Background: an optimization exercise with open tools, aiming at small area. Do not read the settings as production practice.
The RTL was checked by simulation tests, not by an equivalence proof against the original design.
Some runs may be left out. An edit can pass the tests and still lose a function that they never use.
No activity file was given, so power comes from the tool's default toggle rates.

==> flow/design.v <==
`timescale 1ns/1ps
module fetch_rv #
	( parameter[29:0] START_ADDR  = 30'b0
	, parameter USE_RISCV  = 1
	)
	( clk_i
	, rst_i
	, lli_re_o
	, lli_adr_o
	, lli_dat_i
	, lli_busy_i
	, lli_cc_invalidate_o
	, word_o
	, next_ip_o
	, valid_o
	, ready_i
	, fence_i_i
	, jump_valid_i
	, jump_dst_i
	, jump_ready_o
	);
	input clk_i; 
	input rst_i; 
	output lli_re_o; 
	output[29:0] lli_adr_o; 
	input[31:0] lli_dat_i; 
	input lli_busy_i; 
	output lli_cc_invalidate_o; 
	output[31:0] word_o; 
	output[29:0] next_ip_o; 
	output reg valid_o; 
	input ready_i; 
	input fence_i_i; 
	input jump_valid_i; 
	input[29:0] jump_dst_i; 
	output jump_ready_o; 
	reg[29:0] fetch_addr; 
	reg[29:0] last_addr; 
	wire next_word; 
	reg suppress_re; 
	wire re; 
	reg requested; 
	wire fifo_rst; 
	wire fifo_we; 
	wire[61:0] fifo_din; 
	reg[61:0] fifo_dout; 
	reg jr; 
	always @(posedge clk_i)
		last_addr <= fetch_addr; 
	always @(posedge clk_i)
		begin
			if (rst_i)
				begin
					fetch_addr <= START_ADDR ; 
					requested <= 1'b0 ; 
					jr <= 1'b0 ; 
					suppress_re <= 1'b0 ; 
				end
			else
				begin
					jr <= 1'b0 ; 
					suppress_re <= jump_valid_i & ~jr & ~next_word ; 
					if (lli_busy_i == 1'b0)
						begin
							requested <= re & ~(jump_valid_i & ~jr) ; 
						end 
					if (next_word == 1'b1)
						begin
							if (jump_valid_i == 1'b1 & jr == 1'b0)
								begin
									fetch_addr <= jump_dst_i ; 
									jr <= 1'b1 ; 
								end
							else
								begin
									fetch_addr <= fetch_addr + 1'b1 ; 
								end 
						end 
				end  
		end 
	assign next_word = (ready_i) & ~lli_busy_i ;
	assign re = (ready_i) & ~suppress_re ;
	assign lli_re_o = re ;
	assign lli_adr_o = (ready_i)?fetch_addr: last_addr;
	assign jump_ready_o = jr ;
	assign lli_cc_invalidate_o = fence_i_i ;
	assign fifo_rst = rst_i | (jump_valid_i & ~jr) ;
	assign fifo_we = requested & ~lli_busy_i ;
	assign fifo_din = (ready_i)? {fetch_addr, lli_dat_i} : {last_addr, lli_dat_i} ;
	always @(posedge clk_i)
		begin
			if (rst_i)
				begin
					valid_o <= 1'b0 ; 
					fifo_dout <= {62'b0} ; 
				end
			else
				begin
					if (ready_i) begin
							valid_o <= 1'b1 ; 
							fifo_dout <= fifo_din ;
					end
				end  
		end 
	assign next_ip_o = fifo_dout[61:32] ;
	assign word_o = fifo_dout[31:0]  ;
endmodule
`timescale 1ns/1ps
module reg_bank
	(input				rst_i
	,input				clk_i
	,input		[4:0]	read1, read2, read3, read4
	,output reg	[31:0]	data1, data2, data3, data4
	,input				regwrite
	,input		[4:0]	wrreg
	,input		[31:0]	wrdata
	,input  			wait_i
	);
	reg 		[31:0]  r [0:31];   
	reg 		[31:0]  data_1, data_2;
	wire		[31:0]  data_3 = 32'b0, data_4 = 32'b0;
	always @(*) begin
			if (read1 == 5'd0)
				data_1 = 32'd0;
			else if ((read1 == wrreg) && regwrite)
				data_1 = wrdata;
			else
				data_1 = r[read1];
		end
	always @(*) begin
			if (read2 == 5'd0)
				data_2 = 32'd0;
			else if ((read2 == wrreg) && regwrite)
				data_2 = wrdata;
			else
				data_2 = r[read2];
		end
	always @(posedge clk_i)
		if (rst_i)
			begin
				r[0]<= 32'b0;
				r[1]<= 32'b0;r[2]<= 32'b0;r[3]<= 32'b0;r[4]<= 32'b0;r[5]<= 32'b0;r[6]<= 32'b0;r[7]<= 32'b0;r[8]<= 32'b0;r[9]<= 32'b0;
				r[10]<= 32'b0;r[11]<= 32'b0;r[12]<= 32'b0;r[13]<= 32'b0;r[14]<= 32'b0;r[15]<= 32'b0;r[16]<= 32'b0;r[17]<= 32'b0;r[18]<= 32'b0;
				r[19]<= 32'b0;r[20]<= 32'b0;r[21]<= 32'b0;r[22]<= 32'b0;r[23]<= 32'b0;r[24]<= 32'b0;r[25]<= 32'b0;r[26]<= 32'b0;r[27]<= 32'b0;
				r[28]<= 32'b0;r[29]<= 32'b0;r[30]<= 32'b0;r[31]<= 32'b0;
			end
		else if (regwrite && wrreg != 5'd0)
			r[wrreg] <= wrdata; 
	always @(posedge clk_i)
		if (rst_i)
			begin
				data1 <= 32'b0;
				data2 <= 32'b0;
				data3 <= 32'b0;
				data4 <= 32'b0;
			end
		else if (!wait_i)
			begin
				data1 <= data_1;
				data2 <= data_2;
				data3 <= data_3;
				data4 <= data_4;
			end
endmodule
`timescale 1ns/1ps
module riscv_decode_k
	( clk_i
	, rst_i
	, word_i
	, next_ip_i
	, valid_i
	, jump_valid_i
	, ready_o
	, fencei_o
	, interrupt_valid_i
	, interrupt_vector_i
	, interrupt_ready_o
	, sp_raddr1_o
	, sp_rdata1_i
	, sp_raddr2_o
	, sp_rdata2_i
	, displacement_o
	, ready_i
	, valid_o
	, cmd_loadop3_o
	, cmd_signed_o
	, cmd_dbus_o
	, cmd_dbus_store_o
	, cmd_dbus_byte_o
	, cmd_dbus_hword_o
	, cmd_addsub_o
	, cmd_mul_o
	, cmd_div_o
	, cmd_div_mod_o
	, cmd_cmp_o
	, cmd_jump_o
	, cmd_negate_op2_o
	, cmd_and_o
	, cmd_xor_o
	, cmd_shift_o
	, cmd_shift_right_o
	, cmd_mul_high_o
	, cmd_signed_b_o
	, cmd_slt_o
	, cmd_csr_o
	, csr_x0_o
	, csr_op_o
	, cmd_trap_o
	, cmd_tret_o
	, trap_cause_o
	, interrupt_o
	, epc_o
	, epc_i
	, tvec_i
	, sstep_i
	, jump_type_o
	, op1_o
	, op2_o
	, op3_o
	, dst_o
	);
	input clk_i; 
	input rst_i; 
	input[31:0] word_i; 
	input[29:0] next_ip_i; 
	input valid_i; 
	input jump_valid_i; 
	output ready_o; 
	output reg fencei_o; 
	input interrupt_valid_i; 
	input[2:0] interrupt_vector_i; 
	output interrupt_ready_o; 
	output[7:0] sp_raddr1_o; 
	input[31:0] sp_rdata1_i; 
	output[7:0] sp_raddr2_o;
	input[31:0] sp_rdata2_i; 
	output reg [11:0] displacement_o; 
	input ready_i; 
	output valid_o; 
	output reg cmd_loadop3_o; 
	output reg cmd_signed_o; 
	output reg cmd_dbus_o; 
	output reg cmd_dbus_store_o; 
	output reg cmd_dbus_byte_o; 
	output reg cmd_dbus_hword_o; 
	output reg cmd_addsub_o; 
	output reg cmd_mul_o; 
	output reg cmd_div_o; 
	output reg cmd_div_mod_o; 
	output reg cmd_cmp_o; 
	output reg cmd_jump_o; 
	output reg cmd_negate_op2_o; 
	output reg cmd_and_o; 
	output reg cmd_xor_o; 
	output reg cmd_shift_o; 
	output reg cmd_shift_right_o; 
	output reg cmd_mul_high_o; 
	output reg cmd_signed_b_o; 
	output reg cmd_slt_o; 
	output reg cmd_csr_o; 
	output reg csr_x0_o; 
	output reg [1:0] csr_op_o; 
	output reg cmd_trap_o; 
	output reg cmd_tret_o; 
	output reg [3:0] trap_cause_o; 
	output reg interrupt_o; 
	output reg [31:2] epc_o; 
	input      [31:2] epc_i; 
	input      [31:2] tvec_i; 
	input sstep_i; 
	output reg [3:0] jump_type_o; 
	output reg [31:0] op1_o; 
	output reg [31:0] op2_o; 
	output reg [31:0] op3_o; 
	output     [7:0] dst_o; 
	wire [6:2] opcode; 
	wire [4:0] rd; 
	wire [4:0] rs1; 
	wire [4:0] rs2; 
	wire [2:0] funct3; 
	wire [6:0] funct7; 
	wire [29:0] current_ip; 
	wire [29:0] link_ip; 
	wire downstream_busy; 
	reg self_busy; 
	wire busy; 
	reg valid_out; 
	reg interrupt_ready; 
	wire [7:0] rd1; 
	reg[7:0] rd1_reg; 
	wire [7:0] rd2; 
	reg[7:0] rd2_reg; 
	parameter[1:0] undef = 0; 
	parameter[1:0] Registered = 1; 
	parameter[1:0] imm = 2; 
	reg[1:0] rd1_select; 
	reg[31:0] rd1_direct; 
	reg[1:0] rd2_select; 
	reg[31:0] rd2_direct; 
	reg rd1_zero; 
	reg rd2_zero; 
	reg[7:0] dst_out; 
	wire [7:0] radr1_out; 
	wire [7:0] radr2_out; 
	reg trap_on_next; 
	reg trap_on_current; 
	parameter[6:2] op_imm = 5'b00100; 
	parameter[6:2] op_op = 5'b01100; 
	parameter[6:2] op_jal = 5'b11011; 
	parameter[6:2] op_jalr = 5'b11001; 
	parameter[6:2] op_load = 5'b00000; 
	parameter[6:2] op_store = 5'b01000; 
	parameter[6:2] op_branch = 5'b11000; 
	parameter[6:2] op_lui = 5'b01101; 
	parameter[6:2] op_auipc = 5'b00101; 
	parameter[6:2] op_system = 5'b11100; 
	parameter[6:2] op_miscmem = 5'b00011; 
	parameter[3:0] rv_imm = 0; 
	parameter[3:0] rv_op = 1; 
	parameter[3:0] rv_jal = 2; 
	parameter[3:0] rv_jalr = 3; 
	parameter[3:0] rv_load = 4; 
	parameter[3:0] rv_store = 5; 
	parameter[3:0] rv_branch = 6; 
	parameter[3:0] rv_lui = 7; 
	parameter[3:0] rv_auipc = 8; 
	parameter[3:0] rv_system = 9; 
	parameter[3:0] rv_miscmem = 10; 
	parameter[3:0] rv_invalid = 11; 
	parameter[2:0] add = 3'b000; 
	parameter[2:0] slt = 3'b010; 
	parameter[2:0] sltu = 3'b011; 
	parameter[2:0] f_xor = 3'b100; 
	parameter[2:0] f_or = 3'b110; 
	parameter[2:0] f_and = 3'b111; 
	parameter[2:0] sl = 3'b001; 
	parameter[2:0] sr = 3'b101; 
	parameter[6:0] mulext = 7'b0000001; 
	parameter[2:0] mul = 3'b000; 
	parameter[2:0] mulh = 3'b001; 
	parameter[2:0] div = 3'b100; 
	parameter[2:0] divu = 3'b101; 
	parameter[2:0] f_rem = 3'b110; 
	parameter[2:0] remu = 3'b111; 
	parameter[1:0] regular = 0; 
	parameter[1:0] continuecjmp = 1; 
	parameter[1:0] halt = 2; 
	reg[1:0] state; 
	wire [31:0] debug_pc; 
	function [32 - 1:0]get_sb_immediate;
		input[32 - 1:0] instr; 
		reg[32 - 1:0] temp; 
		reg[12:0] t2; 
		begin
			t2 = {instr[31], instr[7], instr[30:25], instr[11:8], 1'b0}; 
			temp = { {19{ t2[12]}} , t2};
			get_sb_immediate = temp; 
		end
	endfunction
	function [3:0]decode_op;
		input[6:2] opcode; 
		begin
			case (opcode)
				op_imm :
					begin
						decode_op = rv_imm; 
					end
				op_op :
					begin
						decode_op = rv_op; 
					end
				op_jal :
					begin
						decode_op = rv_jal; 
					end
				op_jalr :
					begin
						decode_op = rv_jalr; 
					end
				op_load :
					begin
						decode_op = rv_load; 
					end
				op_store :
					begin
						decode_op = rv_store; 
					end
				op_branch :
					begin
						decode_op = rv_branch; 
					end
				op_lui :
					begin
						decode_op = rv_lui; 
					end
				op_auipc :
					begin
						decode_op = rv_auipc; 
					end
				op_system :
					begin
						decode_op = rv_system; 
					end
				op_miscmem :
					begin
						decode_op = rv_miscmem; 
					end
				default :
					begin
						decode_op = rv_invalid; 
					end
			endcase 
		end
	endfunction
	assign opcode = word_i[6:2] ;
	assign rd = word_i[11:7] ;
	assign funct3 = word_i[14:12] ;
	assign rs1 = word_i[19:15] ;
	assign rs2 = word_i[24:20] ;
	assign funct7 = word_i[31:25] ;
	assign rd1 = {3'b000, rs1} ;
	assign rd2 = {3'b000, rs2} ;
	assign downstream_busy = valid_out & ~ready_i ;
	assign busy = downstream_busy | self_busy ;
	assign current_ip = next_ip_i ;
	assign link_ip = next_ip_i + 1'b1 ;
	assign debug_pc = {current_ip, 2'b00} ;
	assign valid_o = valid_out ;
	assign dst_o = dst_out ;
	assign ready_o = ~busy ;
	assign interrupt_ready_o = interrupt_ready ;
	always @(posedge clk_i)
		begin : xhdl_18
			reg [31:0] branch_target; 
			reg [31:0] u_immed; 
			reg [11:0] displacement; 
			reg t_valid; 
			reg trap; 
			reg not_implemented; 
			reg [3:0] optype; 
			if (rst_i == 1'b1)
				begin
					valid_out <= 1'b0 ; 
					self_busy <= 1'b0 ; 
					state <= regular ; 
					interrupt_ready <= 1'b0 ; 
					cmd_loadop3_o <= 1'b0 ; 
					cmd_signed_o <= 1'b0 ; 
					cmd_dbus_o <= 1'b0 ; 
					cmd_dbus_store_o <= 1'b0 ; 
					cmd_dbus_byte_o <= 1'b0 ; 
					cmd_dbus_hword_o <= 1'b0 ; 
					cmd_addsub_o <= 1'b0 ; 
					cmd_negate_op2_o <= 1'b0 ; 
					cmd_mul_o <= 1'b0 ; 
					cmd_div_o <= 1'b0 ; 
					cmd_div_mod_o <= 1'b0 ; 
					cmd_cmp_o <= 1'b0 ; 
					cmd_jump_o <= 1'b0 ; 
					cmd_and_o <= 1'b0 ; 
					cmd_xor_o <= 1'b0 ; 
					cmd_shift_o <= 1'b0 ; 
					cmd_shift_right_o <= 1'b0 ; 
					rd1_select <= undef ; 
					rd1_direct <= {32'b0} ; 
					rd2_select <= undef ; 
					rd2_direct <= {32'b0} ; 
					op3_o <= {32'b0} ; 
					jump_type_o <= {4'b0} ; 
					dst_out <= {8'b0} ; 
					displacement = 12'b0; 
					cmd_mul_high_o <= 1'b0 ; 
					cmd_signed_b_o <= 1'b0 ; 
					cmd_slt_o <= 1'b0 ; 
					cmd_csr_o <= 1'b0 ; 
					cmd_trap_o <= 1'b0 ; 
					cmd_tret_o <= 1'b0 ; 
					interrupt_o <= 1'b0 ; 
					trap_on_next <= 1'b0 ; 
					trap_on_current <= 1'b0 ;
					epc_o <= 32'b0;
					trap_cause_o <= 4'h0 ;
					csr_x0_o <= 1'b0 ; 
				end
			else
				begin
					fencei_o <= 1'b0 ; 
					if (jump_valid_i == 1'b1)
						begin
							valid_out <= 1'b0 ; 
							self_busy <= 1'b0 ; 
							state <= regular ; 
						end
					else if (downstream_busy == 1'b0)
						begin
							case (state)
								regular :
									begin
										cmd_loadop3_o <= 1'b0 ; 
										cmd_signed_o <= 1'b0 ; 
										cmd_dbus_o <= 1'b0 ; 
										cmd_dbus_store_o <= 1'b0 ; 
										cmd_dbus_byte_o <= 1'b0 ; 
										cmd_dbus_hword_o <= 1'b0 ; 
										cmd_addsub_o <= 1'b0 ; 
										cmd_negate_op2_o <= 1'b0 ; 
										cmd_mul_o <= 1'b0 ; 
										cmd_div_o <= 1'b0 ; 
										cmd_div_mod_o <= 1'b0 ; 
										cmd_cmp_o <= 1'b0 ; 
										cmd_jump_o <= 1'b0 ; 
										cmd_and_o <= 1'b0 ; 
										cmd_xor_o <= 1'b0 ; 
										cmd_shift_o <= 1'b0 ; 
										cmd_shift_right_o <= 1'b0 ; 
										cmd_slt_o <= 1'b0 ; 
										cmd_csr_o <= 1'b0 ; 
										cmd_trap_o <= 1'b0 ; 
										cmd_tret_o <= 1'b0 ; 
										interrupt_o <= 1'b0 ; 
										jump_type_o <= 4'b0000 ; 
										dst_out <= {8{1'b0}} ; 
										displacement = {12'b0};
										t_valid = 1'b0; 
										not_implemented = 1'b0; 
										trap = 1'b0; 
										if (valid_i == 1'b1)
											begin
												trap_on_current <= trap_on_next ; 
												trap_on_next <= 1'b0 ; 
												if (interrupt_valid_i == 1'b1)
													begin
														t_valid = 1'b1; 
														interrupt_o <= 1'b1 ; 
														cmd_trap_o <= 1'b1 ; 
														cmd_jump_o <= 1'b1 ; 
														trap_on_next <= 1'b0 ; 
														trap_on_current <= 1'b0 ; 
													end
												else if (trap_on_current == 1'b1)
													begin
														cmd_trap_o <= 1'b1 ; 
														cmd_jump_o <= 1'b1 ; 
														trap_cause_o <= 4'h3 ; 
														t_valid = 1'b1; 
													end
												else if (word_i[1:0] == 2'b11)
													begin
														optype = decode_op(opcode); 
														case (optype)
															rv_imm, rv_op :
																begin
																	rd1_select <= Registered ; 
																	dst_out <= {3'b000, rd} ; 
																	if ((opcode[5]) == 1'b1)
																		begin
																			rd2_select <= Registered ; 
																		end
																	else
																		begin
																			rd2_direct <= {{20{word_i[31]}}, word_i[31:20]} ; 
																			rd2_select <= imm ; 
																		end 
																	if (funct7 == mulext & optype == rv_op)
																		begin
																			if ((funct3[2]) == 1'b0)
																				begin
																					cmd_mul_o <= 1'b1 ; 
																					case (funct3[1:0])
																						2'b00 :
																							begin
																								cmd_mul_high_o <= 1'b0 ; 
																								cmd_signed_o <= 1'b0 ; 
																								cmd_signed_b_o <= 1'b0 ; 
																							end
																						2'b11 :
																							begin
																								cmd_mul_high_o <= 1'b1 ; 
																								cmd_signed_o <= 1'b0 ; 
																								cmd_signed_b_o <= 1'b0 ; 
																							end
																						2'b01 :
																							begin
																								cmd_mul_high_o <= 1'b1 ; 
																								cmd_signed_o <= 1'b1 ; 
																								cmd_signed_b_o <= 1'b1 ; 
																							end
																						2'b10 :
																							begin
																								cmd_mul_high_o <= 1'b1 ; 
																								cmd_signed_o <= 1'b1 ; 
																								cmd_signed_b_o <= 1'b0 ; 
																							end
																						default :
																							begin
																								not_implemented = 1'b1; 
																							end
																					endcase 
																				end
																			else
																				begin
																					cmd_div_o <= 1'b1 ; 
																					cmd_div_mod_o <= funct3[1] ; 
																					cmd_signed_o <= ~funct3[0] ; 
																				end 
																		end
																	else
																		begin
																			case (funct3)
																				add :
																					begin
																						cmd_addsub_o <= 1'b1 ; 
																						if ((opcode[5]) == 1'b1)
																							begin
																								cmd_negate_op2_o <= word_i[30] ; 
																							end 
																					end
																				f_and :
																					begin
																						cmd_and_o <= 1'b1 ; 
																					end
																				f_xor :
																					begin
																						cmd_xor_o <= 1'b1 ; 
																					end
																				f_or :
																					begin
																						cmd_and_o <= 1'b1 ; 
																						cmd_xor_o <= 1'b1 ; 
																					end
																				sl :
																					begin
																						cmd_shift_o <= 1'b1 ; 
																					end
																				sr :
																					begin
																						cmd_shift_o <= 1'b1 ; 
																						cmd_shift_right_o <= 1'b1 ; 
																						cmd_signed_o <= word_i[30] ; 
																					end
																				slt :
																					begin
																						cmd_cmp_o <= 1'b1 ; 
																						cmd_negate_op2_o <= 1'b1 ; 
																						cmd_slt_o <= 1'b1 ; 
																						jump_type_o <= 4'b0100 ; 
																					end
																				sltu :
																					begin
																						cmd_cmp_o <= 1'b1 ; 
																						cmd_negate_op2_o <= 1'b1 ; 
																						cmd_slt_o <= 1'b1 ; 
																						jump_type_o <= 4'b0110 ; 
																					end
																				default :
																					begin
																					end
																			endcase 
																		end 
																	t_valid = 1'b1; 
																end
															rv_jal :
																begin
																	rd1_select <= imm ; 
																	rd1_direct <= {current_ip, 2'b00} + ({12'b0, word_i[31], word_i[19:12], word_i[20], word_i[30:21], 1'b0}); 
																	cmd_jump_o <= 1'b1 ; 
																	cmd_loadop3_o <= 1'b1 ; 
																	op3_o <= {link_ip, 2'b00} ; 
																	dst_out <= {3'b000, rd} ; 
																	t_valid = 1'b1; 
																end
															rv_jalr :
																begin
																	rd1_select <= Registered ; 
																	cmd_jump_o <= 1'b1 ; 
																	cmd_loadop3_o <= 1'b1 ; 
																	op3_o <= {link_ip, 2'b00} ; 
																	dst_out <= {3'b000, rd} ; 
																	displacement = word_i[31:20]; 
																	t_valid = 1'b1; 
																end
															rv_branch :
																begin
																	branch_target = {current_ip, 2'b00} + get_sb_immediate(word_i); 
																	rd1_select <= Registered; 
																	rd2_select <= Registered; 
																	jump_type_o <= {1'b0, funct3} ; 
																	cmd_cmp_o <= 1'b1 ; 
																	cmd_negate_op2_o <= 1'b1 ; 
																	t_valid = 1'b1; 
																	self_busy <= 1'b1 ; 
																	state <= continuecjmp ; 
																end
															rv_load :
																begin
																	rd1_select <= Registered; 
																	displacement = word_i[31:20]; 
																	cmd_dbus_o <= 1'b1 ; 
																	dst_out <= {3'b000, rd} ; 
																	if (funct3[1:0] == 2'b00)
																		begin
																			cmd_dbus_byte_o <= 1'b1 ; 
																		end
																	else if (funct3[1:0] == 2'b01)
																		begin
																			cmd_dbus_hword_o <= 1'b1 ; 
																		end 
																	cmd_signed_o <= ~funct3[2] ; 
																	t_valid = 1'b1; 
																end
															rv_store :
																begin
																	rd1_select <= Registered;
																	displacement = {word_i[31:25], word_i[11:7] }; 
																	rd2_select <= Registered; 
																	cmd_dbus_o <= 1'b1 ; 
																	cmd_dbus_store_o <= 1'b1 ; 
																	if (funct3[1:0] == 2'b00)
																		begin
																			cmd_dbus_byte_o <= 1'b1 ; 
																		end
																	else if (funct3[1:0] == 2'b01)
																		begin
																			cmd_dbus_hword_o <= 1'b1 ; 
																		end 
																	t_valid = 1'b1; 
																end
															rv_lui, rv_auipc :
																begin
																	u_immed = {word_i[31:12], 12'b0};
																	rd2_select <= imm ; 
																	rd2_direct <= u_immed ;  
																	rd1_select <= imm ; 
																	cmd_addsub_o <= 1'b1 ; 
																	if ((word_i[5]) == 1'b1)
																		begin
																			rd1_direct <= {32{1'b0}} ; 
																		end
																	else
																		begin
																			rd1_direct <= {current_ip, 2'b00} ; 
																		end 
																	dst_out <= {3'b000, rd} ; 
																	t_valid = 1'b1; 
																end
															rv_system :
																begin
																	if (funct3 == 3'b000)
																		begin
																			cmd_jump_o <= 1'b1 ; 
																			interrupt_o <= 1'b0 ; 
																			case (word_i[21:20])
																				2'b01 :
																					begin
																						trap_cause_o <= 4'h3 ; 
																						trap = 1'b1; 
																						t_valid = 1'b1; 
																					end
																				2'b00 :
																					begin
																						trap_cause_o <= 4'hB ; 
																						trap = 1'b1; 
																						t_valid = 1'b1; 
																					end
																				2'b10 :
																					begin
																						cmd_tret_o <= 1'b1 ; 
																						t_valid = 1'b1; 
																						if (sstep_i == 1'b1)
																							begin
																								trap_on_next <= 1'b1 ; 
																							end 
																					end
																				default :
																					begin
																					end
																			endcase 
																			cmd_trap_o <= trap ; 
																		end
																	else
																		begin
																			cmd_csr_o <= 1'b1 ; 
																			csr_op_o <= funct3[1:0] ; 
																			if (rs1 == 5'b00000)
																				begin
																					csr_x0_o <= 1'b1 ; 
																				end
																			else
																				begin
																					csr_x0_o <= 1'b0 ; 
																				end 
																			displacement = word_i[31:20]; 
																			if ((funct3[2]) == 1'b1)
																				begin
																					rd1_select <= imm ; 
																					rd1_direct <= {{29{word_i[19]}}, word_i[19:15]} ;
																				end
																			else
																				begin
																					rd1_select <= Registered; 
																				end 
																			dst_out <= {3'b000, rd} ; 
																			t_valid = 1'b1; 
																		end 
																end
															rv_miscmem :
																begin
																	case (funct3)
																		3'b000 :
																			begin
																				t_valid = 1'b1; 
																			end
																		3'b001 :
																			begin
																				rd1_select <= imm ; 
																				rd1_direct <= {link_ip, 2'b00};
																				cmd_jump_o <= 1'b1 ; 
																				fencei_o <= 1'b1 ; 
																				t_valid = 1'b1; 
																			end
																		default :
																			begin
																				not_implemented = 1'b1; 
																			end
																	endcase 
																end
															rv_invalid :
																begin
																	not_implemented = 1'b1; 
																end
														endcase 
													end
												else
													begin
														not_implemented = 1'b1; 
													end 
												if (t_valid == 1'b0 | not_implemented == 1'b1)
													begin
														cmd_jump_o <= 1'b1 ; 
														interrupt_o <= 1'b0 ; 
														trap_cause_o <= 'h2 ; 
														cmd_trap_o <= 1'b1 ; 
														valid_out <= 1'b1 ; 
													end
												else
													begin
														valid_out <= t_valid ; 
													end 
												epc_o <= current_ip;  
											end 
									end
								continuecjmp :
									begin
										rd1_select <= imm ; 
										rd1_direct <= branch_target ; 
										valid_out <= 1'b1 ; 
										cmd_jump_o <= 1'b1 ; 
										self_busy <= 1'b0 ; 
										state <= regular ; 
									end
								halt :
									begin
										if (interrupt_valid_i == 1'b1)
											begin
												self_busy <= 1'b0 ; 
												state <= regular ; 
											end 
									end
							endcase 
						end 
				end 
			displacement_o <= displacement ;  
		end 
	always @(posedge clk_i)
		begin
			if (busy == 1'b0)
				begin
					rd1_reg <= rd1 ; 
					if (rd1[4:0] == 5'b00000)
						begin
							rd1_zero <= 1'b1 ; 
						end
					else
						begin
							rd1_zero <= 1'b0 ; 
						end 
					rd2_reg <= rd2 ; 
					if (rd2[4:0] == 5'b00000)
						begin
							rd2_zero <= 1'b1 ; 
						end
					else
						begin
							rd2_zero <= 1'b0 ; 
						end 
				end  
		end 
	assign radr1_out = (busy == 1'b1) ? rd1_reg : rd1 ;
	assign sp_raddr1_o = radr1_out ;
	assign radr2_out = (busy == 1'b1) ? rd2_reg : rd2 ;
	assign sp_raddr2_o = radr2_out ;
	always @(*)
		begin : xhdl_25
			reg[31:0] rdata; 
			if (rd1_select == imm)
				begin
					op1_o <= rd1_direct ; 
				end
			else
				begin
					if (rd1_zero == 1'b1)
						begin
							op1_o <= 'h00000000 ; 
						end
					else
						begin
							op1_o <= sp_rdata1_i ; 
						end 
				end 
		end 
	always @(*)
		begin
			if (rd2_select == imm)
				begin
					op2_o <= rd2_direct ; 
				end
			else
				begin
					if (rd2_zero == 1'b1)
						begin
							op2_o <= 'h00000000 ; 
						end
					else
						begin
							op2_o <= sp_rdata2_i ; 
						end 
				end 
		end 
endmodule
`timescale 1ns/1ps
module riscv_intrpts 
	( mie
	, ir_in
	, ir_out
	, interrupt_exec_o
	, interrupt_ack_i
	, mcause_o
	, ext_irq_in
	, timer_irq_in
	, software_irq_in
	, l_irq_in
	, clk_i
	, rst_i
	);
	parameter NUM_LOCALINTERUPTS  = 8;
	output [18:0] ir_out; 
	output interrupt_exec_o; 
	output reg [4:0] mcause_o; 
	input interrupt_ack_i;
	input mie; 
	input [18:0] ir_in;
	input ext_irq_in; 
	input timer_irq_in; 
	input software_irq_in; 
	input [NUM_LOCALINTERUPTS - 1:0] l_irq_in; 
	input clk_i; 
	input rst_i; 
	reg interrupt_exec; 
	reg [18:0] irq_pending;
	parameter MCYCLE_EN =1'b1;
	parameter [18:0] c_pending_init = 18'b0;
	parameter IRQ_CODE_MSOFTWARE = 3;
	parameter IRQ_CODE_MTIMER = 7;
	parameter IRQ_CODE_MEXTERNAL = 11;
	parameter IRQ_CODE_LOCAL_BASE = 16;
	function [4:0] IrqPosition;
		input [7:0] Irq;
		integer i;
		begin
			IrqPosition = 5'b0;
			for (i = 0; i < 8; i = i + 1)
				if (Irq[i])
					IrqPosition = i;
		end
	endfunction
	assign ir_out = irq_pending ;
	always @(posedge clk_i)
		begin
			if (rst_i == 1'b1)
				begin
					irq_pending <= c_pending_init ; 
				end
			else
				begin
					irq_pending[1] <= timer_irq_in ; 
					irq_pending[0] <= software_irq_in ; 
					irq_pending[2] <= ext_irq_in ; 
					irq_pending[18:3] <= {8'b0, l_irq_in} ; 
				end  
		end 
	assign interrupt_exec_o = interrupt_exec ;
	wire [15:0] irq_req = ir_in[18:3] & irq_pending [18:3];
	always @(posedge clk_i)
		begin : xhdl_5
			reg found;
			if (rst_i == 1'b1)
				interrupt_exec <= 1'b0 ; 
			else
				begin
					found = 0; 
					if (mie == 1'b1 & interrupt_exec == 1'b0)
						begin
							if (irq_req)
								begin
									interrupt_exec <= 1'b1 ; 
									found = 1;
									mcause_o <= IrqPosition (irq_req);
								end
							if (~found)
								begin
									if (ir_in[2] == 1'b1 & irq_pending[2] == 1'b1) 
										begin
											interrupt_exec <= 1'b1 ; 
											mcause_o <= IRQ_CODE_MEXTERNAL;
										end
									else if (ir_in[0] == 1'b1 & irq_pending[0] == 1'b1) 
										begin
											interrupt_exec <= 1'b1 ; 
											mcause_o <= IRQ_CODE_MSOFTWARE ; 
										end
									else if (ir_in[1] == 1'b1 & irq_pending[1] == 1'b1) 
										begin
											interrupt_exec <= 1'b1 ; 
											mcause_o <= IRQ_CODE_MTIMER ; 
										end 
								end 
						end
					else
						if (interrupt_exec == 1'b1 & interrupt_ack_i == 1'b1)
							interrupt_exec <= 1'b0 ; 
				end  
		end 
endmodule
`timescale 1ns/1ps
module rv_alu #
	(
	parameter           DIVIDER_EN    = 0,     
	parameter           MUL_ARCH      = "dsp" 
	)
	( clk_i, rst_i
	, valid_i, cmd_signed_i, cmd_addsub_i, cmd_mul_i
	, cmd_div_i, cmd_div_mod_i, cmd_cmp_i, cmd_negate_op2_i
	, cmd_and_i, cmd_xor_i, cmd_shift_i, cmd_shift_right_i
	, cmd_mul_high_i, cmd_signed_b_i, op1_i, op2_i, result_o
	, cmp_eq_o, cmp_ug_o, cmp_sg_o, we_o, busy_o, wait_o
	);
	input clk_i; 
	input rst_i; 
	input valid_i; 
	input cmd_signed_i; 
	input cmd_addsub_i; 
	input cmd_mul_i; 
	input cmd_div_i; 
	input cmd_div_mod_i; 
	input cmd_cmp_i; 
	input cmd_negate_op2_i; 
	input cmd_and_i; 
	input cmd_xor_i; 
	input cmd_shift_i; 
	input cmd_shift_right_i; 
	input cmd_mul_high_i; 
	input cmd_signed_b_i; 
	input[31:0] op1_i; 
	input[31:0] op2_i; 
	output[31:0] result_o;
	output reg cmp_eq_o; 
	output cmp_ug_o; 
	output cmp_sg_o; 
	output we_o; 
	output busy_o; 
	output wait_o; 
	wire[31:0] addend1; 
	wire[31:0] addend2; 
	wire[32:0] adder_result; 
	wire adder_we; 
	reg cmp_carry; 
	reg cmp_s1; 
	reg cmp_s2; 
	wire[31:0] logic_result; 
	wire logic_we; 
	wire[31:0] mul_result; 
	wire[31:0] mul_result_high; 
	wire[31:0] mul_result_low; 
	wire mul_ce; 
	wire mul_we; 
	reg mul_high; 
	wire[31:0] div_result; 
	wire div_ce; 
	wire div_we; 
	wire[31:0] shift_result; 
	wire shift_ce; 
	wire shift_we; 
	wire result_we; 
	reg busy; 
	wire[31:0] cmd_and_vect; 
	wire[31:0] cmd_xor_vect; 
	wire[31:0] adder_we_vect; 
	wire[31:0] logic_we_vect; 
	wire[31:0] mul_we_vect; 
	wire[31:0] div_we_vect; 
	wire[31:0] shift_we_vect; 
	assign addend1 = op1_i ;
	assign addend2 = (cmd_negate_op2_i == 1'b0) ? op2_i: ((~op2_i) +1'b1);
	assign adder_result = ({1'b0, addend1}) + ({1'b0, addend2}) ;  
	assign adder_we = cmd_addsub_i & valid_i ;
	always @(posedge clk_i)
		if (rst_i)
			begin
				cmp_eq_o     <= 1'b0 ;
				cmp_carry    <= 1'b0 ;
				cmp_s1       <= 1'b0 ; 
				cmp_s2       <= 1'b0 ;
			end
		else if (valid_i & cmd_cmp_i)
			begin
				if (op1_i == op2_i)
					cmp_eq_o <= 1'b1 ; 
				else
					cmp_eq_o <= 1'b0 ; 
				cmp_carry    <= adder_result[32] ; 
				cmp_s1       <= op1_i[31] ; 
				cmp_s2       <= op2_i[31] ; 
			end  
	assign cmp_ug_o     = cmp_carry & ~cmp_eq_o ;
	assign cmp_sg_o     = ((cmp_s1 & cmp_s2 & cmp_carry) | (~cmp_s1 & ~cmp_s2 & cmp_carry) | (~cmp_s1 & cmp_s2)) & ~cmp_eq_o ;
	assign cmd_and_vect = (cmd_and_i) ? {32'hffffffff} : {32'b0} ;
	assign cmd_xor_vect = (cmd_xor_i) ? {32'hffffffff} : {32'b0} ;
	assign logic_result = (op1_i & op2_i & cmd_and_vect) | ((op1_i ^ op2_i) & cmd_xor_vect) ;
	assign logic_we     = (cmd_and_i | cmd_xor_i) & valid_i ;
	assign mul_ce       =  cmd_mul_i & valid_i ;
	always @(posedge clk_i)
		begin : mul_reg
			if (mul_ce )
				mul_high <= cmd_mul_high_i ; 
		end 
	rv_mul_dsp #(.pipelined(1'b0))
		rv_mul_inst
		( .clk_i(clk_i)
		, .rst_i(rst_i)
		, .ce_i(mul_ce)
		, .op1_i(op1_i)
		, .op2_i(op2_i)
		, .ce_o(mul_we)
		, .result_o(mul_result_low)
		, .result_high_o(mul_result_high)
		); 
	assign mul_result = (mul_high ) ? mul_result_high : mul_result_low ;
	assign div_ce = cmd_div_i & valid_i;
	assign div_we = div_ce ;
	assign div_result = 32'b0;
	assign shift_ce = cmd_shift_i & valid_i ;
	rv_shifter
		rv_shifter_inst
		( .clk_i(clk_i)
		, .rst_i(rst_i)
		, .ce_i(shift_ce)
		, .d_i(op1_i)
		, .s_i(op2_i[4:0])
		, .right_i(cmd_shift_right_i)
		, .sig_i(cmd_signed_i)
		, .ce_o(shift_we)
		, .d_o(shift_result)
		); 
	assign adder_we_vect = (adder_we ) ? {32'hffffffff} : {32'b0} ;
	assign logic_we_vect = (logic_we ) ? {32'hffffffff} : {32'b0} ;
	assign mul_we_vect = (mul_we ) ? {32'hffffffff} : {32'b0} ;
	assign div_we_vect = (div_we ) ? {32'hffffffff} : {32'b0} ;
	assign shift_we_vect = (shift_we ) ? {32'hffffffff} : {32'b0} ;
	assign result_o = (adder_result[31:0] & adder_we_vect) | (logic_result & logic_we_vect) | 
		(mul_result & mul_we_vect) | (div_result & div_we_vect) | (shift_result & shift_we_vect) ;
	assign result_we = adder_we | logic_we | mul_we | div_we | shift_we ;
	assign we_o = result_we ;
	always @(posedge clk_i)
		if (rst_i | result_we)
			busy <= 1'b0 ; 
		else if (shift_ce | mul_ce | div_ce)
			busy <= 1'b1 ;
	assign busy_o = busy ;
	assign wait_o = shift_ce | mul_ce | div_ce ;
endmodule
`timescale 1ns/1ps
module rv_ctrl_unit
	#(
	parameter           DIVIDER_EN    = 1,     
	parameter           MUL_ARCH      = "dsp"  
	)
	( clk_i
	, rst_i
	, op1_i
	, wdata_o
	, we_o
	, csr_exception
	, csr_adr
	, ce_i
	, busy_o
	, csr_x0_i
	, csr_op_i
	, mtvec_o
	, mepc_o
	, sstep_o
	, mcause_i
	, mepc_i
	, adr_i
	, mtrap_strobe_i
	, cmd_tret_i
	, ext_irq_in
	, interrupt_exec_o
	, interrupt_ack_i
	);
	parameter [3:0]	m_stdprefix = 4'h3;
	parameter [3:0] m_nonstdprefix =4'h7;
	parameter [3:0] m_roprefix =4'hf; 
	parameter [7:0] status = 8'h00; 
	parameter [7:0] isa    = 8'h01;
	parameter [7:0] edeleg = 8'h02;
	parameter [7:0] ideleg = 8'h03;
	parameter [7:0] a_ie   = 8'h04;
	parameter [7:0] tvec =   8'h05;
	parameter [7:0] vendorid =  8'h11;
	parameter [7:0] marchid =  8'h12;
	parameter [7:0] impid   =  8'h13;
	parameter [7:0] hartid  =  8'h14;
	parameter [7:0] scratch =   8'h40;
	parameter [7:0] epc=        8'h41;
	parameter [7:0] cause =     8'h42;
	parameter [7:0] badaddr =   8'h43;
	parameter [7:0] a_ip =      8'h44;
	parameter [11:0] a_mcycle  = 12'HB00;
	parameter [11:0] a_mcycleh = 12'HB80;
	parameter [11:0] m_bonfire_csr = 12'H7C0;
	parameter [31:0] impvers = 32'h00010010;
	parameter MCYCLE_EN =1'b1;
	input  [31:0] op1_i; 
	output reg [31:0] wdata_o; 
	output we_o; 
	output csr_exception; 
	input  [11:0] csr_adr; 
	input  ce_i; 
	output busy_o; 
	input  csr_x0_i; 
	input  [01:0] csr_op_i; 
	output [31:2] mtvec_o; 
	output [31:2] mepc_o; 
	output sstep_o; 
	input  [3:0] mcause_i; 
	input  [31:2] mepc_i; 
	input  [31:0] adr_i; 
	input  mtrap_strobe_i; 
	input  cmd_tret_i; 
	input  [07:0] ext_irq_in; 
	output interrupt_exec_o; 
	input  interrupt_ack_i; 
	input  clk_i; 
	input  rst_i; 
	wire  [31:0] csr_in; 
	reg   [31:0] csr_out; 
	wire  [07:0] csr_offset; 
	wire  [31:0] csr_t1; 
	wire  busy; 
	reg   we; 
	reg   exception; 
	reg   [31:2] mtvec; 
	reg   [31:0] mscratch; 
	reg   [31:2] mepc; 
	reg   [04:0] mcause; 
	reg   [04:0] mcause_31; 
	reg   [31:0] mbadaddr; 
	reg   mie; 
	reg   mpie; 
	reg   [18:0] irq_enable; 
	wire  [18:0] irq_pending;
	wire  timer_irq_in = 1'b0; 
	function [31:0] get_mie;
		input [18:0] ir;
		reg [31:0] mie;
		begin
			mie = 32'b0;
			mie[3] = ir[0];
			mie[7] = ir[1];
			mie[11] = ir[2];
			mie[31:16] = ir[18:3];
			get_mie = mie;
		end
	endfunction
	function [31:0] cause_csr;
		input is_irq;
		input [4:0] cause;
		reg [31:0] csr;
		begin
			csr = 32'b0;
			csr[4:0]    =  cause;
			csr[31]     =  is_irq;
			cause_csr   =  csr;
		end
	endfunction
	wire  [04:0] mcause_irq; 
	reg   [01:0] m_bonfire;  
	wire  [63:0] mcycle;
	reg   [63:0] mcycl_count;
	assign we_o = we ;
	assign busy_o = we | exception ;
	assign csr_exception = exception ;
	assign mtvec_o = mtvec ;
	assign mepc_o = mepc ;
	assign sstep_o = m_bonfire[1] ;
	assign csr_offset = csr_adr[7:0] ;
	assign csr_t1 = (csr_offset == status) ? {24'b0000-0000-0000-0000-0001-1000, mpie, 3'b0, mie, 3'b0} : (csr_offset == isa) ? 
		32'b0100-0000-0000-0000-0001-0001-0000-0000 : (csr_offset == tvec) ? {mtvec, 2'b00} : (csr_offset == scratch) ?
		mscratch : (csr_offset == cause) ? cause_csr(mcause_31, mcause) : (csr_offset == badaddr) ?
		mbadaddr : (csr_offset == epc) ? {mepc, 2'b00} : (csr_offset == impid) ? impvers : (csr_offset == a_ie) 
		? get_mie(irq_enable) : (csr_offset == a_ip) ? get_mie(irq_pending) : {32{1'b0}} ; 
	assign csr_in = ((csr_adr[11:8] == m_stdprefix) | (csr_adr[11:8] == m_roprefix)) ? csr_t1 : (csr_adr == a_mcycle) ?	mcycle[31:0]
		: (csr_adr == a_mcycleh) ? mcycle[63:32] : (csr_adr == m_bonfire_csr) ? {31'b0, m_bonfire[0]} : {32'b0} ;
	always @(posedge clk_i)
		begin
			if (rst_i)
				mcycl_count <= 0;
			else
				mcycl_count <= mcycl_count + 1'b1;
		end		
	assign mcycle =  mcycl_count;
	always @(*)
		begin : csr_alu
			case (csr_op_i)
				2'b01 :	csr_out <= op1_i ; 
				2'b10 :	csr_out <= csr_in | op1_i ; 
				2'b11 :	csr_out <= csr_in & (~op1_i) ; 
				default : csr_out <= {32{1'b0}} ; 
			endcase 
		end 
	riscv_intrpts #()
		irq_unit
		( .mie(mie)
		, .ir_in(irq_enable)
		, .ir_out(irq_pending)
		, .interrupt_exec_o(interrupt_exec_o)
		, .interrupt_ack_i(interrupt_ack_i)
		, .mcause_o(mcause_irq)
		, .ext_irq_in(ext_irq_in[0])
		, .l_irq_in(ext_irq_in[7:1])
		, .timer_irq_in(timer_irq_in)
		, .software_irq_in(1'b0)
		, .clk_i(clk_i)
		, .rst_i(rst_i)
		); 
	always @(posedge clk_i)
		begin : xhdl_11
			reg l_exception; 
			if (rst_i == 1'b1)
				begin
					exception  <= 1'b0 ; 
					mtvec      <= 30'b0 ; 
					mepc       <= 30'b0 ; 
					mcause     <= 32'b0 ; 
					mcause_31  <= 1'b0 ; 
					we         <= 1'b0 ; 
					mie        <= 1'b0 ; 
					mpie       <= 1'b0 ; 
					irq_enable <= 19'b0 ; 
					m_bonfire  <= 2'b0 ; 
					mscratch   <= 32'b0 ; 
					mbadaddr   <= 32'b0 ; 
				end
			else
				begin
					if (exception == 1'b1)
						exception <= 1'b0 ; 
					if (we == 1'b1)
						we <= 1'b0 ; 
					if (mtrap_strobe_i == 1'b1)
						begin
							if (interrupt_ack_i == 1'b1)
								begin
									mcause_31 <= 1'b1 ; 
									mcause <= mcause_irq ; 
								end
							else
								begin
									mcause_31 <= 1'b0 ; 
									mcause <= {1'b0, mcause_i} ; 
									case (mcause_i)
										'h4, 'h6, 'h0 :
											mbadaddr <= adr_i ; 
										'h2, 'h3 :
											mbadaddr <= {mepc_i, 2'b00} ; 
										default : begin end
									endcase 
								end 
							mepc <= mepc_i ; 
							mpie <= mie ; 
							mie <= 1'b0 ; 
						end
					else if (cmd_tret_i == 1'b1)
						mie <= mpie ; 
					if (ce_i == 1'b1)
						begin
							if (csr_adr[11:8] == m_stdprefix)
								begin
									l_exception = 1'b0; 
									case (csr_adr[7:0])
										status :
											begin
												mie <= csr_out[3] ; 
												mpie <= csr_out[7] ; 
											end
										isa     : begin end
										tvec    : mtvec <= csr_out[31:2];
										scratch : mscratch <= csr_out; 
										epc     : mepc <= csr_out[31:2];
										cause   :
											begin
												mcause <= csr_out[4:0] ; 
												mcause_31 <= csr_out[31] ; 
											end
										badaddr : mbadaddr <= csr_out;
										a_ie    : irq_enable <= {csr_out[31:16], csr_out[11], csr_out[7], csr_out[3]};
										edeleg, ideleg, a_ip : begin end
										default : l_exception = 1'b1;
									endcase 
								end
							else if (MCYCLE_EN & (csr_adr == a_mcycle | csr_adr == a_mcycleh))
								l_exception = 1'b0;
							else if (csr_adr[11:8] == m_roprefix)
								case (csr_adr[7:0])
									vendorid, marchid, impid, hartid :
										l_exception = 1'b0; 
									default :
										l_exception = 1'b1; 
								endcase 
							else if (csr_adr == m_bonfire_csr)
								begin
									l_exception = 1'b0; 
									m_bonfire[1] <= csr_out[0];
								end
							else
								l_exception = 1'b1; 
							if (l_exception == 1'b0)
								begin
									wdata_o <= csr_in ; 
									we <= 1'b1 ; 
								end
							else
								wdata_o <= {32{1'b0}} ; 
							exception <= l_exception ; 
						end 
				end  
		end 
endmodule
`timescale 1ns/1ps
module rv_db
	#(
	parameter           DB_RMW           = 0,     
	parameter           ENABLE_LOCALMAP    = 1,     
	parameter[31:16]    LOCAL_PREFIX       = 'hFFFF
	)
	( clk_i
	, rst_i
	, valid_i
	, cmd_dbus_i
	, cmd_dbus_store_i
	, cmd_dbus_byte_i
	, cmd_dbus_hword_i
	, cmd_signed_i
	, addr_i
	, wdata_i
	, rdata_o
	, we_o
	, busy_o
	, misalign_o
	, dbus_cyc_o
	, dbus_stb_o
	, dbus_we_o
	, dbus_sel_o
	, dbus_ack_i
	, dbus_adr_o
	, dbus_dat_o
	, dbus_dat_i
	);
	input clk_i; 
	input rst_i; 
	input valid_i; 
	input cmd_dbus_i; 
	input cmd_dbus_store_i; 
	input cmd_dbus_byte_i; 
	input cmd_dbus_hword_i; 
	input cmd_signed_i; 
	input[31:0] addr_i; 
	input[31:0] wdata_i; 
	output[31:0] rdata_o; 
	reg[31:0] rdata_o;
	output we_o;
	output busy_o; 
	output misalign_o; 
	output dbus_cyc_o; 
	output dbus_stb_o; 
	output dbus_we_o; 
	output[3:0] dbus_sel_o; 
	input dbus_ack_i; 
	output[31:2] dbus_adr_o; 
	reg[31:2] dbus_adr_o;
	output[31:0] dbus_dat_o; 
	reg[31:0] dbus_dat_o;
	input[31:0] dbus_dat_i; 
	reg strobe;
	reg we_out;
	reg we; 
	reg byte_mode; 
	reg hword_mode; 
	reg[3:0] sel; 
	reg sig; 
	reg[1:0] adr_reg; 
	reg local_cyc; 
	reg dbus_cyc; 
	reg[31:0] dbus_rdata; 
	wire[7:0] selected_byte; 
	reg misalign; 
	function [31:0]dbus_align;
		input[1:0] adr_i; 
		input[31:0] db_i; 
		reg[31:0] db_o; 
		reg[15:0] low16; 
		begin
			low16 = db_i[15:0]; 
			case (adr_i)
				2'b00 : begin
						db_o = db_i; 
					end
				2'b01 : begin
						db_o = {8'h00, low16, 8'h00}; 
					end
				2'b10 : begin
						db_o = {low16, 16'h0000}; 
					end
				2'b11 : begin
						db_o = {low16[7:0], 24'h000000}; 
					end
				default : begin
						db_o = {32{1'b0}}; 
					end
			endcase 
			dbus_align = db_o; 
		end
	endfunction
	always @(posedge clk_i)
		begin 
			reg misalign_t; 
			if (rst_i == 1'b1)
				begin
					we_out <= 1'b0 ; 
					strobe <= 1'b0 ; 
					sig <= 1'b0 ; 
					byte_mode <= 1'b0 ; 
					sel <= 4'b0;
					we <= 1'b0 ; 
					dbus_adr_o <= 30'b0 ; 
					dbus_dat_o <= 32'b0 ; 
					misalign <= 1'b0 ; 
					local_cyc <= 1'b0 ; 
					dbus_cyc <= 1'b0 ;
					hword_mode <= 1'b0 ; 
				end
			else
				begin
					we_out <= 1'b0 ; 
					misalign_t = 1'b0; 
					if (strobe == 1'b0)
						begin
							if (valid_i & cmd_dbus_i)
								begin
									sig <= cmd_signed_i ; 
									dbus_adr_o <= addr_i[31:2] ; 
									adr_reg <= addr_i[1:0] ; 
									dbus_dat_o <= dbus_align(addr_i[1:0], wdata_i) ; 
									if (cmd_dbus_byte_i)
										begin
											byte_mode <= 1'b1 ; 
											hword_mode <= 1'b0 ; 
											case (addr_i[1:0])
												default : begin
														sel <= 4'b0001 ; 
													end
												2'b01 : begin
														sel <= 4'b0010 ; 
													end
												2'b10 : begin
														sel <= 4'b0100 ; 
													end
												2'b11 : begin
														sel <= 4'b1000 ; 
													end
											endcase 
										end
									else if (cmd_dbus_hword_i)
										begin
											byte_mode <= 1'b0 ; 
											hword_mode <= 1'b1 ;
											case (addr_i[1:0])
												default : begin
														sel <= 4'b0011 ; 
													end
												2'b01 : begin
														sel <= 4'b0110 ; 
													end
												2'b10 : begin
														sel <= 4'b1100 ; 
													end
												2'b11 : begin
														sel <= 4'b0000 ; 
														misalign_t = 1'b1; 
													end
											endcase 
										end
									else
										begin 
											byte_mode <= 1'b0 ; 
											hword_mode <= 1'b0 ;
											if (addr_i[1:0] == 2'b00)
												sel <= 4'b1111 ; 
											else
												begin
													sel <= 4'b0000 ; 
													misalign_t = 1'b1; 
												end 
										end 
									we <= cmd_dbus_store_i ; 
									if (misalign_t == 1'b0)
										begin
											strobe <= 1'b1 ; 
											dbus_cyc <= 1'b1 ; 
										end 
								end 
						end
					else
						begin
							if (dbus_ack_i)
								begin
									strobe         <= 1'b0 ; 
									local_cyc      <= 1'b0 ; 
									dbus_cyc       <= 1'b0 ; 
									if (!we)
										we_out <= 1'b1 ; 
								end 
						end 
					misalign <= misalign_t ; 
				end  
		end 
	assign dbus_cyc_o = dbus_cyc ;
	always @(posedge clk_i)
		begin
			dbus_rdata <= dbus_dat_i ;  
		end 
	assign dbus_sel_o = sel;
	assign dbus_stb_o = strobe ;
	assign dbus_we_o  = we ;
	always @(*)
		begin : rdata_mux
			reg[7:0] byte8; 
			reg[15:0] hword; 
			if (byte_mode == 1'b1)
				begin
					case (adr_reg)
						2'b00 : begin
								byte8 = dbus_rdata[7:0]; 
							end
						2'b01 : begin
								byte8 = dbus_rdata[15:8]; 
							end
						2'b10 : begin
								byte8 = dbus_rdata[23:16]; 
							end
						2'b11 : begin
								byte8 = dbus_rdata[31:24]; 
							end
						default : begin
								byte8 = {8{1'b0}}; 
							end
					endcase 
					if ((sig == 1'b0) | (byte8[7] == 1'b0) )
						rdata_o <= {24'h000000, byte8} ; 
					else
						rdata_o <= {24'hFFFFFF, byte8} ; 
				end
			else if (hword_mode == 1'b1)
				begin
					case (adr_reg)
						2'b00 : begin
								hword = dbus_rdata[15:0]; 
							end
						2'b01 :begin
								hword = dbus_rdata[23:8]; 
							end
						2'b10 : begin
								hword = dbus_rdata[31:16]; 
							end
						default : begin
								hword = {16{1'b0}}; 
							end
					endcase 
					if (sig == 1'b0 | (hword[15] == 1'b0))
						rdata_o <= {16'h0000, hword};
					else
						rdata_o <= {16'hFFFF, hword} ;
				end
			else
				begin
					rdata_o <= dbus_rdata ; 
				end 
		end 
	assign we_o = we_out ;
	assign busy_o = strobe | we_out ;
	assign misalign_o = misalign ;
endmodule
`timescale 1ns/1ps
module rv_exec #
	(
	parameter           DB_RMW      = 0,     
	parameter           DIVIDER_EN    = 1,     
	parameter           MUL_ARCH      = "dsp", 
	parameter           USE_RISCV     = 1,     
	parameter           ENABLE_TIMER  = 1,     
	parameter           TIMER_XLEN    = 32     
	)
	(clk_i
	, rst_i
	, cmd_loadop3_i
	, cmd_signed_i
	, cmd_dbus_i
	, cmd_dbus_store_i
	, cmd_dbus_byte_i
	, cmd_dbus_hword_i
	, cmd_addsub_i
	, cmd_mul_i
	, cmd_div_i
	, cmd_div_mod_i
	, cmd_cmp_i
	, cmd_jump_i
	, cmd_negate_op2_i
	, cmd_and_i
	, cmd_xor_i
	, cmd_shift_i
	, cmd_shift_right_i
	, cmd_mul_high_i
	, cmd_signed_b_i
	, cmd_slt_i
	, cmd_csr_i
	, csr_x0_i
	, csr_op_i
	, cmd_trap_i
	, cmd_tret_i
	, trap_cause_i
	, interrupt_i
	, epc_i
	, ext_irq_in
	, riscv_interrupt_exec_o
	, epc_o
	, tvec_o
	, sstep_o
	, jump_type_i
	, op1_i
	, op2_i
	, op3_i
	, dst_i
	, sp_waddr_o
	, sp_we_o
	, sp_wdata_o
	, displacement_i
	, valid_i
	, ready_o
	, dbus_cyc_o
	, dbus_stb_o
	, dbus_we_o
	, dbus_sel_o
	, dbus_ack_i
	, dbus_adr_o
	, dbus_dat_o
	, dbus_dat_i
	, jump_valid_o
	, jump_dst_o
	, jump_ready_i
	, interrupt_return_o
	, wait_o
	);
	output riscv_interrupt_exec_o; 
	output[31:2] epc_o; 
	output[31:2] tvec_o; 
	output sstep_o; 
	output[7:0] sp_waddr_o; 
	output sp_we_o; 
	output[31:0] sp_wdata_o; 
	output ready_o; 
	output dbus_cyc_o; 
	output dbus_stb_o; 
	output dbus_we_o; 
	output[3:0] dbus_sel_o; 
	output[31:2] dbus_adr_o; 
	output[31:0] dbus_dat_o; 
	output jump_valid_o; 
	output[29:0] jump_dst_o; 
	output interrupt_return_o;
	output  wait_o;	
	input clk_i; 
	input rst_i; 
	input cmd_loadop3_i; 
	input cmd_signed_i; 
	input cmd_dbus_i; 
	input cmd_dbus_store_i; 
	input cmd_dbus_byte_i; 
	input cmd_dbus_hword_i; 
	input cmd_addsub_i; 
	input cmd_mul_i; 
	input cmd_div_i; 
	input cmd_div_mod_i; 
	input cmd_cmp_i; 
	input cmd_jump_i; 
	input cmd_negate_op2_i; 
	input cmd_and_i; 
	input cmd_xor_i; 
	input cmd_shift_i; 
	input cmd_shift_right_i; 
	input cmd_mul_high_i; 
	input cmd_signed_b_i; 
	input cmd_slt_i; 
	input cmd_csr_i; 
	input csr_x0_i; 
	input[1:0] csr_op_i; 
	input cmd_trap_i; 
	input cmd_tret_i; 
	input[3:0] trap_cause_i; 
	input interrupt_i; 
	input[31:2] epc_i; 
	input[7:0] ext_irq_in; 
	input[3:0] jump_type_i; 
	input[31:0] op1_i; 
	input[31:0] op2_i; 
	input[31:0] op3_i; 
	input[7:0] dst_i; 
	input[11:0] displacement_i; 
	input valid_i; 
	input dbus_ack_i; 
	input[31:0] dbus_dat_i; 
	input jump_ready_i; 
	wire busy; 
	wire can_execute; 
	wire[31:0] alu_result; 
	wire alu_we; 
	wire alu_busy; 
	wire alu_cmp_eq; 
	wire alu_cmp_ug; 
	wire alu_cmp_sg; 
	wire loadop3_we; 
	reg jump_condition; 
	reg jump_valid; 
	reg[29:0] jump_dst; 
	reg[29:0] jump_dst_r; 
	reg[2:0] cond_reg; 
	reg slt_we; 
	wire slt_ce; 
	reg[31:0] slt_result; 
	reg slt_busy; 
	wire csr_we; 
	wire csr_ce; 
	wire csr_exception; 
	wire csr_busy; 
	wire[31:0] csr_result; 
	wire mtrap_strobe; 
	wire[3:0] trap_cause; 
	wire csr_tret_exec; 
	wire[31:2] mepc; 
	wire[31:2] mtvec; 
	wire mie; 
	reg[31:0] adr_reg; 
	reg store_reg; 
	wire ex_exception; 
	reg ex_exception_r; 
	reg[31:2] epc_reg; 
	wire[31:2] epc_mux; 
	reg[31:0] target_address; 
	wire[31:0] dbus_result; 
	wire dbus_busy; 
	wire dbus_we; 
	wire dbus_misalign; 
	wire s_dbus_cyc_o; 
	wire s_local_cyc_o; 
	wire s_dbus_stb_o; 
	wire s_dbus_we_o; 
	wire[3:0] s_dbus_sel_o; 
	wire s_dbus_ack_i; 
	wire s_local_ack; 
	wire[31:2] s_dbus_adr_o; 
	wire[31:0] s_dbus_dat_o; 
	wire timer_irq; 
	wire[31:0] result_mux; 
	wire result_valid; 
	wire[7:0] result_regaddr; 
	reg[7:0] dst_reg; 
	reg interrupt_return; 
	wire [31:0] alu_we_vect= (alu_we)? 32'hffffffff: 32'b0;
	wire [31:0] csr_we_vect= (csr_we)? 32'hffffffff: 32'b0;
	wire [31:0] slt_we_vect= (slt_we)? 32'hffffffff: 32'b0;
	wire [31:0] dbus_we_vect= (dbus_we)? 32'hffffffff: 32'b0;
	wire [31:0] loadop3_we_vect= (loadop3_we)? 32'hffffffff: 32'b0;
	assign ex_exception = dbus_misalign | csr_exception ;
	assign tvec_o = mtvec ;
	assign epc_o = mepc ;
	assign busy = alu_busy | dbus_busy | slt_busy | csr_busy | ex_exception | ex_exception_r ;
	assign ready_o = ~busy ;
	assign can_execute = valid_i & ~busy ;
	rv_alu #
		( .DIVIDER_EN(DIVIDER_EN)
		, .MUL_ARCH  (MUL_ARCH)
		)
		rv_alu_inst
		( .clk_i(clk_i)
		, .rst_i(rst_i)
		, .valid_i(can_execute)
		, .cmd_signed_i(cmd_signed_i)
		, .cmd_addsub_i(cmd_addsub_i)
		, .cmd_mul_i(cmd_mul_i)
		, .cmd_div_i(cmd_div_i)
		, .cmd_div_mod_i(cmd_div_mod_i)
		, .cmd_cmp_i(cmd_cmp_i)
		, .cmd_negate_op2_i(cmd_negate_op2_i)
		, .cmd_and_i(cmd_and_i)
		, .cmd_xor_i(cmd_xor_i)
		, .cmd_shift_i(cmd_shift_i)
		, .cmd_shift_right_i(cmd_shift_right_i)
		, .cmd_mul_high_i(cmd_mul_high_i)
		, .cmd_signed_b_i(cmd_signed_b_i)
		, .op1_i(op1_i)
		, .op2_i(op2_i)
		, .result_o(alu_result)
		, .cmp_eq_o(alu_cmp_eq)
		, .cmp_ug_o(alu_cmp_ug)
		, .cmp_sg_o(alu_cmp_sg)
		, .we_o(alu_we)
		, .busy_o(alu_busy)
		, .wait_o(wait_o)
		);
	assign loadop3_we = can_execute & cmd_loadop3_i ;
	always @(*)
		begin 
			reg c; 
			case (cond_reg)
				3'b000 :
					begin
						c = alu_cmp_eq; 
					end
				3'b001 :
					begin
						c = ~alu_cmp_eq; 
					end
				3'b100 :
					begin
						c = ~alu_cmp_eq & ~alu_cmp_sg; 
					end
				3'b101 :
					begin
						c = alu_cmp_eq | alu_cmp_sg; 
					end
				3'b110 :
					begin
						c = ~alu_cmp_eq & ~alu_cmp_ug; 
					end
				3'b111 :
					begin
						c = alu_cmp_eq | alu_cmp_ug; 
					end
				default :
					begin
						c = 1'b0; 
					end
			endcase 
			slt_result <= {31'b0, c} ; 
			if (cmd_cmp_i == 1'b0)
				begin
					jump_condition <= 1'b1 ; 
				end
			else
				begin
					jump_condition <= c ; 
				end 
		end 
	assign slt_ce = cmd_slt_i & can_execute ;
	always @(posedge clk_i)
		begin : slt_ctrl
			if (cmd_cmp_i == 1'b1)
				begin
					cond_reg <= jump_type_i[2:0] ; 
				end 
			slt_we <= slt_ce ; 
			if (slt_we == 1'b1 | rst_i == 1'b1)
				begin
					slt_busy <= 1'b0 ; 
				end
			else if (slt_ce == 1'b1)
				begin
					slt_busy <= 1'b1 ; 
				end  
		end 
	always @(*)
		begin : xhdl_12
			reg[11:0] d; 
			target_address <= op1_i +  {{20{displacement_i[11]}},  displacement_i};
		end 
	always @(*)
		begin
			if (cmd_tret_i == 1'b1)
				begin
					jump_dst <= mepc ; 
				end
			else if (cmd_trap_i == 1'b1 | ex_exception == 1'b1)
				begin
					jump_dst <= mtvec ; 
				end
			else
				begin
					jump_dst <= target_address[31:2] ; 
				end 
		end 
	always @(posedge clk_i)
		begin
			if (rst_i == 1'b1)
				begin
					jump_valid <= 1'b0 ; 
					interrupt_return <= 1'b0 ; 
					jump_dst_r <= {30{1'b0}} ; 
					ex_exception_r <= 1'b0 ; 
				end
			else
				begin
					if (jump_valid == 1'b0)
						begin
							jump_dst_r <= jump_dst ; 
							ex_exception_r <= ex_exception ; 
							if ((can_execute == 1'b1 & cmd_jump_i == 1'b1 & jump_condition == 1'b1) | ex_exception == 1'b1)
								begin
									jump_valid <= 1'b1 ; 
								end 
						end
					else if (jump_ready_i == 1'b1)
						begin
							jump_valid <= 1'b0 ; 
							ex_exception_r <= 1'b0 ; 
							interrupt_return <= 1'b0 ; 
						end 
				end  
		end 
	assign jump_valid_o = jump_valid | (can_execute & cmd_jump_i & jump_condition) ;
	assign jump_dst_o = (jump_valid == 1'b1) ? jump_dst_r : jump_dst ;
	assign interrupt_return_o = interrupt_return ;
	assign s_dbus_ack_i = (s_dbus_cyc_o) ? dbus_ack_i : 1'b0 ;
	assign dbus_adr_o = s_dbus_adr_o ;
	assign dbus_cyc_o = s_dbus_cyc_o ;
	assign dbus_stb_o = s_dbus_stb_o & s_dbus_cyc_o ;
	assign dbus_we_o = s_dbus_we_o ;
	assign dbus_dat_o = s_dbus_dat_o ;
	assign dbus_sel_o = s_dbus_sel_o ;
	rv_db #
		(
		.ENABLE_LOCALMAP(USE_RISCV),
		.DB_RMW       (DB_RMW)
		)
		rv_dbus_inst
		(. clk_i(clk_i)
		, .rst_i(rst_i)
		, .valid_i(can_execute)
		, .cmd_dbus_i(cmd_dbus_i)
		, .cmd_dbus_store_i(cmd_dbus_store_i)
		, .cmd_dbus_byte_i(cmd_dbus_byte_i)
		, .cmd_dbus_hword_i(cmd_dbus_hword_i)
		, .cmd_signed_i(cmd_signed_i)
		, .addr_i(target_address)
		, .wdata_i(op2_i)
		, .rdata_o(dbus_result)
		, .busy_o(dbus_busy)
		, .we_o(dbus_we)
		, .misalign_o(dbus_misalign)
		, .dbus_cyc_o(s_dbus_cyc_o)
		, .dbus_stb_o(s_dbus_stb_o)
		, .dbus_we_o(s_dbus_we_o)
		, .dbus_sel_o(s_dbus_sel_o)
		, .dbus_ack_i(s_dbus_ack_i)
		, .dbus_adr_o(s_dbus_adr_o)
		, .dbus_dat_o(s_dbus_dat_o)
		, .dbus_dat_i(dbus_dat_i)
	); 
	assign csr_ce = cmd_csr_i & can_execute ;
	assign mtrap_strobe = (cmd_trap_i & can_execute) | ex_exception ;
	assign trap_cause = (dbus_misalign == 1'b1 & store_reg == 1'b0) ? 'h4 : (dbus_misalign == 1'b1 & store_reg == 1'b1) ? 'h6 : (csr_exception == 1'b1) ? 'h2 : trap_cause_i ;
	always @(posedge clk_i)
		begin
			if (can_execute == 1'b1)
				begin
					epc_reg <= epc_i ; 
					adr_reg <= target_address ; 
					store_reg <= cmd_dbus_store_i ; 
				end  
		end
	assign epc_mux = (ex_exception == 1'b1) ? epc_reg : epc_i ;
	assign csr_tret_exec = cmd_tret_i & can_execute ;
	rv_ctrl_unit #
		(
		.DIVIDER_EN(DIVIDER_EN),
		.MUL_ARCH  (MUL_ARCH)
		)
		rv_ctrl_inst
		(. op1_i(op1_i)
		, .wdata_o(csr_result)
		, .we_o(csr_we)
		, .csr_exception(csr_exception)
		, .csr_adr(displacement_i)
		, .ce_i(csr_ce)
		, .busy_o(csr_busy)
		, .csr_x0_i(csr_x0_i)
		, .csr_op_i(csr_op_i)
		, .clk_i(clk_i)
		, .rst_i(rst_i)
		, .mtvec_o(mtvec)
		, .mepc_o(mepc)
		, .sstep_o(sstep_o)
		, .mcause_i(trap_cause)
		, .mepc_i(epc_mux)
		, .mtrap_strobe_i(mtrap_strobe)
		, .adr_i(adr_reg)
		, .cmd_tret_i(csr_tret_exec)
		, .interrupt_ack_i(interrupt_i)
		, .ext_irq_in(ext_irq_in)
		, .interrupt_exec_o(riscv_interrupt_exec_o)
		); 
	assign result_mux   = (alu_result & alu_we_vect) |(op3_i & loadop3_we_vect) |(dbus_result & dbus_we_vect) |(csr_result & csr_we_vect) |(slt_result & slt_we_vect) ;
	assign result_valid = (                 alu_we   |              loadop3_we  |                    dbus_we  |                   csr_we  |                   slt_we) ;
	always @(posedge clk_i)
		if (can_execute == 1'b1)
			dst_reg <= dst_i ; 
	assign result_regaddr = (can_execute == 1'b1) ? dst_i : dst_reg ;
	assign sp_we_o = result_valid ;
	assign sp_waddr_o = result_regaddr ;
	assign sp_wdata_o = result_mux ;
endmodule
`timescale 1ns/1ps
module rv_mul_dsp 
	( clk_i
	, rst_i
	, ce_i
	, op1_i
	, op2_i
	, ce_o
	, result_o
	, result_high_o
	);
	parameter pipelined  = 1;
	input clk_i; 
	input rst_i; 
	input ce_i; 
	input[31:0] op1_i; 
	input[31:0] op2_i; 
	output ce_o; 
	wire ce_o;
	output[31:0] result_o; 
	wire[31:0] result_o;
	output[31:0] result_high_o; 
	wire[31:0] result_high_o;
	reg[31:0] pp00; 
	reg[31:0] pp01; 
	reg[31:0] pp10; 
	reg[31:0] pp11; 
	wire[31:0] product; 
	wire[31:0] product_h; 
	reg ceo; 
	wire ce1; 
	always @(posedge clk_i)
		begin
			pp00 <= ((op1_i[15:0]) * (op2_i[15:0])) ; 
			pp01 <= ((op1_i[15:0]) * (op2_i[31:16])) ; 
			pp10 <= ((op1_i[31:16]) * (op2_i[15:0])) ; 
			pp11 <= ((op1_i[31:16]) * (op2_i[31:16])) ;  
		end 
	assign product[31:16] = (pp00[31:16]) + (pp01[15:0]) + (pp10[15:0]) ;
	assign product[15:0] = (pp00[15:0]) ;
	assign product_h[15:0] = (pp01[31:16]) + (pp10[31:16]) + (pp11[15:0]) ;
	assign product_h[31:16] = (pp11[31:16]) ;
	assign result_o = (product) ;
	assign result_high_o = (product_h) ;
	always @(posedge clk_i)
		if (rst_i == 1'b1)
			ceo <= 1'b0 ; 
		else
			ceo <= ce_i ;
	assign ce_o = ceo ;
endmodule
`timescale 1ns/1ps
module rv_shifter
	( clk_i
	, rst_i
	, ce_i
	, d_i
	, s_i
	, right_i
	, sig_i
	, ce_o
	, d_o
	);
	input         clk_i; 
	input         rst_i; 
	input         ce_i; 
	input  [31:0] d_i; 
	input  [4:0]  s_i; 
	input         right_i; 
	input         sig_i; 
	output        ce_o; 
	output[31:0]  d_o; 
	wire[31:0]    datax;
	wire[31:0] data_shifted; 
	wire fill; 
	wire[3:0] fill_v; 
	wire[31:0] cascades0; 
	wire[31:0] cascades1; 
	wire[31:0] cascades2; 
	wire[31:0] cascades3; 
	wire[31:0] cascades4; 
	reg[31:0] stage2_data; 
	reg[4:0] stage2_s; 
	reg stage2_fill; 
	wire[15:0] stage2_fill_v; 
	reg stage2_right; 
	reg ceo; 
	function [31:0] ReverseBits32;
		input [31:0] Byte;
		integer i;
		begin
			for (i = 0; i < 32; i = i + 1)
				ReverseBits32[31-i] = Byte[i];
		end
	endfunction
	assign datax = (right_i)? ReverseBits32(d_i): d_i;
	assign fill = sig_i & datax[0] ;
	assign fill_v = {4{fill}} ;
	assign cascades0 = (s_i[0]) ? {datax[30:0], fill_v[0]} : datax ;
	assign cascades1 = (s_i[1]) ? {cascades0[29:0], fill_v[1:0]} : cascades0 ;
	assign cascades2 = (s_i[2]) ? {cascades1[27:0], fill_v[3:0]} : cascades1 ;
	always @(posedge clk_i)
		if (rst_i)
			begin
				ceo <= 1'b0 ; 
				stage2_data <= {32{1'b0}} ; 
				stage2_s <= {5{1'b0}} ; 
				stage2_fill <= 1'b0 ; 
				stage2_right <= 1'b0 ; 
			end
		else
			begin
				ceo <= ce_i ; 
				stage2_data <= cascades2; 
				stage2_s <= s_i ; 
				stage2_fill <= fill ; 
				stage2_right <= right_i ; 
			end  
	assign stage2_fill_v = {16{stage2_fill}} ;
	assign cascades3 = (stage2_s[3]) ? {stage2_data[23:0], stage2_fill_v[7:0]} : stage2_data ;
	assign cascades4 = (stage2_s[4]) ? {cascades3[15:0], stage2_fill_v[15:0]} : cascades3 ;
	assign data_shifted = (stage2_right == 1'b0) ? cascades4 : (ReverseBits32(cascades4));
	assign d_o = data_shifted ;
	assign ce_o = ceo ;
endmodule
`timescale 1ns/1ps
module rv_cpu 
  #(
  parameter           DB_RMW        = 0,     
  parameter           DIVIDER_EN    = 1,     
  parameter           MUL_ARCH      = "dsp", 
  parameter  [29:0]   START_ADDR    = 30'b0, 
  parameter           REG_RAM_STYLE = 1,     
  parameter           ENABLE_TIMER  = 1,     
  parameter           TIMER_XLEN    = 32     
  )
  (
  clk_i,
  rst_i,
  lli_re_o,
  lli_adr_o,
  lli_dat_i, 
  lli_busy_i,
  lli_cc_invalidate_o,
  dbus_cyc_o,
  dbus_stb_o,
  dbus_we_o,
  dbus_sel_o,
  dbus_ack_i, 
  dbus_adr_o, 
  dbus_dat_o, 
  dbus_dat_i,
  irq_i
  );
  input clk_i; 
  input rst_i; 
  output lli_re_o; 
  output [29:0] lli_adr_o; 
  input  [31:0] lli_dat_i; 
  input lli_busy_i; 
  output lli_cc_invalidate_o; 
  output dbus_cyc_o; 
  output dbus_stb_o; 
  output dbus_we_o; 
  output [3:0]  dbus_sel_o; 
  input dbus_ack_i; 
  output [31:2] dbus_adr_o; 
  output [31:0] dbus_dat_o; 
  input  [31:0] dbus_dat_i; 
  input  [7:0]  irq_i; 
  wire [31:0] fetch_word; 
  wire [29:0] fetch_next_ip; 
  wire fetch_valid; 
  wire fetch_jump_ready; 
  wire fetch_fence_i; 
  wire decode_ready; 
  wire decode_valid; 
  wire decode_cmd_loadop3; 
  wire decode_cmd_signed; 
  wire decode_cmd_dbus; 
  wire decode_cmd_dbus_store; 
  wire decode_cmd_dbus_byte; 
  wire decode_cmd_dbus_hword; 
  wire decode_cmd_addsub; 
  wire decode_cmd_mul; 
  wire decode_cmd_div; 
  wire decode_cmd_div_mod; 
  wire decode_cmd_cmp; 
  wire decode_cmd_jump; 
  wire decode_cmd_negate_op2; 
  wire decode_cmd_and; 
  wire decode_cmd_xor; 
  wire decode_cmd_shift; 
  wire decode_cmd_shift_right; 
  wire decode_cmd_mul_high; 
  wire decode_cmd_signed_b; 
  wire decode_cmd_slt; 
  wire decode_cmd_csr; 
  wire decode_cmd_trap; 
  wire decode_cmd_tret; 
  wire [3:0] decode_jump_type; 
  wire [31:0] decode_op1; 
  wire [31:0] decode_op2; 
  wire [31:0] decode_op3; 
  wire [7:0] decode_dst; 
  wire decode_csr_x0_o; 
  wire [1:0] decode_csr_op_o; 
  wire execute_ready; 
  wire execute_jump_valid; 
  wire [29:0] execute_jump_dst; 
  wire [7:0] sp_raddr1; 
  wire [31:0] sp_rdata1; 
  wire [7:0] sp_raddr2; 
  wire [31:0] sp_rdata2; 
  wire [7:0] sp_waddr; 
  wire sp_we; 
  wire [31:0] sp_wdata; 
  wire[11:0] displacement; 
  wire interrupt_valid; 
  wire[2:0] interrupt_vector; 
  wire interrupt_ready; 
  wire interrupt_return; 
  wire[3:0] decode_trap_cause; 
  wire decode_interrupt; 
  wire[31:2] decode_epc; 
  wire[31:2] ex_epc; 
  wire[31:2] ex_tvec; 
  wire sstep; 
  wire wait_s;
  fetch_rv #(
    .START_ADDR (START_ADDR),
    .USE_RISCV  (1)
    )
    fetch_inst
    (
    .  clk_i(clk_i)
    , .rst_i(rst_i)
    , .lli_re_o(lli_re_o)
    , .lli_adr_o(lli_adr_o)
    , .lli_dat_i(lli_dat_i)
    , .lli_busy_i(lli_busy_i)
    , .lli_cc_invalidate_o(lli_cc_invalidate_o)
    , .word_o(fetch_word)
    , .next_ip_o(fetch_next_ip)
    , .valid_o(fetch_valid)
    , .ready_i(decode_ready)
    , .fence_i_i(fetch_fence_i)
    , .jump_valid_i(execute_jump_valid)
    , .jump_dst_i(execute_jump_dst)
    , .jump_ready_o(fetch_jump_ready)
    ); 
  riscv_decode_k decode_inst_k
    (
    .  clk_i(clk_i)
    , .rst_i(rst_i)
    , .word_i(fetch_word)
    , .next_ip_i(fetch_next_ip)
    , .valid_i(fetch_valid)
    , .jump_valid_i(execute_jump_valid)
    , .ready_o(decode_ready)
    , .fencei_o(fetch_fence_i)
    , .interrupt_valid_i(interrupt_valid)
    , .interrupt_vector_i(interrupt_vector)
    , .interrupt_ready_o(interrupt_ready)
    , .sp_raddr1_o(sp_raddr1)
    , .sp_rdata1_i(sp_rdata1)
    , .sp_raddr2_o(sp_raddr2)
    , .sp_rdata2_i(sp_rdata2)
    , .displacement_o(displacement)
    , .ready_i(execute_ready)
    , .valid_o(decode_valid)
    , .cmd_loadop3_o(decode_cmd_loadop3)
    , .cmd_signed_o(decode_cmd_signed)
    , .cmd_dbus_o(decode_cmd_dbus)
    , .cmd_dbus_store_o(decode_cmd_dbus_store)
    , .cmd_dbus_byte_o(decode_cmd_dbus_byte)
    , .cmd_dbus_hword_o(decode_cmd_dbus_hword)
    , .cmd_addsub_o(decode_cmd_addsub)
    , .cmd_mul_o(decode_cmd_mul)
    , .cmd_div_o(decode_cmd_div)
    , .cmd_div_mod_o(decode_cmd_div_mod)
    , .cmd_cmp_o(decode_cmd_cmp)
    , .cmd_jump_o(decode_cmd_jump)
    , .cmd_negate_op2_o(decode_cmd_negate_op2)
    , .cmd_and_o(decode_cmd_and)
    , .cmd_xor_o(decode_cmd_xor)
    , .cmd_shift_o(decode_cmd_shift)
    , .cmd_shift_right_o(decode_cmd_shift_right)
    , .cmd_mul_high_o(decode_cmd_mul_high)
    , .cmd_signed_b_o(decode_cmd_signed_b)
    , .cmd_slt_o(decode_cmd_slt)
    , .cmd_csr_o(decode_cmd_csr)
    , .csr_x0_o(decode_csr_x0_o)
    , .csr_op_o(decode_csr_op_o)
    , .cmd_trap_o(decode_cmd_trap)
    , .cmd_tret_o(decode_cmd_tret)
    , .trap_cause_o(decode_trap_cause)
    , .interrupt_o(decode_interrupt)
    , .epc_o(decode_epc)
    , .epc_i(ex_epc)
    , .tvec_i(ex_tvec)
    , .sstep_i(sstep)
    , .jump_type_o(decode_jump_type)
    , .op1_o(decode_op1)
    , .op2_o(decode_op2)
    , .op3_o(decode_op3)
    , .dst_o(decode_dst)
    ); 		   
  reg [31:0] exec_next_ip, exec_word ;
  reg exec_ready;
  always @ (posedge clk_i)
    begin
      exec_next_ip <= fetch_next_ip;
      exec_word <= fetch_word;
      exec_ready <= decode_ready;
    end
  rv_exec
    #(
    .DB_RMW       (DB_RMW),
    .DIVIDER_EN   (DIVIDER_EN),
    .MUL_ARCH     (MUL_ARCH),
    .USE_RISCV    (1),
    .ENABLE_TIMER (ENABLE_TIMER),
    .TIMER_XLEN   (TIMER_XLEN)
    ) 
    execute_inst
    (
    .  clk_i(clk_i)
    , .rst_i(rst_i)
    , .cmd_loadop3_i(decode_cmd_loadop3)
    , .cmd_signed_i(decode_cmd_signed)
    , .cmd_dbus_i(decode_cmd_dbus)
    , .cmd_dbus_store_i(decode_cmd_dbus_store)
    , .cmd_dbus_byte_i(decode_cmd_dbus_byte)
    , .cmd_dbus_hword_i(decode_cmd_dbus_hword)
    , .cmd_addsub_i(decode_cmd_addsub)
    , .cmd_mul_i(decode_cmd_mul)
    , .cmd_div_i(decode_cmd_div)
    , .cmd_div_mod_i(decode_cmd_div_mod)
    , .cmd_cmp_i(decode_cmd_cmp)
    , .cmd_jump_i(decode_cmd_jump)
    , .cmd_negate_op2_i(decode_cmd_negate_op2)
    , .cmd_and_i(decode_cmd_and)
    , .cmd_xor_i(decode_cmd_xor)
    , .cmd_shift_i(decode_cmd_shift)
    , .cmd_shift_right_i(decode_cmd_shift_right)
    , .cmd_mul_high_i(decode_cmd_mul_high)
    , .cmd_signed_b_i(decode_cmd_signed_b)
    , .cmd_slt_i(decode_cmd_slt)
    , .cmd_csr_i(decode_cmd_csr)
    , .csr_op_i(decode_csr_op_o)
    , .csr_x0_i(decode_csr_x0_o)
    , .cmd_trap_i(decode_cmd_trap)
    , .cmd_tret_i(decode_cmd_tret)
    , .trap_cause_i(decode_trap_cause)
    , .interrupt_i(decode_interrupt)
    , .epc_i(decode_epc)
    , .epc_o(ex_epc)
    , .tvec_o(ex_tvec)
    , .sstep_o(sstep)
    , .jump_type_i(decode_jump_type)
    , .op1_i(decode_op1)
    , .op2_i(decode_op2)
    , .op3_i(decode_op3)
    , .dst_i(decode_dst)
    , .sp_waddr_o(sp_waddr)
    , .sp_we_o(sp_we)
    , .sp_wdata_o(sp_wdata)
    , .displacement_i(displacement)
    , .valid_i(decode_valid)
    , .ready_o(execute_ready)
    , .dbus_cyc_o(dbus_cyc_o)
    , .dbus_stb_o(dbus_stb_o)
    , .dbus_we_o(dbus_we_o)
    , .dbus_sel_o(dbus_sel_o)
    , .dbus_ack_i(dbus_ack_i)
    , .dbus_adr_o(dbus_adr_o)
    , .dbus_dat_o(dbus_dat_o)
    , .dbus_dat_i(dbus_dat_i)
    , .jump_valid_o(execute_jump_valid)
    , .jump_dst_o(execute_jump_dst)
    , .jump_ready_i(fetch_jump_ready)
    , .interrupt_return_o(interrupt_return)
    , .ext_irq_in(irq_i)
    , .riscv_interrupt_exec_o(interrupt_valid)
	, .wait_o(wait_s)
    ); 
  reg [31:0] reg_next_ip, reg_word ;
  reg reg_ready;
  always @ (posedge clk_i)
    begin
      reg_next_ip <= exec_next_ip;
      reg_word <= exec_word;
      reg_ready <= exec_ready;
    end
  wire [4:0] wrreg = sp_waddr;
  reg_bank regfile
    (.rst_i(rst_i)
    ,.clk_i(clk_i)
    ,.read1(sp_raddr1)
    ,.read2(sp_raddr2)
    ,.read3(5'b0)
    ,.read4(5'b0)
    ,.data1(sp_rdata1)
    ,.data2(sp_rdata2)
    ,.data3()
    ,.data4()
    ,.regwrite(sp_we)
    ,.wrreg(wrreg)
    ,.wrdata(sp_wdata)
	,.wait_i(wait_s)
    );
endmodule
==> flow/run.sh <==
#!/bin/bash
# synth_recipe.tcl (not shown) runs the flow's synth.tcl, then flattens the netlist and writes it again
# the make line also repeats each setting of config.mk as NAME=value (left out here)
make -C /OpenROAD-flow-scripts/flow DESIGN_CONFIG=/design/flow/config.mk WORK_HOME=/design/flow/orfs CLKGATE_MAP_FILE= SYNTH_SCRIPT=/design/flow/synth_recipe.tcl finish
==> flow/config.mk <==
export PLATFORM = sky130hd
export DESIGN_NAME = rv_cpu
export DESIGN_NICKNAME = rv_cpu
export VERILOG_FILES = /design/flow/design.v
export SDC_FILE = /design/flow/constraint.sdc
export NUM_CORES = 4
export LEC_CHECK = 0
export CAP_MARGIN = 20
export CORE_MARGIN = 2
export CORE_UTILIZATION = 40
export SLEW_MARGIN = 20
==> flow/constraint.sdc <==
create_clock -name core_clock -period 14.0 [get_ports {clk_i}]
set_input_delay 2.8000 -clock core_clock [delete_from_list [all_inputs] [get_ports {clk_i}]]
set_output_delay 2.8000 -clock core_clock [all_outputs]
set_load 0.01 [all_outputs]
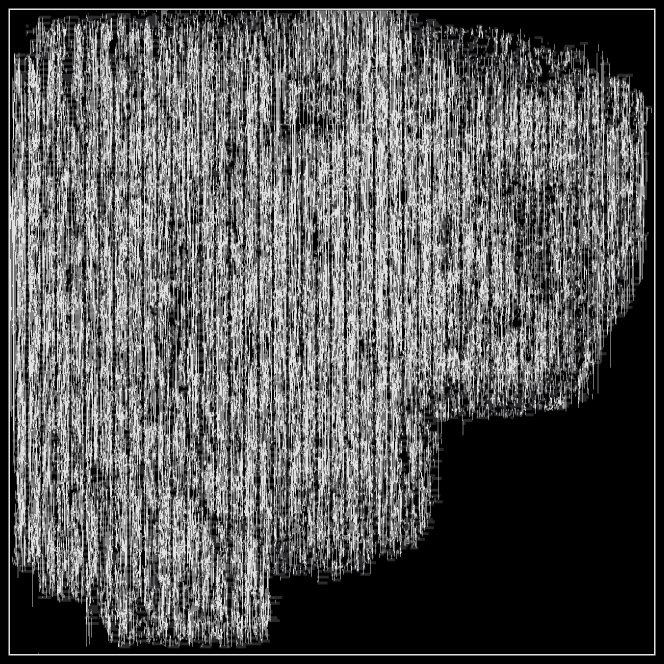
**Above:** run 1 (met2 routing).
14010 nets have wire on it. The longest straight run is 228 um. The layer carries 282 mm of wire. The layer holds 42% of the routed length. The wires run mostly vertical.

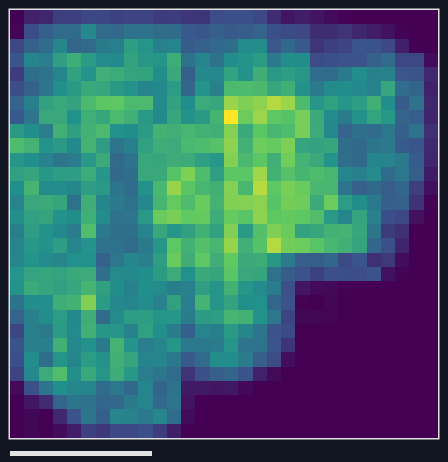
**Above:** run 1 (wiring heat map).
Scale bar: 200 um. The die is cut into 30 by 30 equal tiles; dark purple is low, yellow is high, scaled to the fullest tile. Values are wire area over tile area, all layers added.
The densest ninth of the die: center. The fullest tile reaches 0.88. 36% of the tiles are over half the peak. The mean over all tiles is 0.33. The emptiest ninth of the die: south-east.
overall via count from detail_route: 132000
final wirelength: 668000 um
Routed wire per std cell: 30.9 um
GRT Resource Usage Total: 35.6%

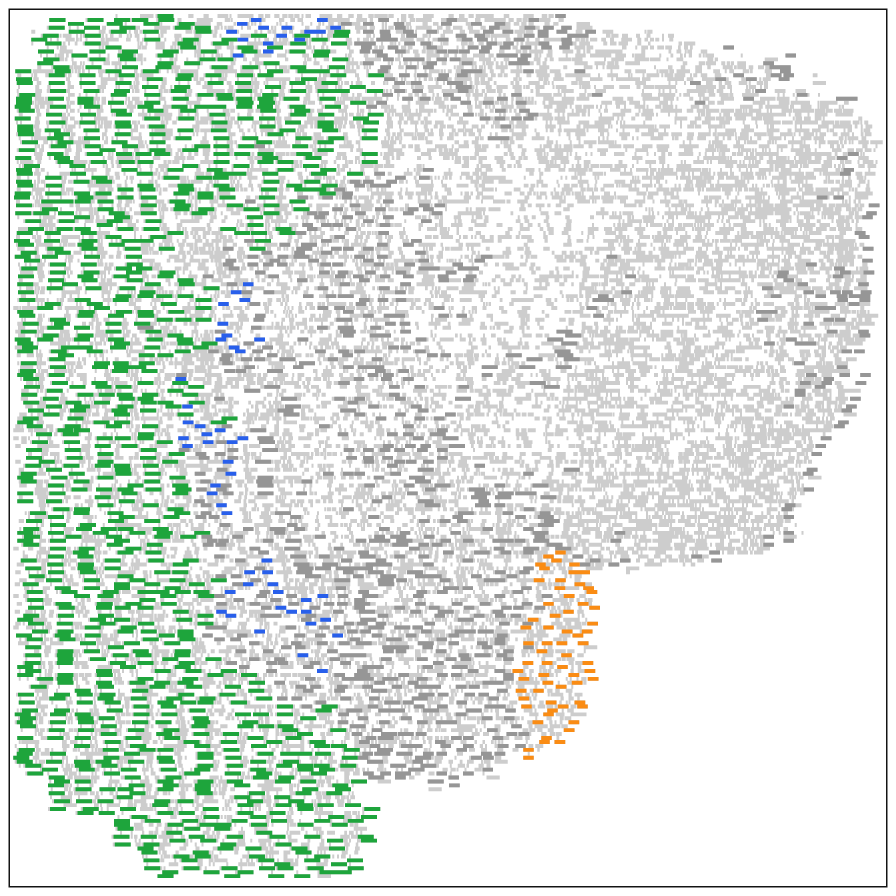
**Above:** run 1 (where the registers sit).
Other sequential cells in the stronger gray, the rest of the logic in the fainter gray.
Green is `regfile.r`, sequential cells 1024. Orange is `execute_inst.rv_ctrl_inst.mcycl_count`, sequential cells 64. Blue is `fetch_inst.fifo_dout`, sequential cells 62, where a column on the left.
Another 939 sequential cells are not colored.

==> flow_summary.ini, run 1 <==
[global_routing]
use_met2_pct = 52.7
antenna_found_initial = 42
grt_max_degree = 148
grt_pass1_vias = 124000

[yosys]
synth-simple-area-share_pct = 22.8
async_flop_share_pct = 0
synth_top_cell_area_share_pct = 24.3
seq_area_frac_synth_pct = 37.2
synth_seq_cells = 2089
yosysMostFrequentCell = nand2_1
ys_warn_count = 14
synth_compound_area_share_pct = 12.9
synth_cell_types = 111

[critical_path]
crit_arrival_ns = 9.67
slowest_delay_ns = 0.92
reg2reg_to = execute_inst.rv_alu_inst.rv_mul_inst.pp11[31]
crit_path_start = decode_inst_k.rd2_select[0]
critPathMaxFanout = 32
critPathRequiredTime_ns = 14.82
r2r_slack_ns = 5.15

[cells_and_area]
seq_cells = 2089
regMostFlops = regfile.r
postLayoutCoreUtil_pct = 44.4
seq_area_sq_um = 53500
nonClkBufAreaFrac_pct = 3.40
signal_buffers = 635
nNonClkInverters = 1131
multi_input_area_sq_um = 82000
drive_above_1_share_pct = 7.08
clock_buffers = 287
instances_no_fill = 21600
num-multi-input-gates = 12500

[power_and_ir_drop]
maxPowerGroup = sequential cells
total_power_mw = 17.1
p_leak_nw = 62.4
switching_power_mw = 5.68
combPwrFrac_pct = 20.4
clkPwrFrac_pct = 38.7
pg_seq_mw = 6.99

[route]
via_per_inst = 6.13
dr_wl_met3_um = 81600
dr.pass1.iters = 11
topRoutingLayerUsed = met5
drtIter0Drc = 19200

[sta]
fmax_mhz = 113
clock_skew_ns = 0.142
setup_viol = 0
maxSlewViolCount = 0
post-route-min-period_ns = 8.85
fin_setup_tns_ns = 0
whs_ns = 0.420

[clock_network]
post_cts_buffers = 0
cts_sinks = 2089
cts_buffers = 239
htreeDepth = 4

[floorplanning]
pin_count = 177
row_count = 220

[outcome]
status = no timing/DRC/antenna violations

[worst_hold_path]
hold_depth = 0
whs_endpoint = fetch_inst.last_addr[14]

[placement]
dp.cells = 21100
placed_area_sq_um = 151000
==> run 2, diff against run 1 <==
--- a/flow/design.v
+++ b/flow/design.v
@@ -109,58 +109,61 @@
 module reg_bank
 	(input				rst_i
 	,input				clk_i
-	,input		[4:0]	read1, read2, read3, read4
-	,output reg	[31:0]	data1, data2, data3, data4
+	,input		[4:0]	read1, read2
+	,output 	[31:0]	data1, data2
 	,input				regwrite
+	,input				wzero
 	,input		[4:0]	wrreg
 	,input		[31:0]	wrdata
 	,input  			wait_i
 	);
-	reg 		[31:0]  r [0:31];   
-	reg 		[31:0]  data_1, data_2;
-	wire		[31:0]  data_3 = 32'b0, data_4 = 32'b0;
-	always @(*) begin
-			if (read1 == 5'd0)
-				data_1 = 32'd0;
-			else if ((read1 == wrreg) && regwrite)
-				data_1 = wrdata;
-			else
-				data_1 = r[read1];
-		end
-	always @(*) begin
-			if (read2 == 5'd0)
-				data_2 = 32'd0;
-			else if ((read2 == wrreg) && regwrite)
-				data_2 = wrdata;
-			else
-				data_2 = r[read2];
-		end
+	reg 		[31:0]  r [1:31];
+	reg 		[31:1]  valid;
+	reg 		[4:0]   a1q, a2q;
+	reg 				v1q, v2q;
+	wire [31:0] vld = {valid, 1'b0};
+	wire wr = regwrite && wrreg != 5'd0;
+	wire v1n = (wr && wrreg == read1) ? ~wzero : vld[read1];
+	wire v2n = (wr && wrreg == read2) ? ~wzero : vld[read2];
+	integer i;
 	always @(posedge clk_i)
-		if (rst_i)
-			begin
-				r[0]<= 32'b0;
-				r[1]<= 32'b0;r[2]<= 32'b0;r[3]<= 32'b0;r[4]<= 32'b0;r[5]<= 32'b0;r[6]<= 32'b0;r[7]<= 32'b0;r[8]<= 32'b0;r[9]<= 32'b0;
-				r[10]<= 32'b0;r[11]<= 32'b0;r[12]<= 32'b0;r[13]<= 32'b0;r[14]<= 32'b0;r[15]<= 32'b0;r[16]<= 32'b0;r[17]<= 32'b0;r[18]<= 32'b0;
-				r[19]<= 32'b0;r[20]<= 32'b0;r[21]<= 32'b0;r[22]<= 32'b0;r[23]<= 32'b0;r[24]<= 32'b0;r[25]<= 32'b0;r[26]<= 32'b0;r[27]<= 32'b0;
-				r[28]<= 32'b0;r[29]<= 32'b0;r[30]<= 32'b0;r[31]<= 32'b0;
-			end
-		else if (regwrite && wrreg != 5'd0)
-			r[wrreg] <= wrdata; 
+		for (i = 1; i < 32; i = i + 1)
+			if (wr && !wzero && wrreg == i)
+				r[i] <= wrdata;
 	always @(posedge clk_i)
 		if (rst_i)
 			begin
-				data1 <= 32'b0;
-				data2 <= 32'b0;
-				data3 <= 32'b0;
-				data4 <= 32'b0;
+				valid <= 31'b0;
+				v1q <= 1'b0;
+				v2q <= 1'b0;
+				a1q <= 5'b0;
+				a2q <= 5'b0;
 			end
-		else if (!wait_i)
+		else
 			begin
-				data1 <= data_1;
-				data2 <= data_2;
-				data3 <= data_3;
-				data4 <= data_4;
+				if (wr)
+					valid[wrreg] <= ~wzero;
+				if (!wait_i)
+					begin
+						a1q <= read1;
+						a2q <= read2;
+						v1q <= v1n;
+						v2q <= v2n;
+					end
 			end
+	reg [31:0] o1, o2;
+	always @(*)
+		begin
+			o1 = 32'b0;
+			o2 = 32'b0;
+			for (i = 1; i < 32; i = i + 1)
+				begin
+					o1 = o1 | (r[i] & {32{v1q && a1q == i}});
+					o2 = o2 | (r[i] & {32{v2q && a2q == i}});
+				end
+		end
+	assign data1 = o1;
+	assign data2 = o2;
 endmodule
 `timescale 1ns/1ps
 module riscv_decode_k
@@ -218,6 +221,7 @@
 	, op2_o
 	, op3_o
 	, dst_o
+	, opzero_o
 	);
 	input clk_i; 
 	input rst_i; 
@@ -273,6 +277,7 @@
 	output reg [31:0] op2_o; 
 	output reg [31:0] op3_o; 
 	output     [7:0] dst_o; 
+	output opzero_o; 
 	wire [6:2] opcode; 
 	wire [4:0] rd; 
 	wire [4:0] rs1; 
@@ -899,6 +904,7 @@
 	assign sp_raddr1_o = radr1_out ;
 	assign radr2_out = (busy == 1'b1) ? rd2_reg : rd2 ;
 	assign sp_raddr2_o = radr2_out ;
+	assign opzero_o = rd1_zero | rd2_zero ;
 	always @(*)
 		begin : xhdl_25
 			reg[31:0] rdata; 
@@ -1053,6 +1059,7 @@
 	, cmd_and_i, cmd_xor_i, cmd_shift_i, cmd_shift_right_i
 	, cmd_mul_high_i, cmd_signed_b_i, op1_i, op2_i, result_o
 	, cmp_eq_o, cmp_ug_o, cmp_sg_o, we_o, busy_o, wait_o
+	, d1_i, d2_i, zero_i
 	);
 	input clk_i; 
 	input rst_i; 
@@ -1072,6 +1079,9 @@
 	input cmd_signed_b_i; 
 	input[31:0] op1_i; 
 	input[31:0] op2_i; 
+	input[31:0] d1_i; 
+	input[31:0] d2_i; 
+	input zero_i; 
 	output[31:0] result_o;
 	output reg cmp_eq_o; 
 	output cmp_ug_o; 
@@ -1138,23 +1148,20 @@
 	assign logic_result = (op1_i & op2_i & cmd_and_vect) | ((op1_i ^ op2_i) & cmd_xor_vect) ;
 	assign logic_we     = (cmd_and_i | cmd_xor_i) & valid_i ;
 	assign mul_ce       =  cmd_mul_i & valid_i ;
-	always @(posedge clk_i)
-		begin : mul_reg
-			if (mul_ce )
-				mul_high <= cmd_mul_high_i ; 
-		end 
-	rv_mul_dsp #(.pipelined(1'b0))
+	rv_mul_dsp
 		rv_mul_inst
 		( .clk_i(clk_i)
 		, .rst_i(rst_i)
 		, .ce_i(mul_ce)
+		, .high_i(cmd_mul_high_i)
+		, .zero_i(zero_i)
 		, .op1_i(op1_i)
 		, .op2_i(op2_i)
+		, .d1_i(d1_i)
+		, .d2_i(d2_i)
 		, .ce_o(mul_we)
-		, .result_o(mul_result_low)
-		, .result_high_o(mul_result_high)
+		, .result_o(mul_result)
 		); 
-	assign mul_result = (mul_high ) ? mul_result_high : mul_result_low ;
 	assign div_ce = cmd_div_i & valid_i;
 	assign div_we = div_ce ;
 	assign div_result = 32'b0;
@@ -1789,6 +1796,10 @@
 	, jump_ready_i
 	, interrupt_return_o
 	, wait_o
+	, d1_i
+	, d2_i
+	, zero_i
+	, wzero_o
 	);
 	output riscv_interrupt_exec_o; 
 	output[31:2] epc_o; 
@@ -1849,6 +1860,10 @@
 	input dbus_ack_i; 
 	input[31:0] dbus_dat_i; 
 	input jump_ready_i; 
+	input[31:0] d1_i; 
+	input[31:0] d2_i; 
+	input zero_i; 
+	output wzero_o; 
 	wire busy; 
 	wire can_execute; 
 	wire[31:0] alu_result; 
@@ -1945,6 +1960,9 @@
 		, .we_o(alu_we)
 		, .busy_o(alu_busy)
 		, .wait_o(wait_o)
+		, .d1_i(d1_i)
+		, .d2_i(d2_i)
+		, .zero_i(zero_i)
 		);
 	assign loadop3_we = can_execute & cmd_loadop3_i ;
 	always @(*)
@@ -2144,53 +2162,54 @@
 			dst_reg <= dst_i ; 
 	assign result_regaddr = (can_execute == 1'b1) ? dst_i : dst_reg ;
 	assign sp_we_o = result_valid ;
+	assign wzero_o = cmd_div_i & can_execute ;
 	assign sp_waddr_o = result_regaddr ;
 	assign sp_wdata_o = result_mux ;
 endmodule
 `timescale 1ns/1ps
-module rv_mul_dsp 
+module rv_mul_dsp
 	( clk_i
 	, rst_i
 	, ce_i
+	, high_i
+	, zero_i
 	, op1_i
 	, op2_i
+	, d1_i
+	, d2_i
 	, ce_o
 	, result_o
-	, result_high_o
 	);
-	parameter pipelined  = 1;
 	input clk_i; 
 	input rst_i; 
 	input ce_i; 
+	input high_i; 
+	input zero_i; 
 	input[31:0] op1_i; 
 	input[31:0] op2_i; 
+	input[31:0] d1_i; 
+	input[31:0] d2_i; 
 	output ce_o; 
-	wire ce_o;
 	output[31:0] result_o; 
-	wire[31:0] result_o;
-	output[31:0] result_high_o; 
-	wire[31:0] result_high_o;
-	reg[31:0] pp00; 
-	reg[31:0] pp01; 
-	reg[31:0] pp10; 
-	reg[31:0] pp11; 
-	wire[31:0] product; 
-	wire[31:0] product_h; 
 	reg ceo; 
-	wire ce1; 
+	reg hi; 
+	reg zq; 
+	reg[15:0] r; 
+	wire z = ceo ? zq : zero_i;
+	wire[15:0] xa = (ceo & hi) ? d1_i[31:16] : d1_i[15:0];
+	wire[15:0] x = xa & {16{~z}};
+	wire[15:0] y = (ceo & ~hi) ? d2_i[15:0] : d2_i[31:16];
+	wire[31:0] pm = x * y;
+	wire[31:0] p10 = op1_i[31:16] * op2_i[15:0];
 	always @(posedge clk_i)
-		begin
-			pp00 <= ((op1_i[15:0]) * (op2_i[15:0])) ; 
-			pp01 <= ((op1_i[15:0]) * (op2_i[31:16])) ; 
-			pp10 <= ((op1_i[31:16]) * (op2_i[15:0])) ; 
-			pp11 <= ((op1_i[31:16]) * (op2_i[31:16])) ;  
-		end 
-	assign product[31:16] = (pp00[31:16]) + (pp01[15:0]) + (pp10[15:0]) ;
-	assign product[15:0] = (pp00[15:0]) ;
-	assign product_h[15:0] = (pp01[31:16]) + (pp10[31:16]) + (pp11[15:0]) ;
-	assign product_h[31:16] = (pp11[31:16]) ;
-	assign result_o = (product) ;
-	assign result_high_o = (product_h) ;
+		if (ce_i)
+			begin
+				hi <= high_i;
+				zq <= zero_i;
+				r <= high_i ? (pm[31:16] + p10[31:16]) : (pm[15:0] + p10[15:0]);
+			end
+	wire[15:0] s = (hi ? pm[15:0] : pm[31:16]) + r;
+	assign result_o = hi ? {pm[31:16], s} : {s, pm[15:0]};
 	always @(posedge clk_i)
 		if (rst_i == 1'b1)
 			ceo <= 1'b0 ; 
@@ -2376,6 +2395,8 @@
   wire[31:2] ex_tvec; 
   wire sstep; 
   wire wait_s;
+  wire decode_opzero;
+  wire sp_wzero;
   fetch_rv #(
     .START_ADDR (START_ADDR),
     .USE_RISCV  (1)
@@ -2454,6 +2475,7 @@
     , .op2_o(decode_op2)
     , .op3_o(decode_op3)
     , .dst_o(decode_dst)
+    , .opzero_o(decode_opzero)
     ); 		   
   reg [31:0] exec_next_ip, exec_word ;
   reg exec_ready;
@@ -2533,6 +2555,10 @@
     , .ext_irq_in(irq_i)
     , .riscv_interrupt_exec_o(interrupt_valid)
 	, .wait_o(wait_s)
+    , .d1_i(sp_rdata1)
+    , .d2_i(sp_rdata2)
+    , .zero_i(decode_opzero)
+    , .wzero_o(sp_wzero)
     ); 
   reg [31:0] reg_next_ip, reg_word ;
   reg reg_ready;
@@ -2546,17 +2572,14 @@
   reg_bank regfile
     (.rst_i(rst_i)
     ,.clk_i(clk_i)
-    ,.read1(sp_raddr1)
-    ,.read2(sp_raddr2)
-    ,.read3(5'b0)
-    ,.read4(5'b0)
+    ,.read1(sp_raddr1[4:0])
+    ,.read2(sp_raddr2[4:0])
     ,.data1(sp_rdata1)
     ,.data2(sp_rdata2)
-    ,.data3()
-    ,.data4()
     ,.regwrite(sp_we)
+    ,.wzero(sp_wzero)
     ,.wrreg(wrreg)
     ,.wrdata(sp_wdata)
-	,.wait_i(wait_s)
+    ,.wait_i(wait_s)
     );
 endmodule
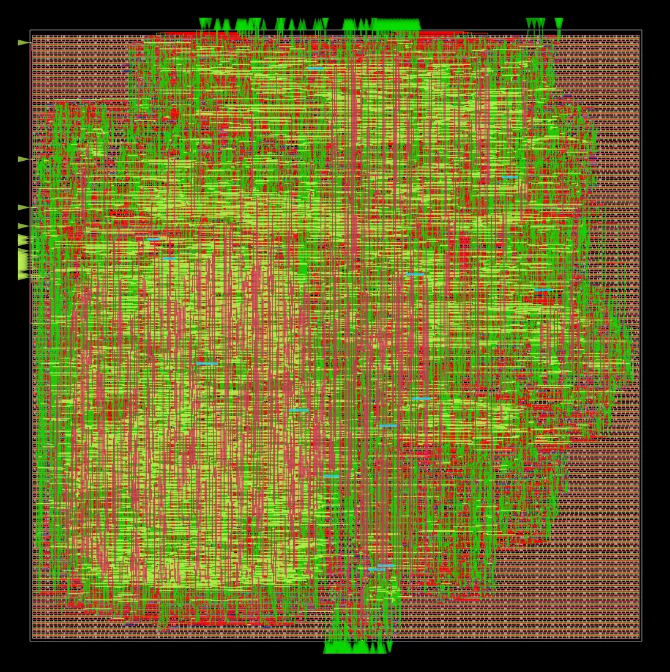
**Above:** run 2 (the routed nets).
final wirelength: 578000 um
Top Metal Used: met5

==> run 2 against run 1 <==
Clock power decreased by 12%. Total power decreased by 25%. Highest routed layer unchanged. Global-route usage increased by 3.4 points. Still clean on timing, DRC and antenna. Clock skew decreased by 0.055 ns. Sequential power decreased by 13%. Final cell count decreased by 28%.
==> flow_summary.ini, run 2 <==
[outcome]
status = no timing/DRC/antenna violations

[yosys]
async_flop_share_pct = 0
synth-simple-area-share_pct = 16.3
synth_cell_types = 97
seq_area_frac_synth_pct = 44.4
yosysMostFrequentCell = edfxtp_1
syn_area_per_cell_sq_um = 9.76
synth_seq_cells = 1925
synth_compound_area_share_pct = 17.7
synth_top_cell_area_share_pct = 30.6
ys_warn_count = 13

[placement]
dp.cells = 15100
placed_area_sq_um = 121000

[power_and_ir_drop]
combPwrFrac_pct = 7.3
total_power_mw = 12.8
p_int_mw = 9.60
pg_seq_mw = 6.05
clock_power_mw = 5.85
p_leak_nw = 47.3
switching_power_mw = 3.22

[cells_and_area]
drive_above_1_share_pct = 10.3
seq_cells = 1925
signal_buffers = 649
clock_buffers = 273
regMostFlops = regfile.r
nNonClkInverters = 677
instances_no_fill = 15500
nonClkBufAreaFrac_pct = 4.33
seq_area_sq_um = 50100

[critical_path]
reg2reg_to = regfile.r[30][11]
r2r_slack_ns = 0.86
critPathRequiredTime_ns = 14.61
slowest_delay_ns = 0.94
crit_arrival_ns = 13.75

[clock_network]
post_cts_buffers = 0
htreeDepth = 4
cts_sinks = 1925
cts_max_path_buffers = 4

[sta]
setup_viol = 0
clock_skew_ns = 0.0863
post-route-min-period_ns = 13.14
whs_ns = 0.404
maxSlewViolCount = 0
fin_setup_tns_ns = 0
rsz0062_at_grt = false

[floorplanning]
pin_count = 177

[route]
dr_wl_met3_um = 81800
dr.pass1.iters = 15
via_per_inst = 6.80
drtIter0Drc = 19500
routedWlPerCell_um = 37.2

[global_routing]
grt_max_degree = 98
grt_overflow = 0
grt_util_all_layers_pct = 39.1

[worst_hold_path]
whs_endpoint = fetch_inst.last_addr[15]
hold_depth = 0
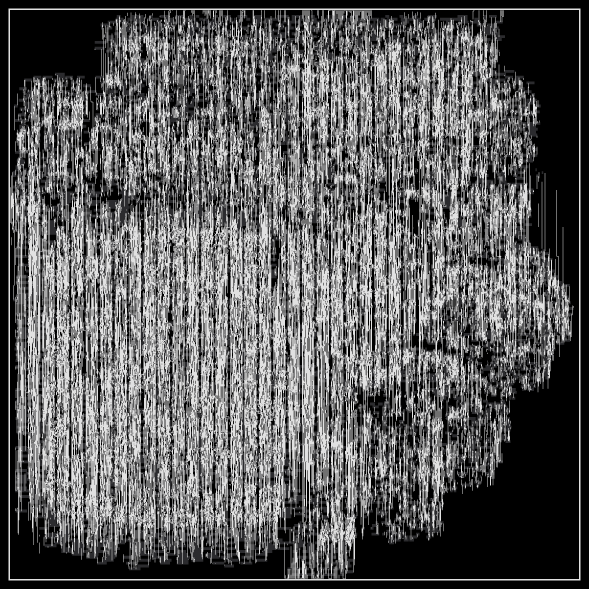
**Above:** run 2 (met2 routing).
The layer holds 41% of the routed length. The wires run mostly vertical. The longest straight run is 180 um. 10580 nets have wire on it. The layer carries 234 mm of wire.
met2 Use GR: 55.5%
overall via count from detail_route: 106000

## Run 3: large edit since run 2, in outline
flow/design.v: 2585 -> 2946 lines; modules unchanged: 0
  add_ha: new, 4 lines
  inc_ripple: new, 11 lines
  add_ripple: new, 11 lines
  add30_cs: new, 8 lines
  rf_aoi222: new, 3 lines
  rf_nand2: new, 3 lines
  rf_nand3: new, 3 lines
  rf_nand4: new, 3 lines
  rf_or3: new, 3 lines
  rf_rdbit: new, 16 lines
  mul_fa: new, 4 lines
  mul16x16: new, 642 lines
  rv_cpu: edited, 291 -> 2231 lines
  removed: fetch_rv, reg_bank, riscv_decode_k, riscv_intrpts, rv_alu, rv_ctrl_unit, rv_db, rv_exec, rv_mul_dsp, rv_shifter
==> module add30_cs as of run 3 <==
module add30_cs (input [29:0] a, b, output [29:0] s);
	wire cl, c0, c1;
	wire [14:0] h0, h1;
	add_ripple #(15) lo (.a(a[14:0]), .b(b[14:0]), .cin(1'b0), .s(s[14:0]), .co(cl));
	add_ripple #(15) hz (.a(a[29:15]), .b(b[29:15]), .cin(1'b0), .s(h0), .co(c0));
	add_ripple #(15) ho (.a(a[29:15]), .b(b[29:15]), .cin(1'b1), .s(h1), .co(c1));
	assign s[29:15] = cl ? h1 : h0;
endmodule
==> module rf_or3 as of run 3 <==
module rf_or3 (input a, b, c, output y);
	assign y = a | b | c;
endmodule
==> module add_ha as of run 3 <==
module add_ha (input a, b, output s, co);
	assign s = a ^ b;
	assign co = a & b;
endmodule
==> module rf_nand4 as of run 3 <==
module rf_nand4 (input a, b, c, d, output y);
	assign y = ~(a & b & c & d);
endmodule
==> module rf_nand2 as of run 3 <==
module rf_nand2 (input a, b, output y);
	assign y = ~(a & b);
endmodule
==> module rf_aoi222 as of run 3 <==
module rf_aoi222 (input a1, a2, b1, b2, c1, c2, output y);
	assign y = ~((a1 & a2) | (b1 & b2) | (c1 & c2));
endmodule
==> module rf_rdbit as of run 3 <==
module rf_rdbit (input [31:1] sel, input [31:1] d, output q);
	wire [10:0] n;
	genvar k;
	generate
		for (k = 0; k < 10; k = k + 1) begin : g
			rf_aoi222 u (.a1(sel[3*k+1]), .a2(d[3*k+1]), .b1(sel[3*k+2]), .b2(d[3*k+2]),
			             .c1(sel[3*k+3]), .c2(d[3*k+3]), .y(n[k]));
		end
	endgenerate
	rf_nand2 u31 (.a(sel[31]), .b(d[31]), .y(n[10]));
	wire m0, m1, m2;
	rf_nand4 u0 (.a(n[0]), .b(n[1]), .c(n[2]), .d(n[3]), .y(m0));
	rf_nand4 u1 (.a(n[4]), .b(n[5]), .c(n[6]), .d(n[7]), .y(m1));
	rf_nand3 u2 (.a(n[8]), .b(n[9]), .c(n[10]), .y(m2));
	rf_or3 uo (.a(m0), .b(m1), .c(m2), .y(q));
endmodule
==> module add_ripple as of run 3 <==
module add_ripple #(parameter W = 15) (input [W-1:0] a, b, input cin, output [W-1:0] s, output co);
	wire [W:0] c;
	assign c[0] = cin;
	genvar i;
	generate
		for (i = 0; i < W; i = i + 1) begin : g
			mul_fa u (.a(a[i]), .b(b[i]), .ci(c[i]), .s(s[i]), .co(c[i+1]));
		end
	endgenerate
	assign co = c[W];
endmodule
==> module mul_fa as of run 3 <==
module mul_fa (input a, b, ci, output s, co);
	assign s = a ^ b ^ ci;
	assign co = (a & b) | (a & ci) | (b & ci);
endmodule
==> module rf_nand3 as of run 3 <==
module rf_nand3 (input a, b, c, output y);
	assign y = ~(a & b & c);
endmodule
==> module inc_ripple as of run 3 <==
module inc_ripple #(parameter W = 30) (input [W-1:0] a, input cin, output [W-1:0] s, output co);
	wire [W:0] c;
	assign c[0] = cin;
	genvar i;
	generate
		for (i = 0; i < W; i = i + 1) begin : g
			add_ha u (.a(a[i]), .b(c[i]), .s(s[i]), .co(c[i+1]));
		end
	endgenerate
	assign co = c[W];
endmodule
--- a/flow/config.mk
+++ b/flow/config.mk
@@ -10,2 +10,3 @@
 export CORE_UTILIZATION = 40
 export SLEW_MARGIN = 20
+export SYNTH_HIERARCHICAL = 1
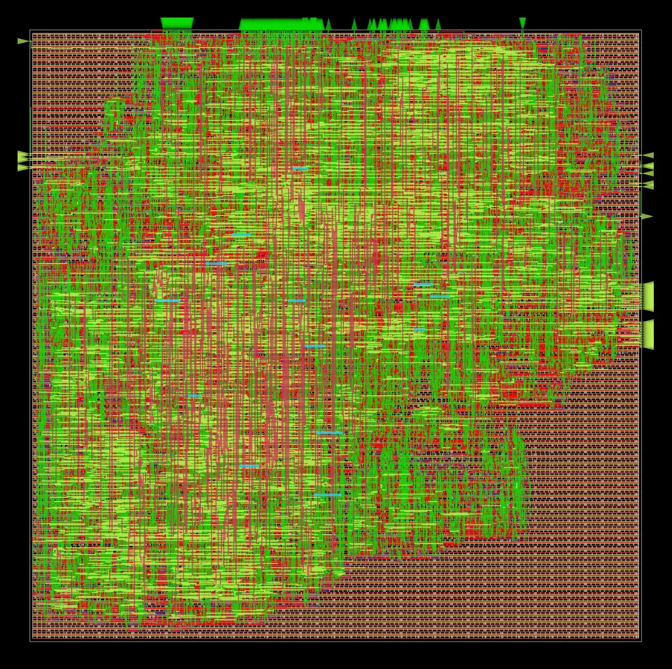
**Above:** run 3 (the routed nets).
met3 wire length: 61800 um
routed wire length on met2: 191000 um
Routed wire per std cell: 34.7 um
DRT met1 WL: 168000 um

==> run 3 against run 2 <==
Worst setup slack improved by 1.0 ns. Largest cell class unchanged. Clock power decreased by 11%. Largest power group unchanged. Register-to-register slack improved by 1.0 ns. Hold slack improved by 0.040 ns. Wire length decreased by 22%.
==> flow_summary.ini, run 3 <==
[power_and_ir_drop]
clkPwrFrac_pct = 45.1
combPwrFrac_pct = 7.3
clock_power_mw = 5.19
switching_power_mw = 2.89
pg_seq_mw = 5.48
total_power_mw = 11.5
p_int_mw = 8.61
p_leak_nw = 37.7

[yosys]
netlist_area_sq_um = 99700
seq_area_frac_synth_pct = 45.9
syn_area_per_cell_sq_um = 10.6
synth_top_cell_area_share_pct = 32.8
synthFlopType = edfxtp_1
synth_compound_area_share_pct = 18.4
async_flop_share_pct = 0
synth_cell_types = 116
ys_warn_count = 8
synth-simple-area-share_pct = 13.8
synth_seq_cells = 1743
yosysMostFrequentCell = nand2_1

[clock_network]
post_cts_buffers = 0
cts_max_path_buffers = 3
clock_latency_ns = 0.93
cts_sinks = 1743
htreeDepth = 4

[sta]
post-route-min-period_ns = 12.11
whs_ns = 0.444
setup_viol = 0
tightest_slew_ns = 1.33
rsz0062_at_grt = false
fin_setup_tns_ns = 0
period_share_pct = 86.5
clock_skew_ns = 0.108
maxSlewViolCount = 0

[global_routing]
grt.busiest_layer = met2
use_met2_pct = 50.6
grt_util_all_layers_pct = 34.5
grt_use_met1_pct = 45.5
grt_max_degree = 90
grt_overflow = 0

[cells_and_area]
seq_area_sq_um = 45800
seq_cells = 1743
signal_buffers = 508
clock_buffers = 247
regMostFlops = rf__r
drive_above_1_share_pct = 10.4
nonClkBufAreaFrac_pct = 3.76
num-multi-input-gates = 6837
reg_top3 = rf__r: 992 flops, cu__mcycl_count: 64 flops, fe__fifo_dout: 62 flops
instances_no_fill = 13000
nNonClkInverters = 235
largestClassByArea = multi-input combinational cells

[worst_hold_path]
whs_endpoint = ex__cond_reg[0]
hold_depth = 0

[route]
topRoutingLayerUsed = met5
dr.pass1.iters = 14
drtIter0Drc = 17800

[floorplanning]
die_w_um = 503
pin_count = 177

[critical_path]
crit_arrival_ns = 12.69
critPathRequiredTime_ns = 14.59
r2r_slack_ns = 1.89
reg2reg_to = rf__r[27][15]

[placement]
dp.cells = 12700
placed_area_sq_um = 107000

[outcome]
status = no timing/DRC/antenna violations
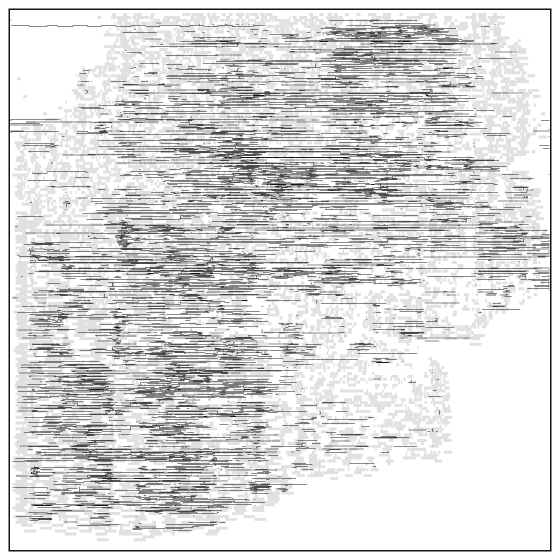
**Above:** run 3 (metal 3).
The layer carries 61.8 mm of wire. The wires run mostly horizontal. The longest straight run is 296 um. The layer holds 14% of the routed length. 1600 nets have wire on it.
final wirelength: 451000 um
global routing usage on met3: 10.4%
overall via count from detail_route: 87700

==> run 4, diff against run 3 <==
--- a/flow/design.v
+++ b/flow/design.v
@@ -953,6 +953,9 @@
 	wire [7:0] de__sp_raddr2_o;
 	wire [31:0] de__sp_rdata2_i; 
 	reg [11:0] de__displacement_o; 
+	reg [7:0] de__dext_o; 
+	reg [1:0] de__dmode_o; 
+	reg [1:0] de__rd1_kind; 
 	wire  de__ready_i; 
 	wire  de__valid_o; 
 	reg  de__cmd_loadop3_o; 
@@ -1013,7 +1016,6 @@
 	parameter[1:0] de__Registered = 1; 
 	parameter[1:0] de__imm = 2; 
 	reg[1:0] de__rd1_select; 
-	reg[31:0] de__rd1_direct; 
 	reg[1:0] de__rd2_select; 
 	reg[31:0] de__rd2_direct; 
 	reg de__rd1_zero; 
@@ -1142,11 +1144,6 @@
 	assign de__downstream_busy = de__valid_out & ~de__ready_i ;
 	assign de__busy = de__downstream_busy | de__self_busy ;
 	assign de__current_ip = de__next_ip_i ;
-	wire [31:0] de__pc_imm = (de__opcode == de__op_jal) ? {11'b0, de__word_i[31], de__word_i[19:12], de__word_i[20], de__word_i[30:21], 1'b0} :
-	                     (de__opcode == de__op_branch) ? de__get_sb_immediate(de__word_i) : 32'd4 ;
-	wire [31:0] de__pc_add;
-	assign de__pc_add[1:0] = de__pc_imm[1:0];
-	add30_cs de__pc_adder (.a(de__current_ip), .b(de__pc_imm[31:2]), .s(de__pc_add[31:2]));
 	wire [29:0] de__link;
 	inc_ripple #(30) de__link_inc (.a(de__epc_o), .cin(1'b1), .s(de__link), .co());
 	assign de__op3_o = {de__link, 2'b00} ;
@@ -1159,6 +1156,8 @@
 		begin : de__xhdl_18
 			reg [31:0] de__u_immed; 
 			reg [11:0] de__displacement; 
+			reg [7:0] de__dext; 
+			reg [1:0] de__dmode; 
 			reg de__t_valid; 
 			reg de__trap; 
 			reg de__not_implemented; 
@@ -1187,12 +1186,13 @@
 					de__cmd_shift_o <= 1'b0 ; 
 					de__cmd_shift_right_o <= 1'b0 ; 
 					de__rd1_select <= de__undef ; 
-					de__rd1_direct <= {32'b0} ; 
 					de__rd2_select <= de__undef ; 
 					de__rd2_direct <= {32'b0} ; 
 					de__jump_type_o <= {4'b0} ; 
 					de__dst_out <= {8'b0} ; 
 					de__displacement = 12'b0; 
+					de__dext = 8'b0; 
+					de__dmode = 2'b0; 
 					de__cmd_mul_high_o <= 1'b0 ; 
 					de__cmd_signed_b_o <= 1'b0 ; 
 					de__cmd_slt_o <= 1'b0 ; 
@@ -1245,6 +1245,8 @@
 										de__jump_type_o <= 4'b0000 ; 
 										de__dst_out <= {8{1'b0}} ; 
 										de__displacement = {12'b0};
+										de__dext = 8'b0; 
+										de__dmode = 2'b0; 
 										de__t_valid = 1'b0; 
 										de__not_implemented = 1'b0; 
 										de__trap = 1'b0; 
@@ -1386,7 +1388,9 @@
 															de__rv_jal :
 																begin
 																	de__rd1_select <= de__imm ; 
-																	de__rd1_direct <= de__pc_add ; 
+																	de__rd1_kind <= 2'd0 ; 
+																	{de__dext, de__displacement} = {de__word_i[31], de__word_i[19:12], de__word_i[20], de__word_i[30:21]}; 
+																	de__dmode = 2'd1; 
 																	de__cmd_jump_o <= 1'b1 ; 
 																	de__cmd_loadop3_o <= 1'b1 ; 
 																	de__dst_out <= {3'b000, de__rd} ; 
@@ -1403,7 +1407,9 @@
 																end
 															de__rv_branch :
 																begin
-																	de__rd1_direct <= de__pc_add ; 
+																	de__rd1_kind <= 2'd0 ; 
+																	de__displacement = {de__word_i[31], de__word_i[7], de__word_i[30:25], de__word_i[11:8]}; 
+																	de__dmode = 2'd2; 
 																	de__rd1_select <= de__Registered; 
 																	de__rd2_select <= de__Registered; 
 																	de__jump_type_o <= {1'b0, de__funct3} ; 
@@ -1456,11 +1462,11 @@
 																	de__cmd_addsub_o <= 1'b1 ; 
 																	if ((de__word_i[5]) == 1'b1)
 																		begin
-																			de__rd1_direct <= {32{1'b0}} ; 
+																			de__rd1_kind <= 2'd1 ; 
 																		end
 																	else
 																		begin
-																			de__rd1_direct <= {de__current_ip, 2'b00} ; 
+																			de__rd1_kind <= 2'd0 ; 
 																		end 
 																	de__dst_out <= {3'b000, de__rd} ; 
 																	de__t_valid = 1'b1; 
@@ -1515,7 +1521,7 @@
 																			if ((de__funct3[2]) == 1'b1)
 																				begin
 																					de__rd1_select <= de__imm ; 
-																					de__rd1_direct <= {{29{de__word_i[19]}}, de__word_i[19:15]} ;
+																					de__rd1_kind <= 2'd2 ;
 																				end
 																			else
 																				begin
@@ -1535,7 +1541,8 @@
 																		3'b001 :
 																			begin
 																				de__rd1_select <= de__imm ; 
-																				de__rd1_direct <= de__pc_add ;
+																				de__rd1_kind <= 2'd0 ; 
+																				de__dmode = 2'd3; 
 																				de__cmd_jump_o <= 1'b1 ; 
 																				de__fencei_o <= 1'b1 ; 
 																				de__t_valid = 1'b1; 
@@ -1591,6 +1598,8 @@
 						end 
 				end 
 			de__displacement_o <= de__displacement ;  
+			de__dext_o <= de__dext ;  
+			de__dmode_o <= de__dmode ;  
 		end 
 	always @(posedge clk_i)
 		begin
@@ -1627,7 +1636,11 @@
 			reg[31:0] de__rdata; 
 			if (de__rd1_select == de__imm)
 				begin
-					de__op1_o <= de__rd1_direct ; 
+					case (de__rd1_kind)
+						2'd0 : de__op1_o <= {de__epc_o, 2'b00} ; 
+						2'd1 : de__op1_o <= 32'b0 ; 
+						default : de__op1_o <= {{27{de__rd1_reg[4]}}, de__rd1_reg[4:0]} ; 
+					endcase
 				end
 			else
 				begin
@@ -1793,7 +1806,7 @@
 	reg ex__jump_condition; 
 	reg ex__jump_valid; 
 	reg[29:0] ex__jump_dst; 
-	reg[29:0] ex__jump_dst_r; 
+	reg ex__tret_r; 
 	reg[2:0] ex__cond_reg; 
 	reg ex__slt_we; 
 	wire ex__slt_ce; 
@@ -1934,14 +1947,14 @@
 				begin
 					ex__jump_valid <= 1'b0 ; 
 					ex__interrupt_return <= 1'b0 ; 
-					ex__jump_dst_r <= {30{1'b0}} ; 
+					ex__tret_r <= 1'b0 ; 
 					ex__ex_exception_r <= 1'b0 ; 
 				end
 			else
 				begin
 					if (ex__jump_valid == 1'b0)
 						begin
-							ex__jump_dst_r <= ex__jump_dst ; 
+							ex__tret_r <= ex__cmd_tret_i ; 
 							ex__ex_exception_r <= ex__ex_exception ; 
 							if ((ex__can_execute == 1'b1 & ex__cmd_jump_i == 1'b1 & ex__jump_condition == 1'b1) | ex__ex_exception == 1'b1)
 								begin
@@ -1957,7 +1970,8 @@
 				end  
 		end 
 	assign ex__jump_valid_o = ex__jump_valid | (ex__can_execute & ex__cmd_jump_i & ex__jump_condition) ;
-	assign ex__jump_dst_o = (ex__jump_valid == 1'b1) ? ex__jump_dst_r : ex__jump_dst ;
+	assign ex__jump_dst_o = (ex__jump_valid == 1'b1) ? (ex__tret_r ? ex__mepc : ex__mtvec) : ex__jump_dst ;
+	wire ex__exc_taken = ex__jump_valid & ex__jump_ready_i & ex__ex_exception_r ;
 	assign ex__interrupt_return_o = ex__interrupt_return ;
 	assign ex__s_dbus_ack_i = (ex__s_dbus_cyc_o) ? ex__dbus_ack_i : 1'b0 ;
 	assign ex__dbus_adr_o = ex__s_dbus_adr_o ;
@@ -2113,7 +2127,15 @@
 	assign al__addend1 = al__op1_i ;
 	wire al__use_disp = ex__cmd_dbus_i | ex__cmd_jump_i;
 	wire al__sub = al__cmd_negate_op2_i & ~al__use_disp;
-	assign al__addend2 = al__use_disp ? {{20{ex__displacement_i[11]}}, ex__displacement_i} : (al__op2_i ^ {32{al__sub}});
+	reg [31:0] al__disp;
+	always @(*)
+		case (de__dmode_o)
+			2'd0 : al__disp = {{20{ex__displacement_i[11]}}, ex__displacement_i};
+			2'd1 : al__disp = {11'b0, de__dext_o, ex__displacement_i, 1'b0};
+			2'd2 : al__disp = {{19{ex__displacement_i[11]}}, ex__displacement_i, 1'b0};
+			default : al__disp = 32'd4;
+		endcase
+	assign al__addend2 = al__use_disp ? al__disp : (al__op2_i ^ {32{al__sub}});
 	assign al__adder_result = {1'b0, al__addend1} + {1'b0, al__addend2} + {32'b0, al__sub} ;  
 	assign al__adder_we = al__cmd_addsub_i & al__valid_i ;
 	always @(posedge clk_i)
@@ -2559,7 +2581,7 @@
 	parameter [31:0] cu__impvers = 32'h00010010;
 	parameter cu__MCYCLE_EN =1'b1;
 	wire [31:0] cu__op1_i; 
-	reg [31:0] cu__wdata_o; 
+	wire [31:0] cu__wdata_o; 
 	wire  cu__we_o; 
 	wire  cu__csr_exception; 
 	wire [11:0] cu__csr_adr; 
@@ -2623,20 +2645,38 @@
 	reg   [01:0] cu__m_bonfire;  
 	wire  [63:0] cu__mcycle;
 	reg   [63:0] cu__mcycl_count;
-	assign cu__we_o = cu__we ;
+	wire cu__csr_ok = ((cu__csr_adr[11:8] == cu__m_stdprefix) &
+	                   ((cu__csr_adr[7:0] <= 8'h05) | (cu__csr_adr[7:0] >= 8'h40 & cu__csr_adr[7:0] <= 8'h44))) |
+	                  (cu__csr_adr == cu__a_mcycle) | (cu__csr_adr == cu__a_mcycleh) |
+	                  ((cu__csr_adr[11:8] == cu__m_roprefix) & (cu__csr_adr[7:0] >= 8'h11 & cu__csr_adr[7:0] <= 8'h14)) |
+	                  (cu__csr_adr == cu__m_bonfire_csr);
+	assign cu__we_o = cu__ce_i & cu__csr_ok ;
+	assign cu__wdata_o = cu__csr_in ;
 	assign cu__busy_o = cu__we | cu__exception ;
 	assign cu__csr_exception = cu__exception ;
 	assign cu__mtvec_o = cu__mtvec ;
 	assign cu__mepc_o = cu__mepc ;
 	assign cu__sstep_o = cu__m_bonfire[1] ;
 	assign cu__csr_offset = cu__csr_adr[7:0] ;
-	assign cu__csr_t1 = (cu__csr_offset == cu__status) ? {24'b0000-0000-0000-0000-0001-1000, cu__mpie, 3'b0, cu__mie, 3'b0} : (cu__csr_offset == cu__isa) ? 
-		32'b0100-0000-0000-0000-0001-0001-0000-0000 : (cu__csr_offset == cu__tvec) ? {cu__mtvec, 2'b00} : (cu__csr_offset == cu__scratch) ?
-		cu__mscratch : (cu__csr_offset == cu__cause) ? cu__cause_csr(cu__mcause_31, cu__mcause) : (cu__csr_offset == cu__badaddr) ?
-		cu__mbadaddr : (cu__csr_offset == cu__epc) ? {cu__mepc, 2'b00} : (cu__csr_offset == cu__impid) ? cu__impvers : (cu__csr_offset == cu__a_ie) 
-		? cu__get_mie(cu__irq_enable) : (cu__csr_offset == cu__a_ip) ? cu__get_mie(cu__irq_pending) : {32{1'b0}} ; 
-	assign cu__csr_in = ((cu__csr_adr[11:8] == cu__m_stdprefix) | (cu__csr_adr[11:8] == cu__m_roprefix)) ? cu__csr_t1 : (cu__csr_adr == cu__a_mcycle) ?	cu__mcycle[31:0]
-		: (cu__csr_adr == cu__a_mcycleh) ? cu__mcycle[63:32] : (cu__csr_adr == cu__m_bonfire_csr) ? {31'b0, cu__m_bonfire[0]} : {32'b0} ;
+	wire [31:0] cu__v_status = {24'b0000-0000-0000-0000-0001-1000, cu__mpie, 3'b0, cu__mie, 3'b0};
+	wire [31:0] cu__v_isa = 32'b0100-0000-0000-0000-0001-0001-0000-0000;
+	wire cu__p3f = (cu__csr_adr[11:8] == cu__m_stdprefix) | (cu__csr_adr[11:8] == cu__m_roprefix);
+	assign cu__csr_t1 = 
+		({32{cu__csr_offset == cu__status}}  & cu__v_status) |
+		({32{cu__csr_offset == cu__isa}}     & cu__v_isa) |
+		({32{cu__csr_offset == cu__tvec}}    & {cu__mtvec, 2'b00}) |
+		({32{cu__csr_offset == cu__scratch}} & cu__mscratch) |
+		({32{cu__csr_offset == cu__cause}}   & cu__cause_csr(cu__mcause_31, cu__mcause)) |
+		({32{cu__csr_offset == cu__badaddr}} & cu__mbadaddr) |
+		({32{cu__csr_offset == cu__epc}}     & {cu__mepc, 2'b00}) |
+		({32{cu__csr_offset == cu__impid}}   & cu__impvers) |
+		({32{cu__csr_offset == cu__a_ie}}    & cu__get_mie(cu__irq_enable)) |
+		({32{cu__csr_offset == cu__a_ip}}    & cu__get_mie(cu__irq_pending)) ;
+	assign cu__csr_in = 
+		({32{cu__p3f}} & cu__csr_t1) |
+		({32{cu__csr_adr == cu__a_mcycle}} & cu__mcycle[31:0]) |
+		({32{cu__csr_adr == cu__a_mcycleh}} & cu__mcycle[63:32]) |
+		({32{cu__csr_adr == cu__m_bonfire_csr}} & {31'b0, cu__m_bonfire[0]}) ;
 	always @(posedge clk_i)
 		begin
 			if (rst_i)
@@ -2697,12 +2737,15 @@
 										default : begin end
 									endcase 
 								end 
-							cu__mepc <= cu__mepc_i ; 
+							if (!ex__ex_exception)
+								cu__mepc <= cu__mepc_i ; 
 							cu__mpie <= cu__mie ; 
 							cu__mie <= 1'b0 ; 
 						end
 					else if (cu__cmd_tret_i == 1'b1)
-						cu__mie <= cu__mpie ; 
+						cu__mie <= cu__mpie ;
+					if (ex__exc_taken)
+						cu__mepc <= ex__epc_reg ; 
 					if (cu__ce_i == 1'b1)
 						begin
 							if (cu__csr_adr[11:8] == cu__m_stdprefix)
@@ -2746,12 +2789,7 @@
 							else
 								cu__l_exception = 1'b1; 
 							if (cu__l_exception == 1'b0)
-								begin
-									cu__wdata_o <= cu__csr_in ; 
-									cu__we <= 1'b1 ; 
-								end
-							else
-								cu__wdata_o <= {32{1'b0}} ; 
+								cu__we <= 1'b1 ; 
 							cu__exception <= cu__l_exception ; 
 						end 
 				end  
==> flow/flow/run.sh (new file) <==
#!/bin/bash
set -euo pipefail
export BUFFER_PORTS_ARGS="-buffer_cell sky130_fd_sc_hd__buf_1"
export CTS_ARGS="-sink_clustering_enable -repair_clock_nets -buf_list sky130_fd_sc_hd__clkbuf_8 -dont_use_dummy_load"
bash standard.sh > standard.log 2>&1
==> flow/standard.sh (new file) <==
#!/bin/bash
# synth_recipe.tcl (not shown) runs the flow's synth.tcl, then flattens the netlist and writes it again
# the make line also repeats each setting of config.mk as NAME=value (left out here)
make -C /OpenROAD-flow-scripts/flow DESIGN_CONFIG=/design/flow/config.mk WORK_HOME=/design/flow/orfs CLKGATE_MAP_FILE= SYNTH_SCRIPT=/design/flow/synth_recipe.tcl "${@:-finish}"
removed: flow/run.sh
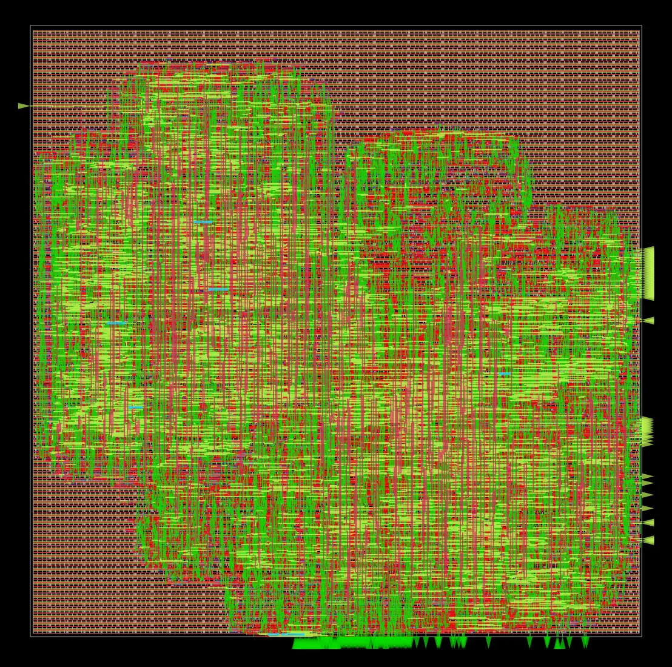
**Above:** run 4 (the routed nets).
Routed wire per std cell: 33.8 um
met3 wire length: 56500 um
routed wire length on met2: 180000 um

==> run 4 against run 3 <==
Still clean on timing, DRC and antenna. Worst setup slack worse by 0.068 ns. Total power is 13% lower. First-iteration DRC count is 7.7% lower. Sequential share of layout area is 0.81 points higher. Via count is 2.8% lower. Flip-flop and latch count is 81 lower. Non-clock buffer count is 17 higher. Wire length is 6.5% lower. Final cell count is 4.2% lower. Largest power group unchanged.
==> flow_summary.ini, run 4 <==
[outcome]
status = no timing/DRC/antenna violations

[yosys]
synth_compound_area_share_pct = 19.2
synth_seq_cells = 1662
synthFlopType = edfxtp_1
synth_top_family_by_area = compound AO/OA/AOI/OAI gates
synth_top_area_cell = edfxtp_1
muxShareOfSynthArea_pct = 4.17
synth_top_cell_area_share_pct = 33.1
synth_adder_area_share_pct = 12.8
synth-simple-area-share_pct = 13.5
yosysMostFrequentCell = nand2_1
async_flop_share_pct = 0
synth_cell_types = 99
netlist_area_sq_um = 96000
syn_area_per_cell_sq_um = 10.6
seq_area_frac_synth_pct = 45.7
ys_warn_count = 8
synth-edff-count = 1058

[clock_network]
cts_sinks = 1662
clock_latency_ns = 1.07
cts_buffers = 303
cts_hold_buffers = 0
post_cts_buffers = 0
post_cts_resized = 0
cts_max_path_buffers = 4
htreeDepth = 5

[power_and_ir_drop]
p_leak_nw = 34.8
combPwrFrac_pct = 9.3
p_int_mw = 7.37
pg_comb_mw = 0.930
clkPwrFrac_pct = 38.0
pg_seq_mw = 5.25
power_frac_seq_pct = 52.7
switching_share_pct = 26.1
switching_power_mw = 2.60
clock_power_mw = 3.78
total_power_mw = 9.96

[cells_and_area]
signal_buffers = 525
largestClassByArea = multi-input combinational cells
seq_area_sq_um = 43900
nonClkBufAreaFrac_pct = 3.11
syn_to_final_growth_pct = 10.7
regMostFlops = rf__r
num-multi-input-gates = 6579
seq_cells = 1662
drive_above_1_share_pct = 11.1
instances_no_fill = 12500
clock_buffers = 303
nNonClkInverters = 212
reg_top3 = rf__r: 992 flops, cu__mcycl_count: 64 flops, fe__fifo_dout: 62 flops
seq_area_share_pct = 41.3

[critical_path]
r2r_slack_ns = 1.83
reg2reg_to = rf__r[30][30]
critPathRequiredTime_ns = 14.69
crit_arrival_ns = 12.87
crit_top_cell = fa_1

[global_routing]
grt_max_degree = 149
use_met2_pct = 49.4
grt_pass1_wl_um = 591000
grt_overflow = 0
grt_use_met1_pct = 43.0
grt_use_met3_pct = 9.37
grt.busiest_layer = met2
grt_util_all_layers_pct = 33.4

[route]
topRoutingLayerUsed = met5
finalWirelength_um = 422000
remaining_drc_errors = 0
dr.pass1.iters = 14
routedLengthMet1_um = 154000
drtIter0Drc = 16400
num_vias = 85300

[floorplanning]
die_w_um = 494
row_count = 179
pin_count = 177

[placement]
placed_area_sq_um = 102000
dp.cells = 12100

[sta]
tightest_slew_ns = 1.32
fin_setup_tns_ns = 0
setup_viol = 0
clock_skew_ns = 0.149
period_share_pct = 87.0
rsz0062_at_grt = false
post-route-min-period_ns = 12.17
slew_headroom_pct = 12.2
whs_ns = 0.388
maxSlewViolCount = 0

[worst_hold_path]
whs_endpoint = sh__rq
hold_depth = 0
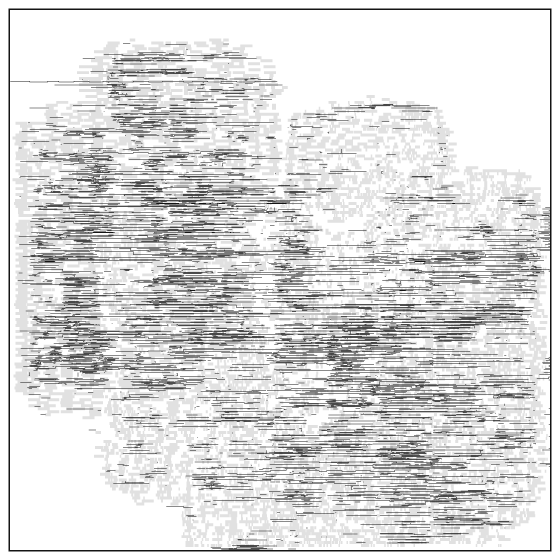
**Above:** run 4 (metal 3).
1636 nets have wire on it. The wires run mostly horizontal. The layer holds 13% of the routed length. The layer carries 56.5 mm of wire. The longest straight run is 177 um.

afterwards: timing with drivers on the ports:
The flow's constraints put no driver on any port. The routed layouts listed below were extracted and timed again, unchanged, in two steps.
Step 1 (the two cells are an assumption about what drives the block):
set clk [get_ports {clk_i}]
set_driving_cell -lib_cell sky130_fd_sc_hd__clkbuf_16 $clk
set_driving_cell -lib_cell sky130_fd_sc_hd__buf_2 [delete_from_list [all_inputs] $clk]
Step 2, shift: input delay + t, output delay - t, t = (earliest + latest rising clock arrival at the registers) / 2. This alone moves slack from input paths to output paths.
a / b / c = ideal / step 1 / step 2; a / b = the first two.
run | t, ns | setup WS [ns] | worst setup path at the end | slew at the worst register clock pin (ns)
run 1 | 1.077 | 5.150 / 5.150 / 5.150 | register to register | 0.08 / 0.08
run 2 | 1.016 | 0.861 / 0.861 / 0.861 | register to register | 0.07 / 0.07
run 3 | 0.980 | 1.894 / 1.894 / 1.894 | register to register | 0.09 / 0.09
run 4 | 1.102 | 1.826 / 1.826 / 1.826 | register to register | 0.07 / 0.07
After both steps every run listed still meets setup and hold.
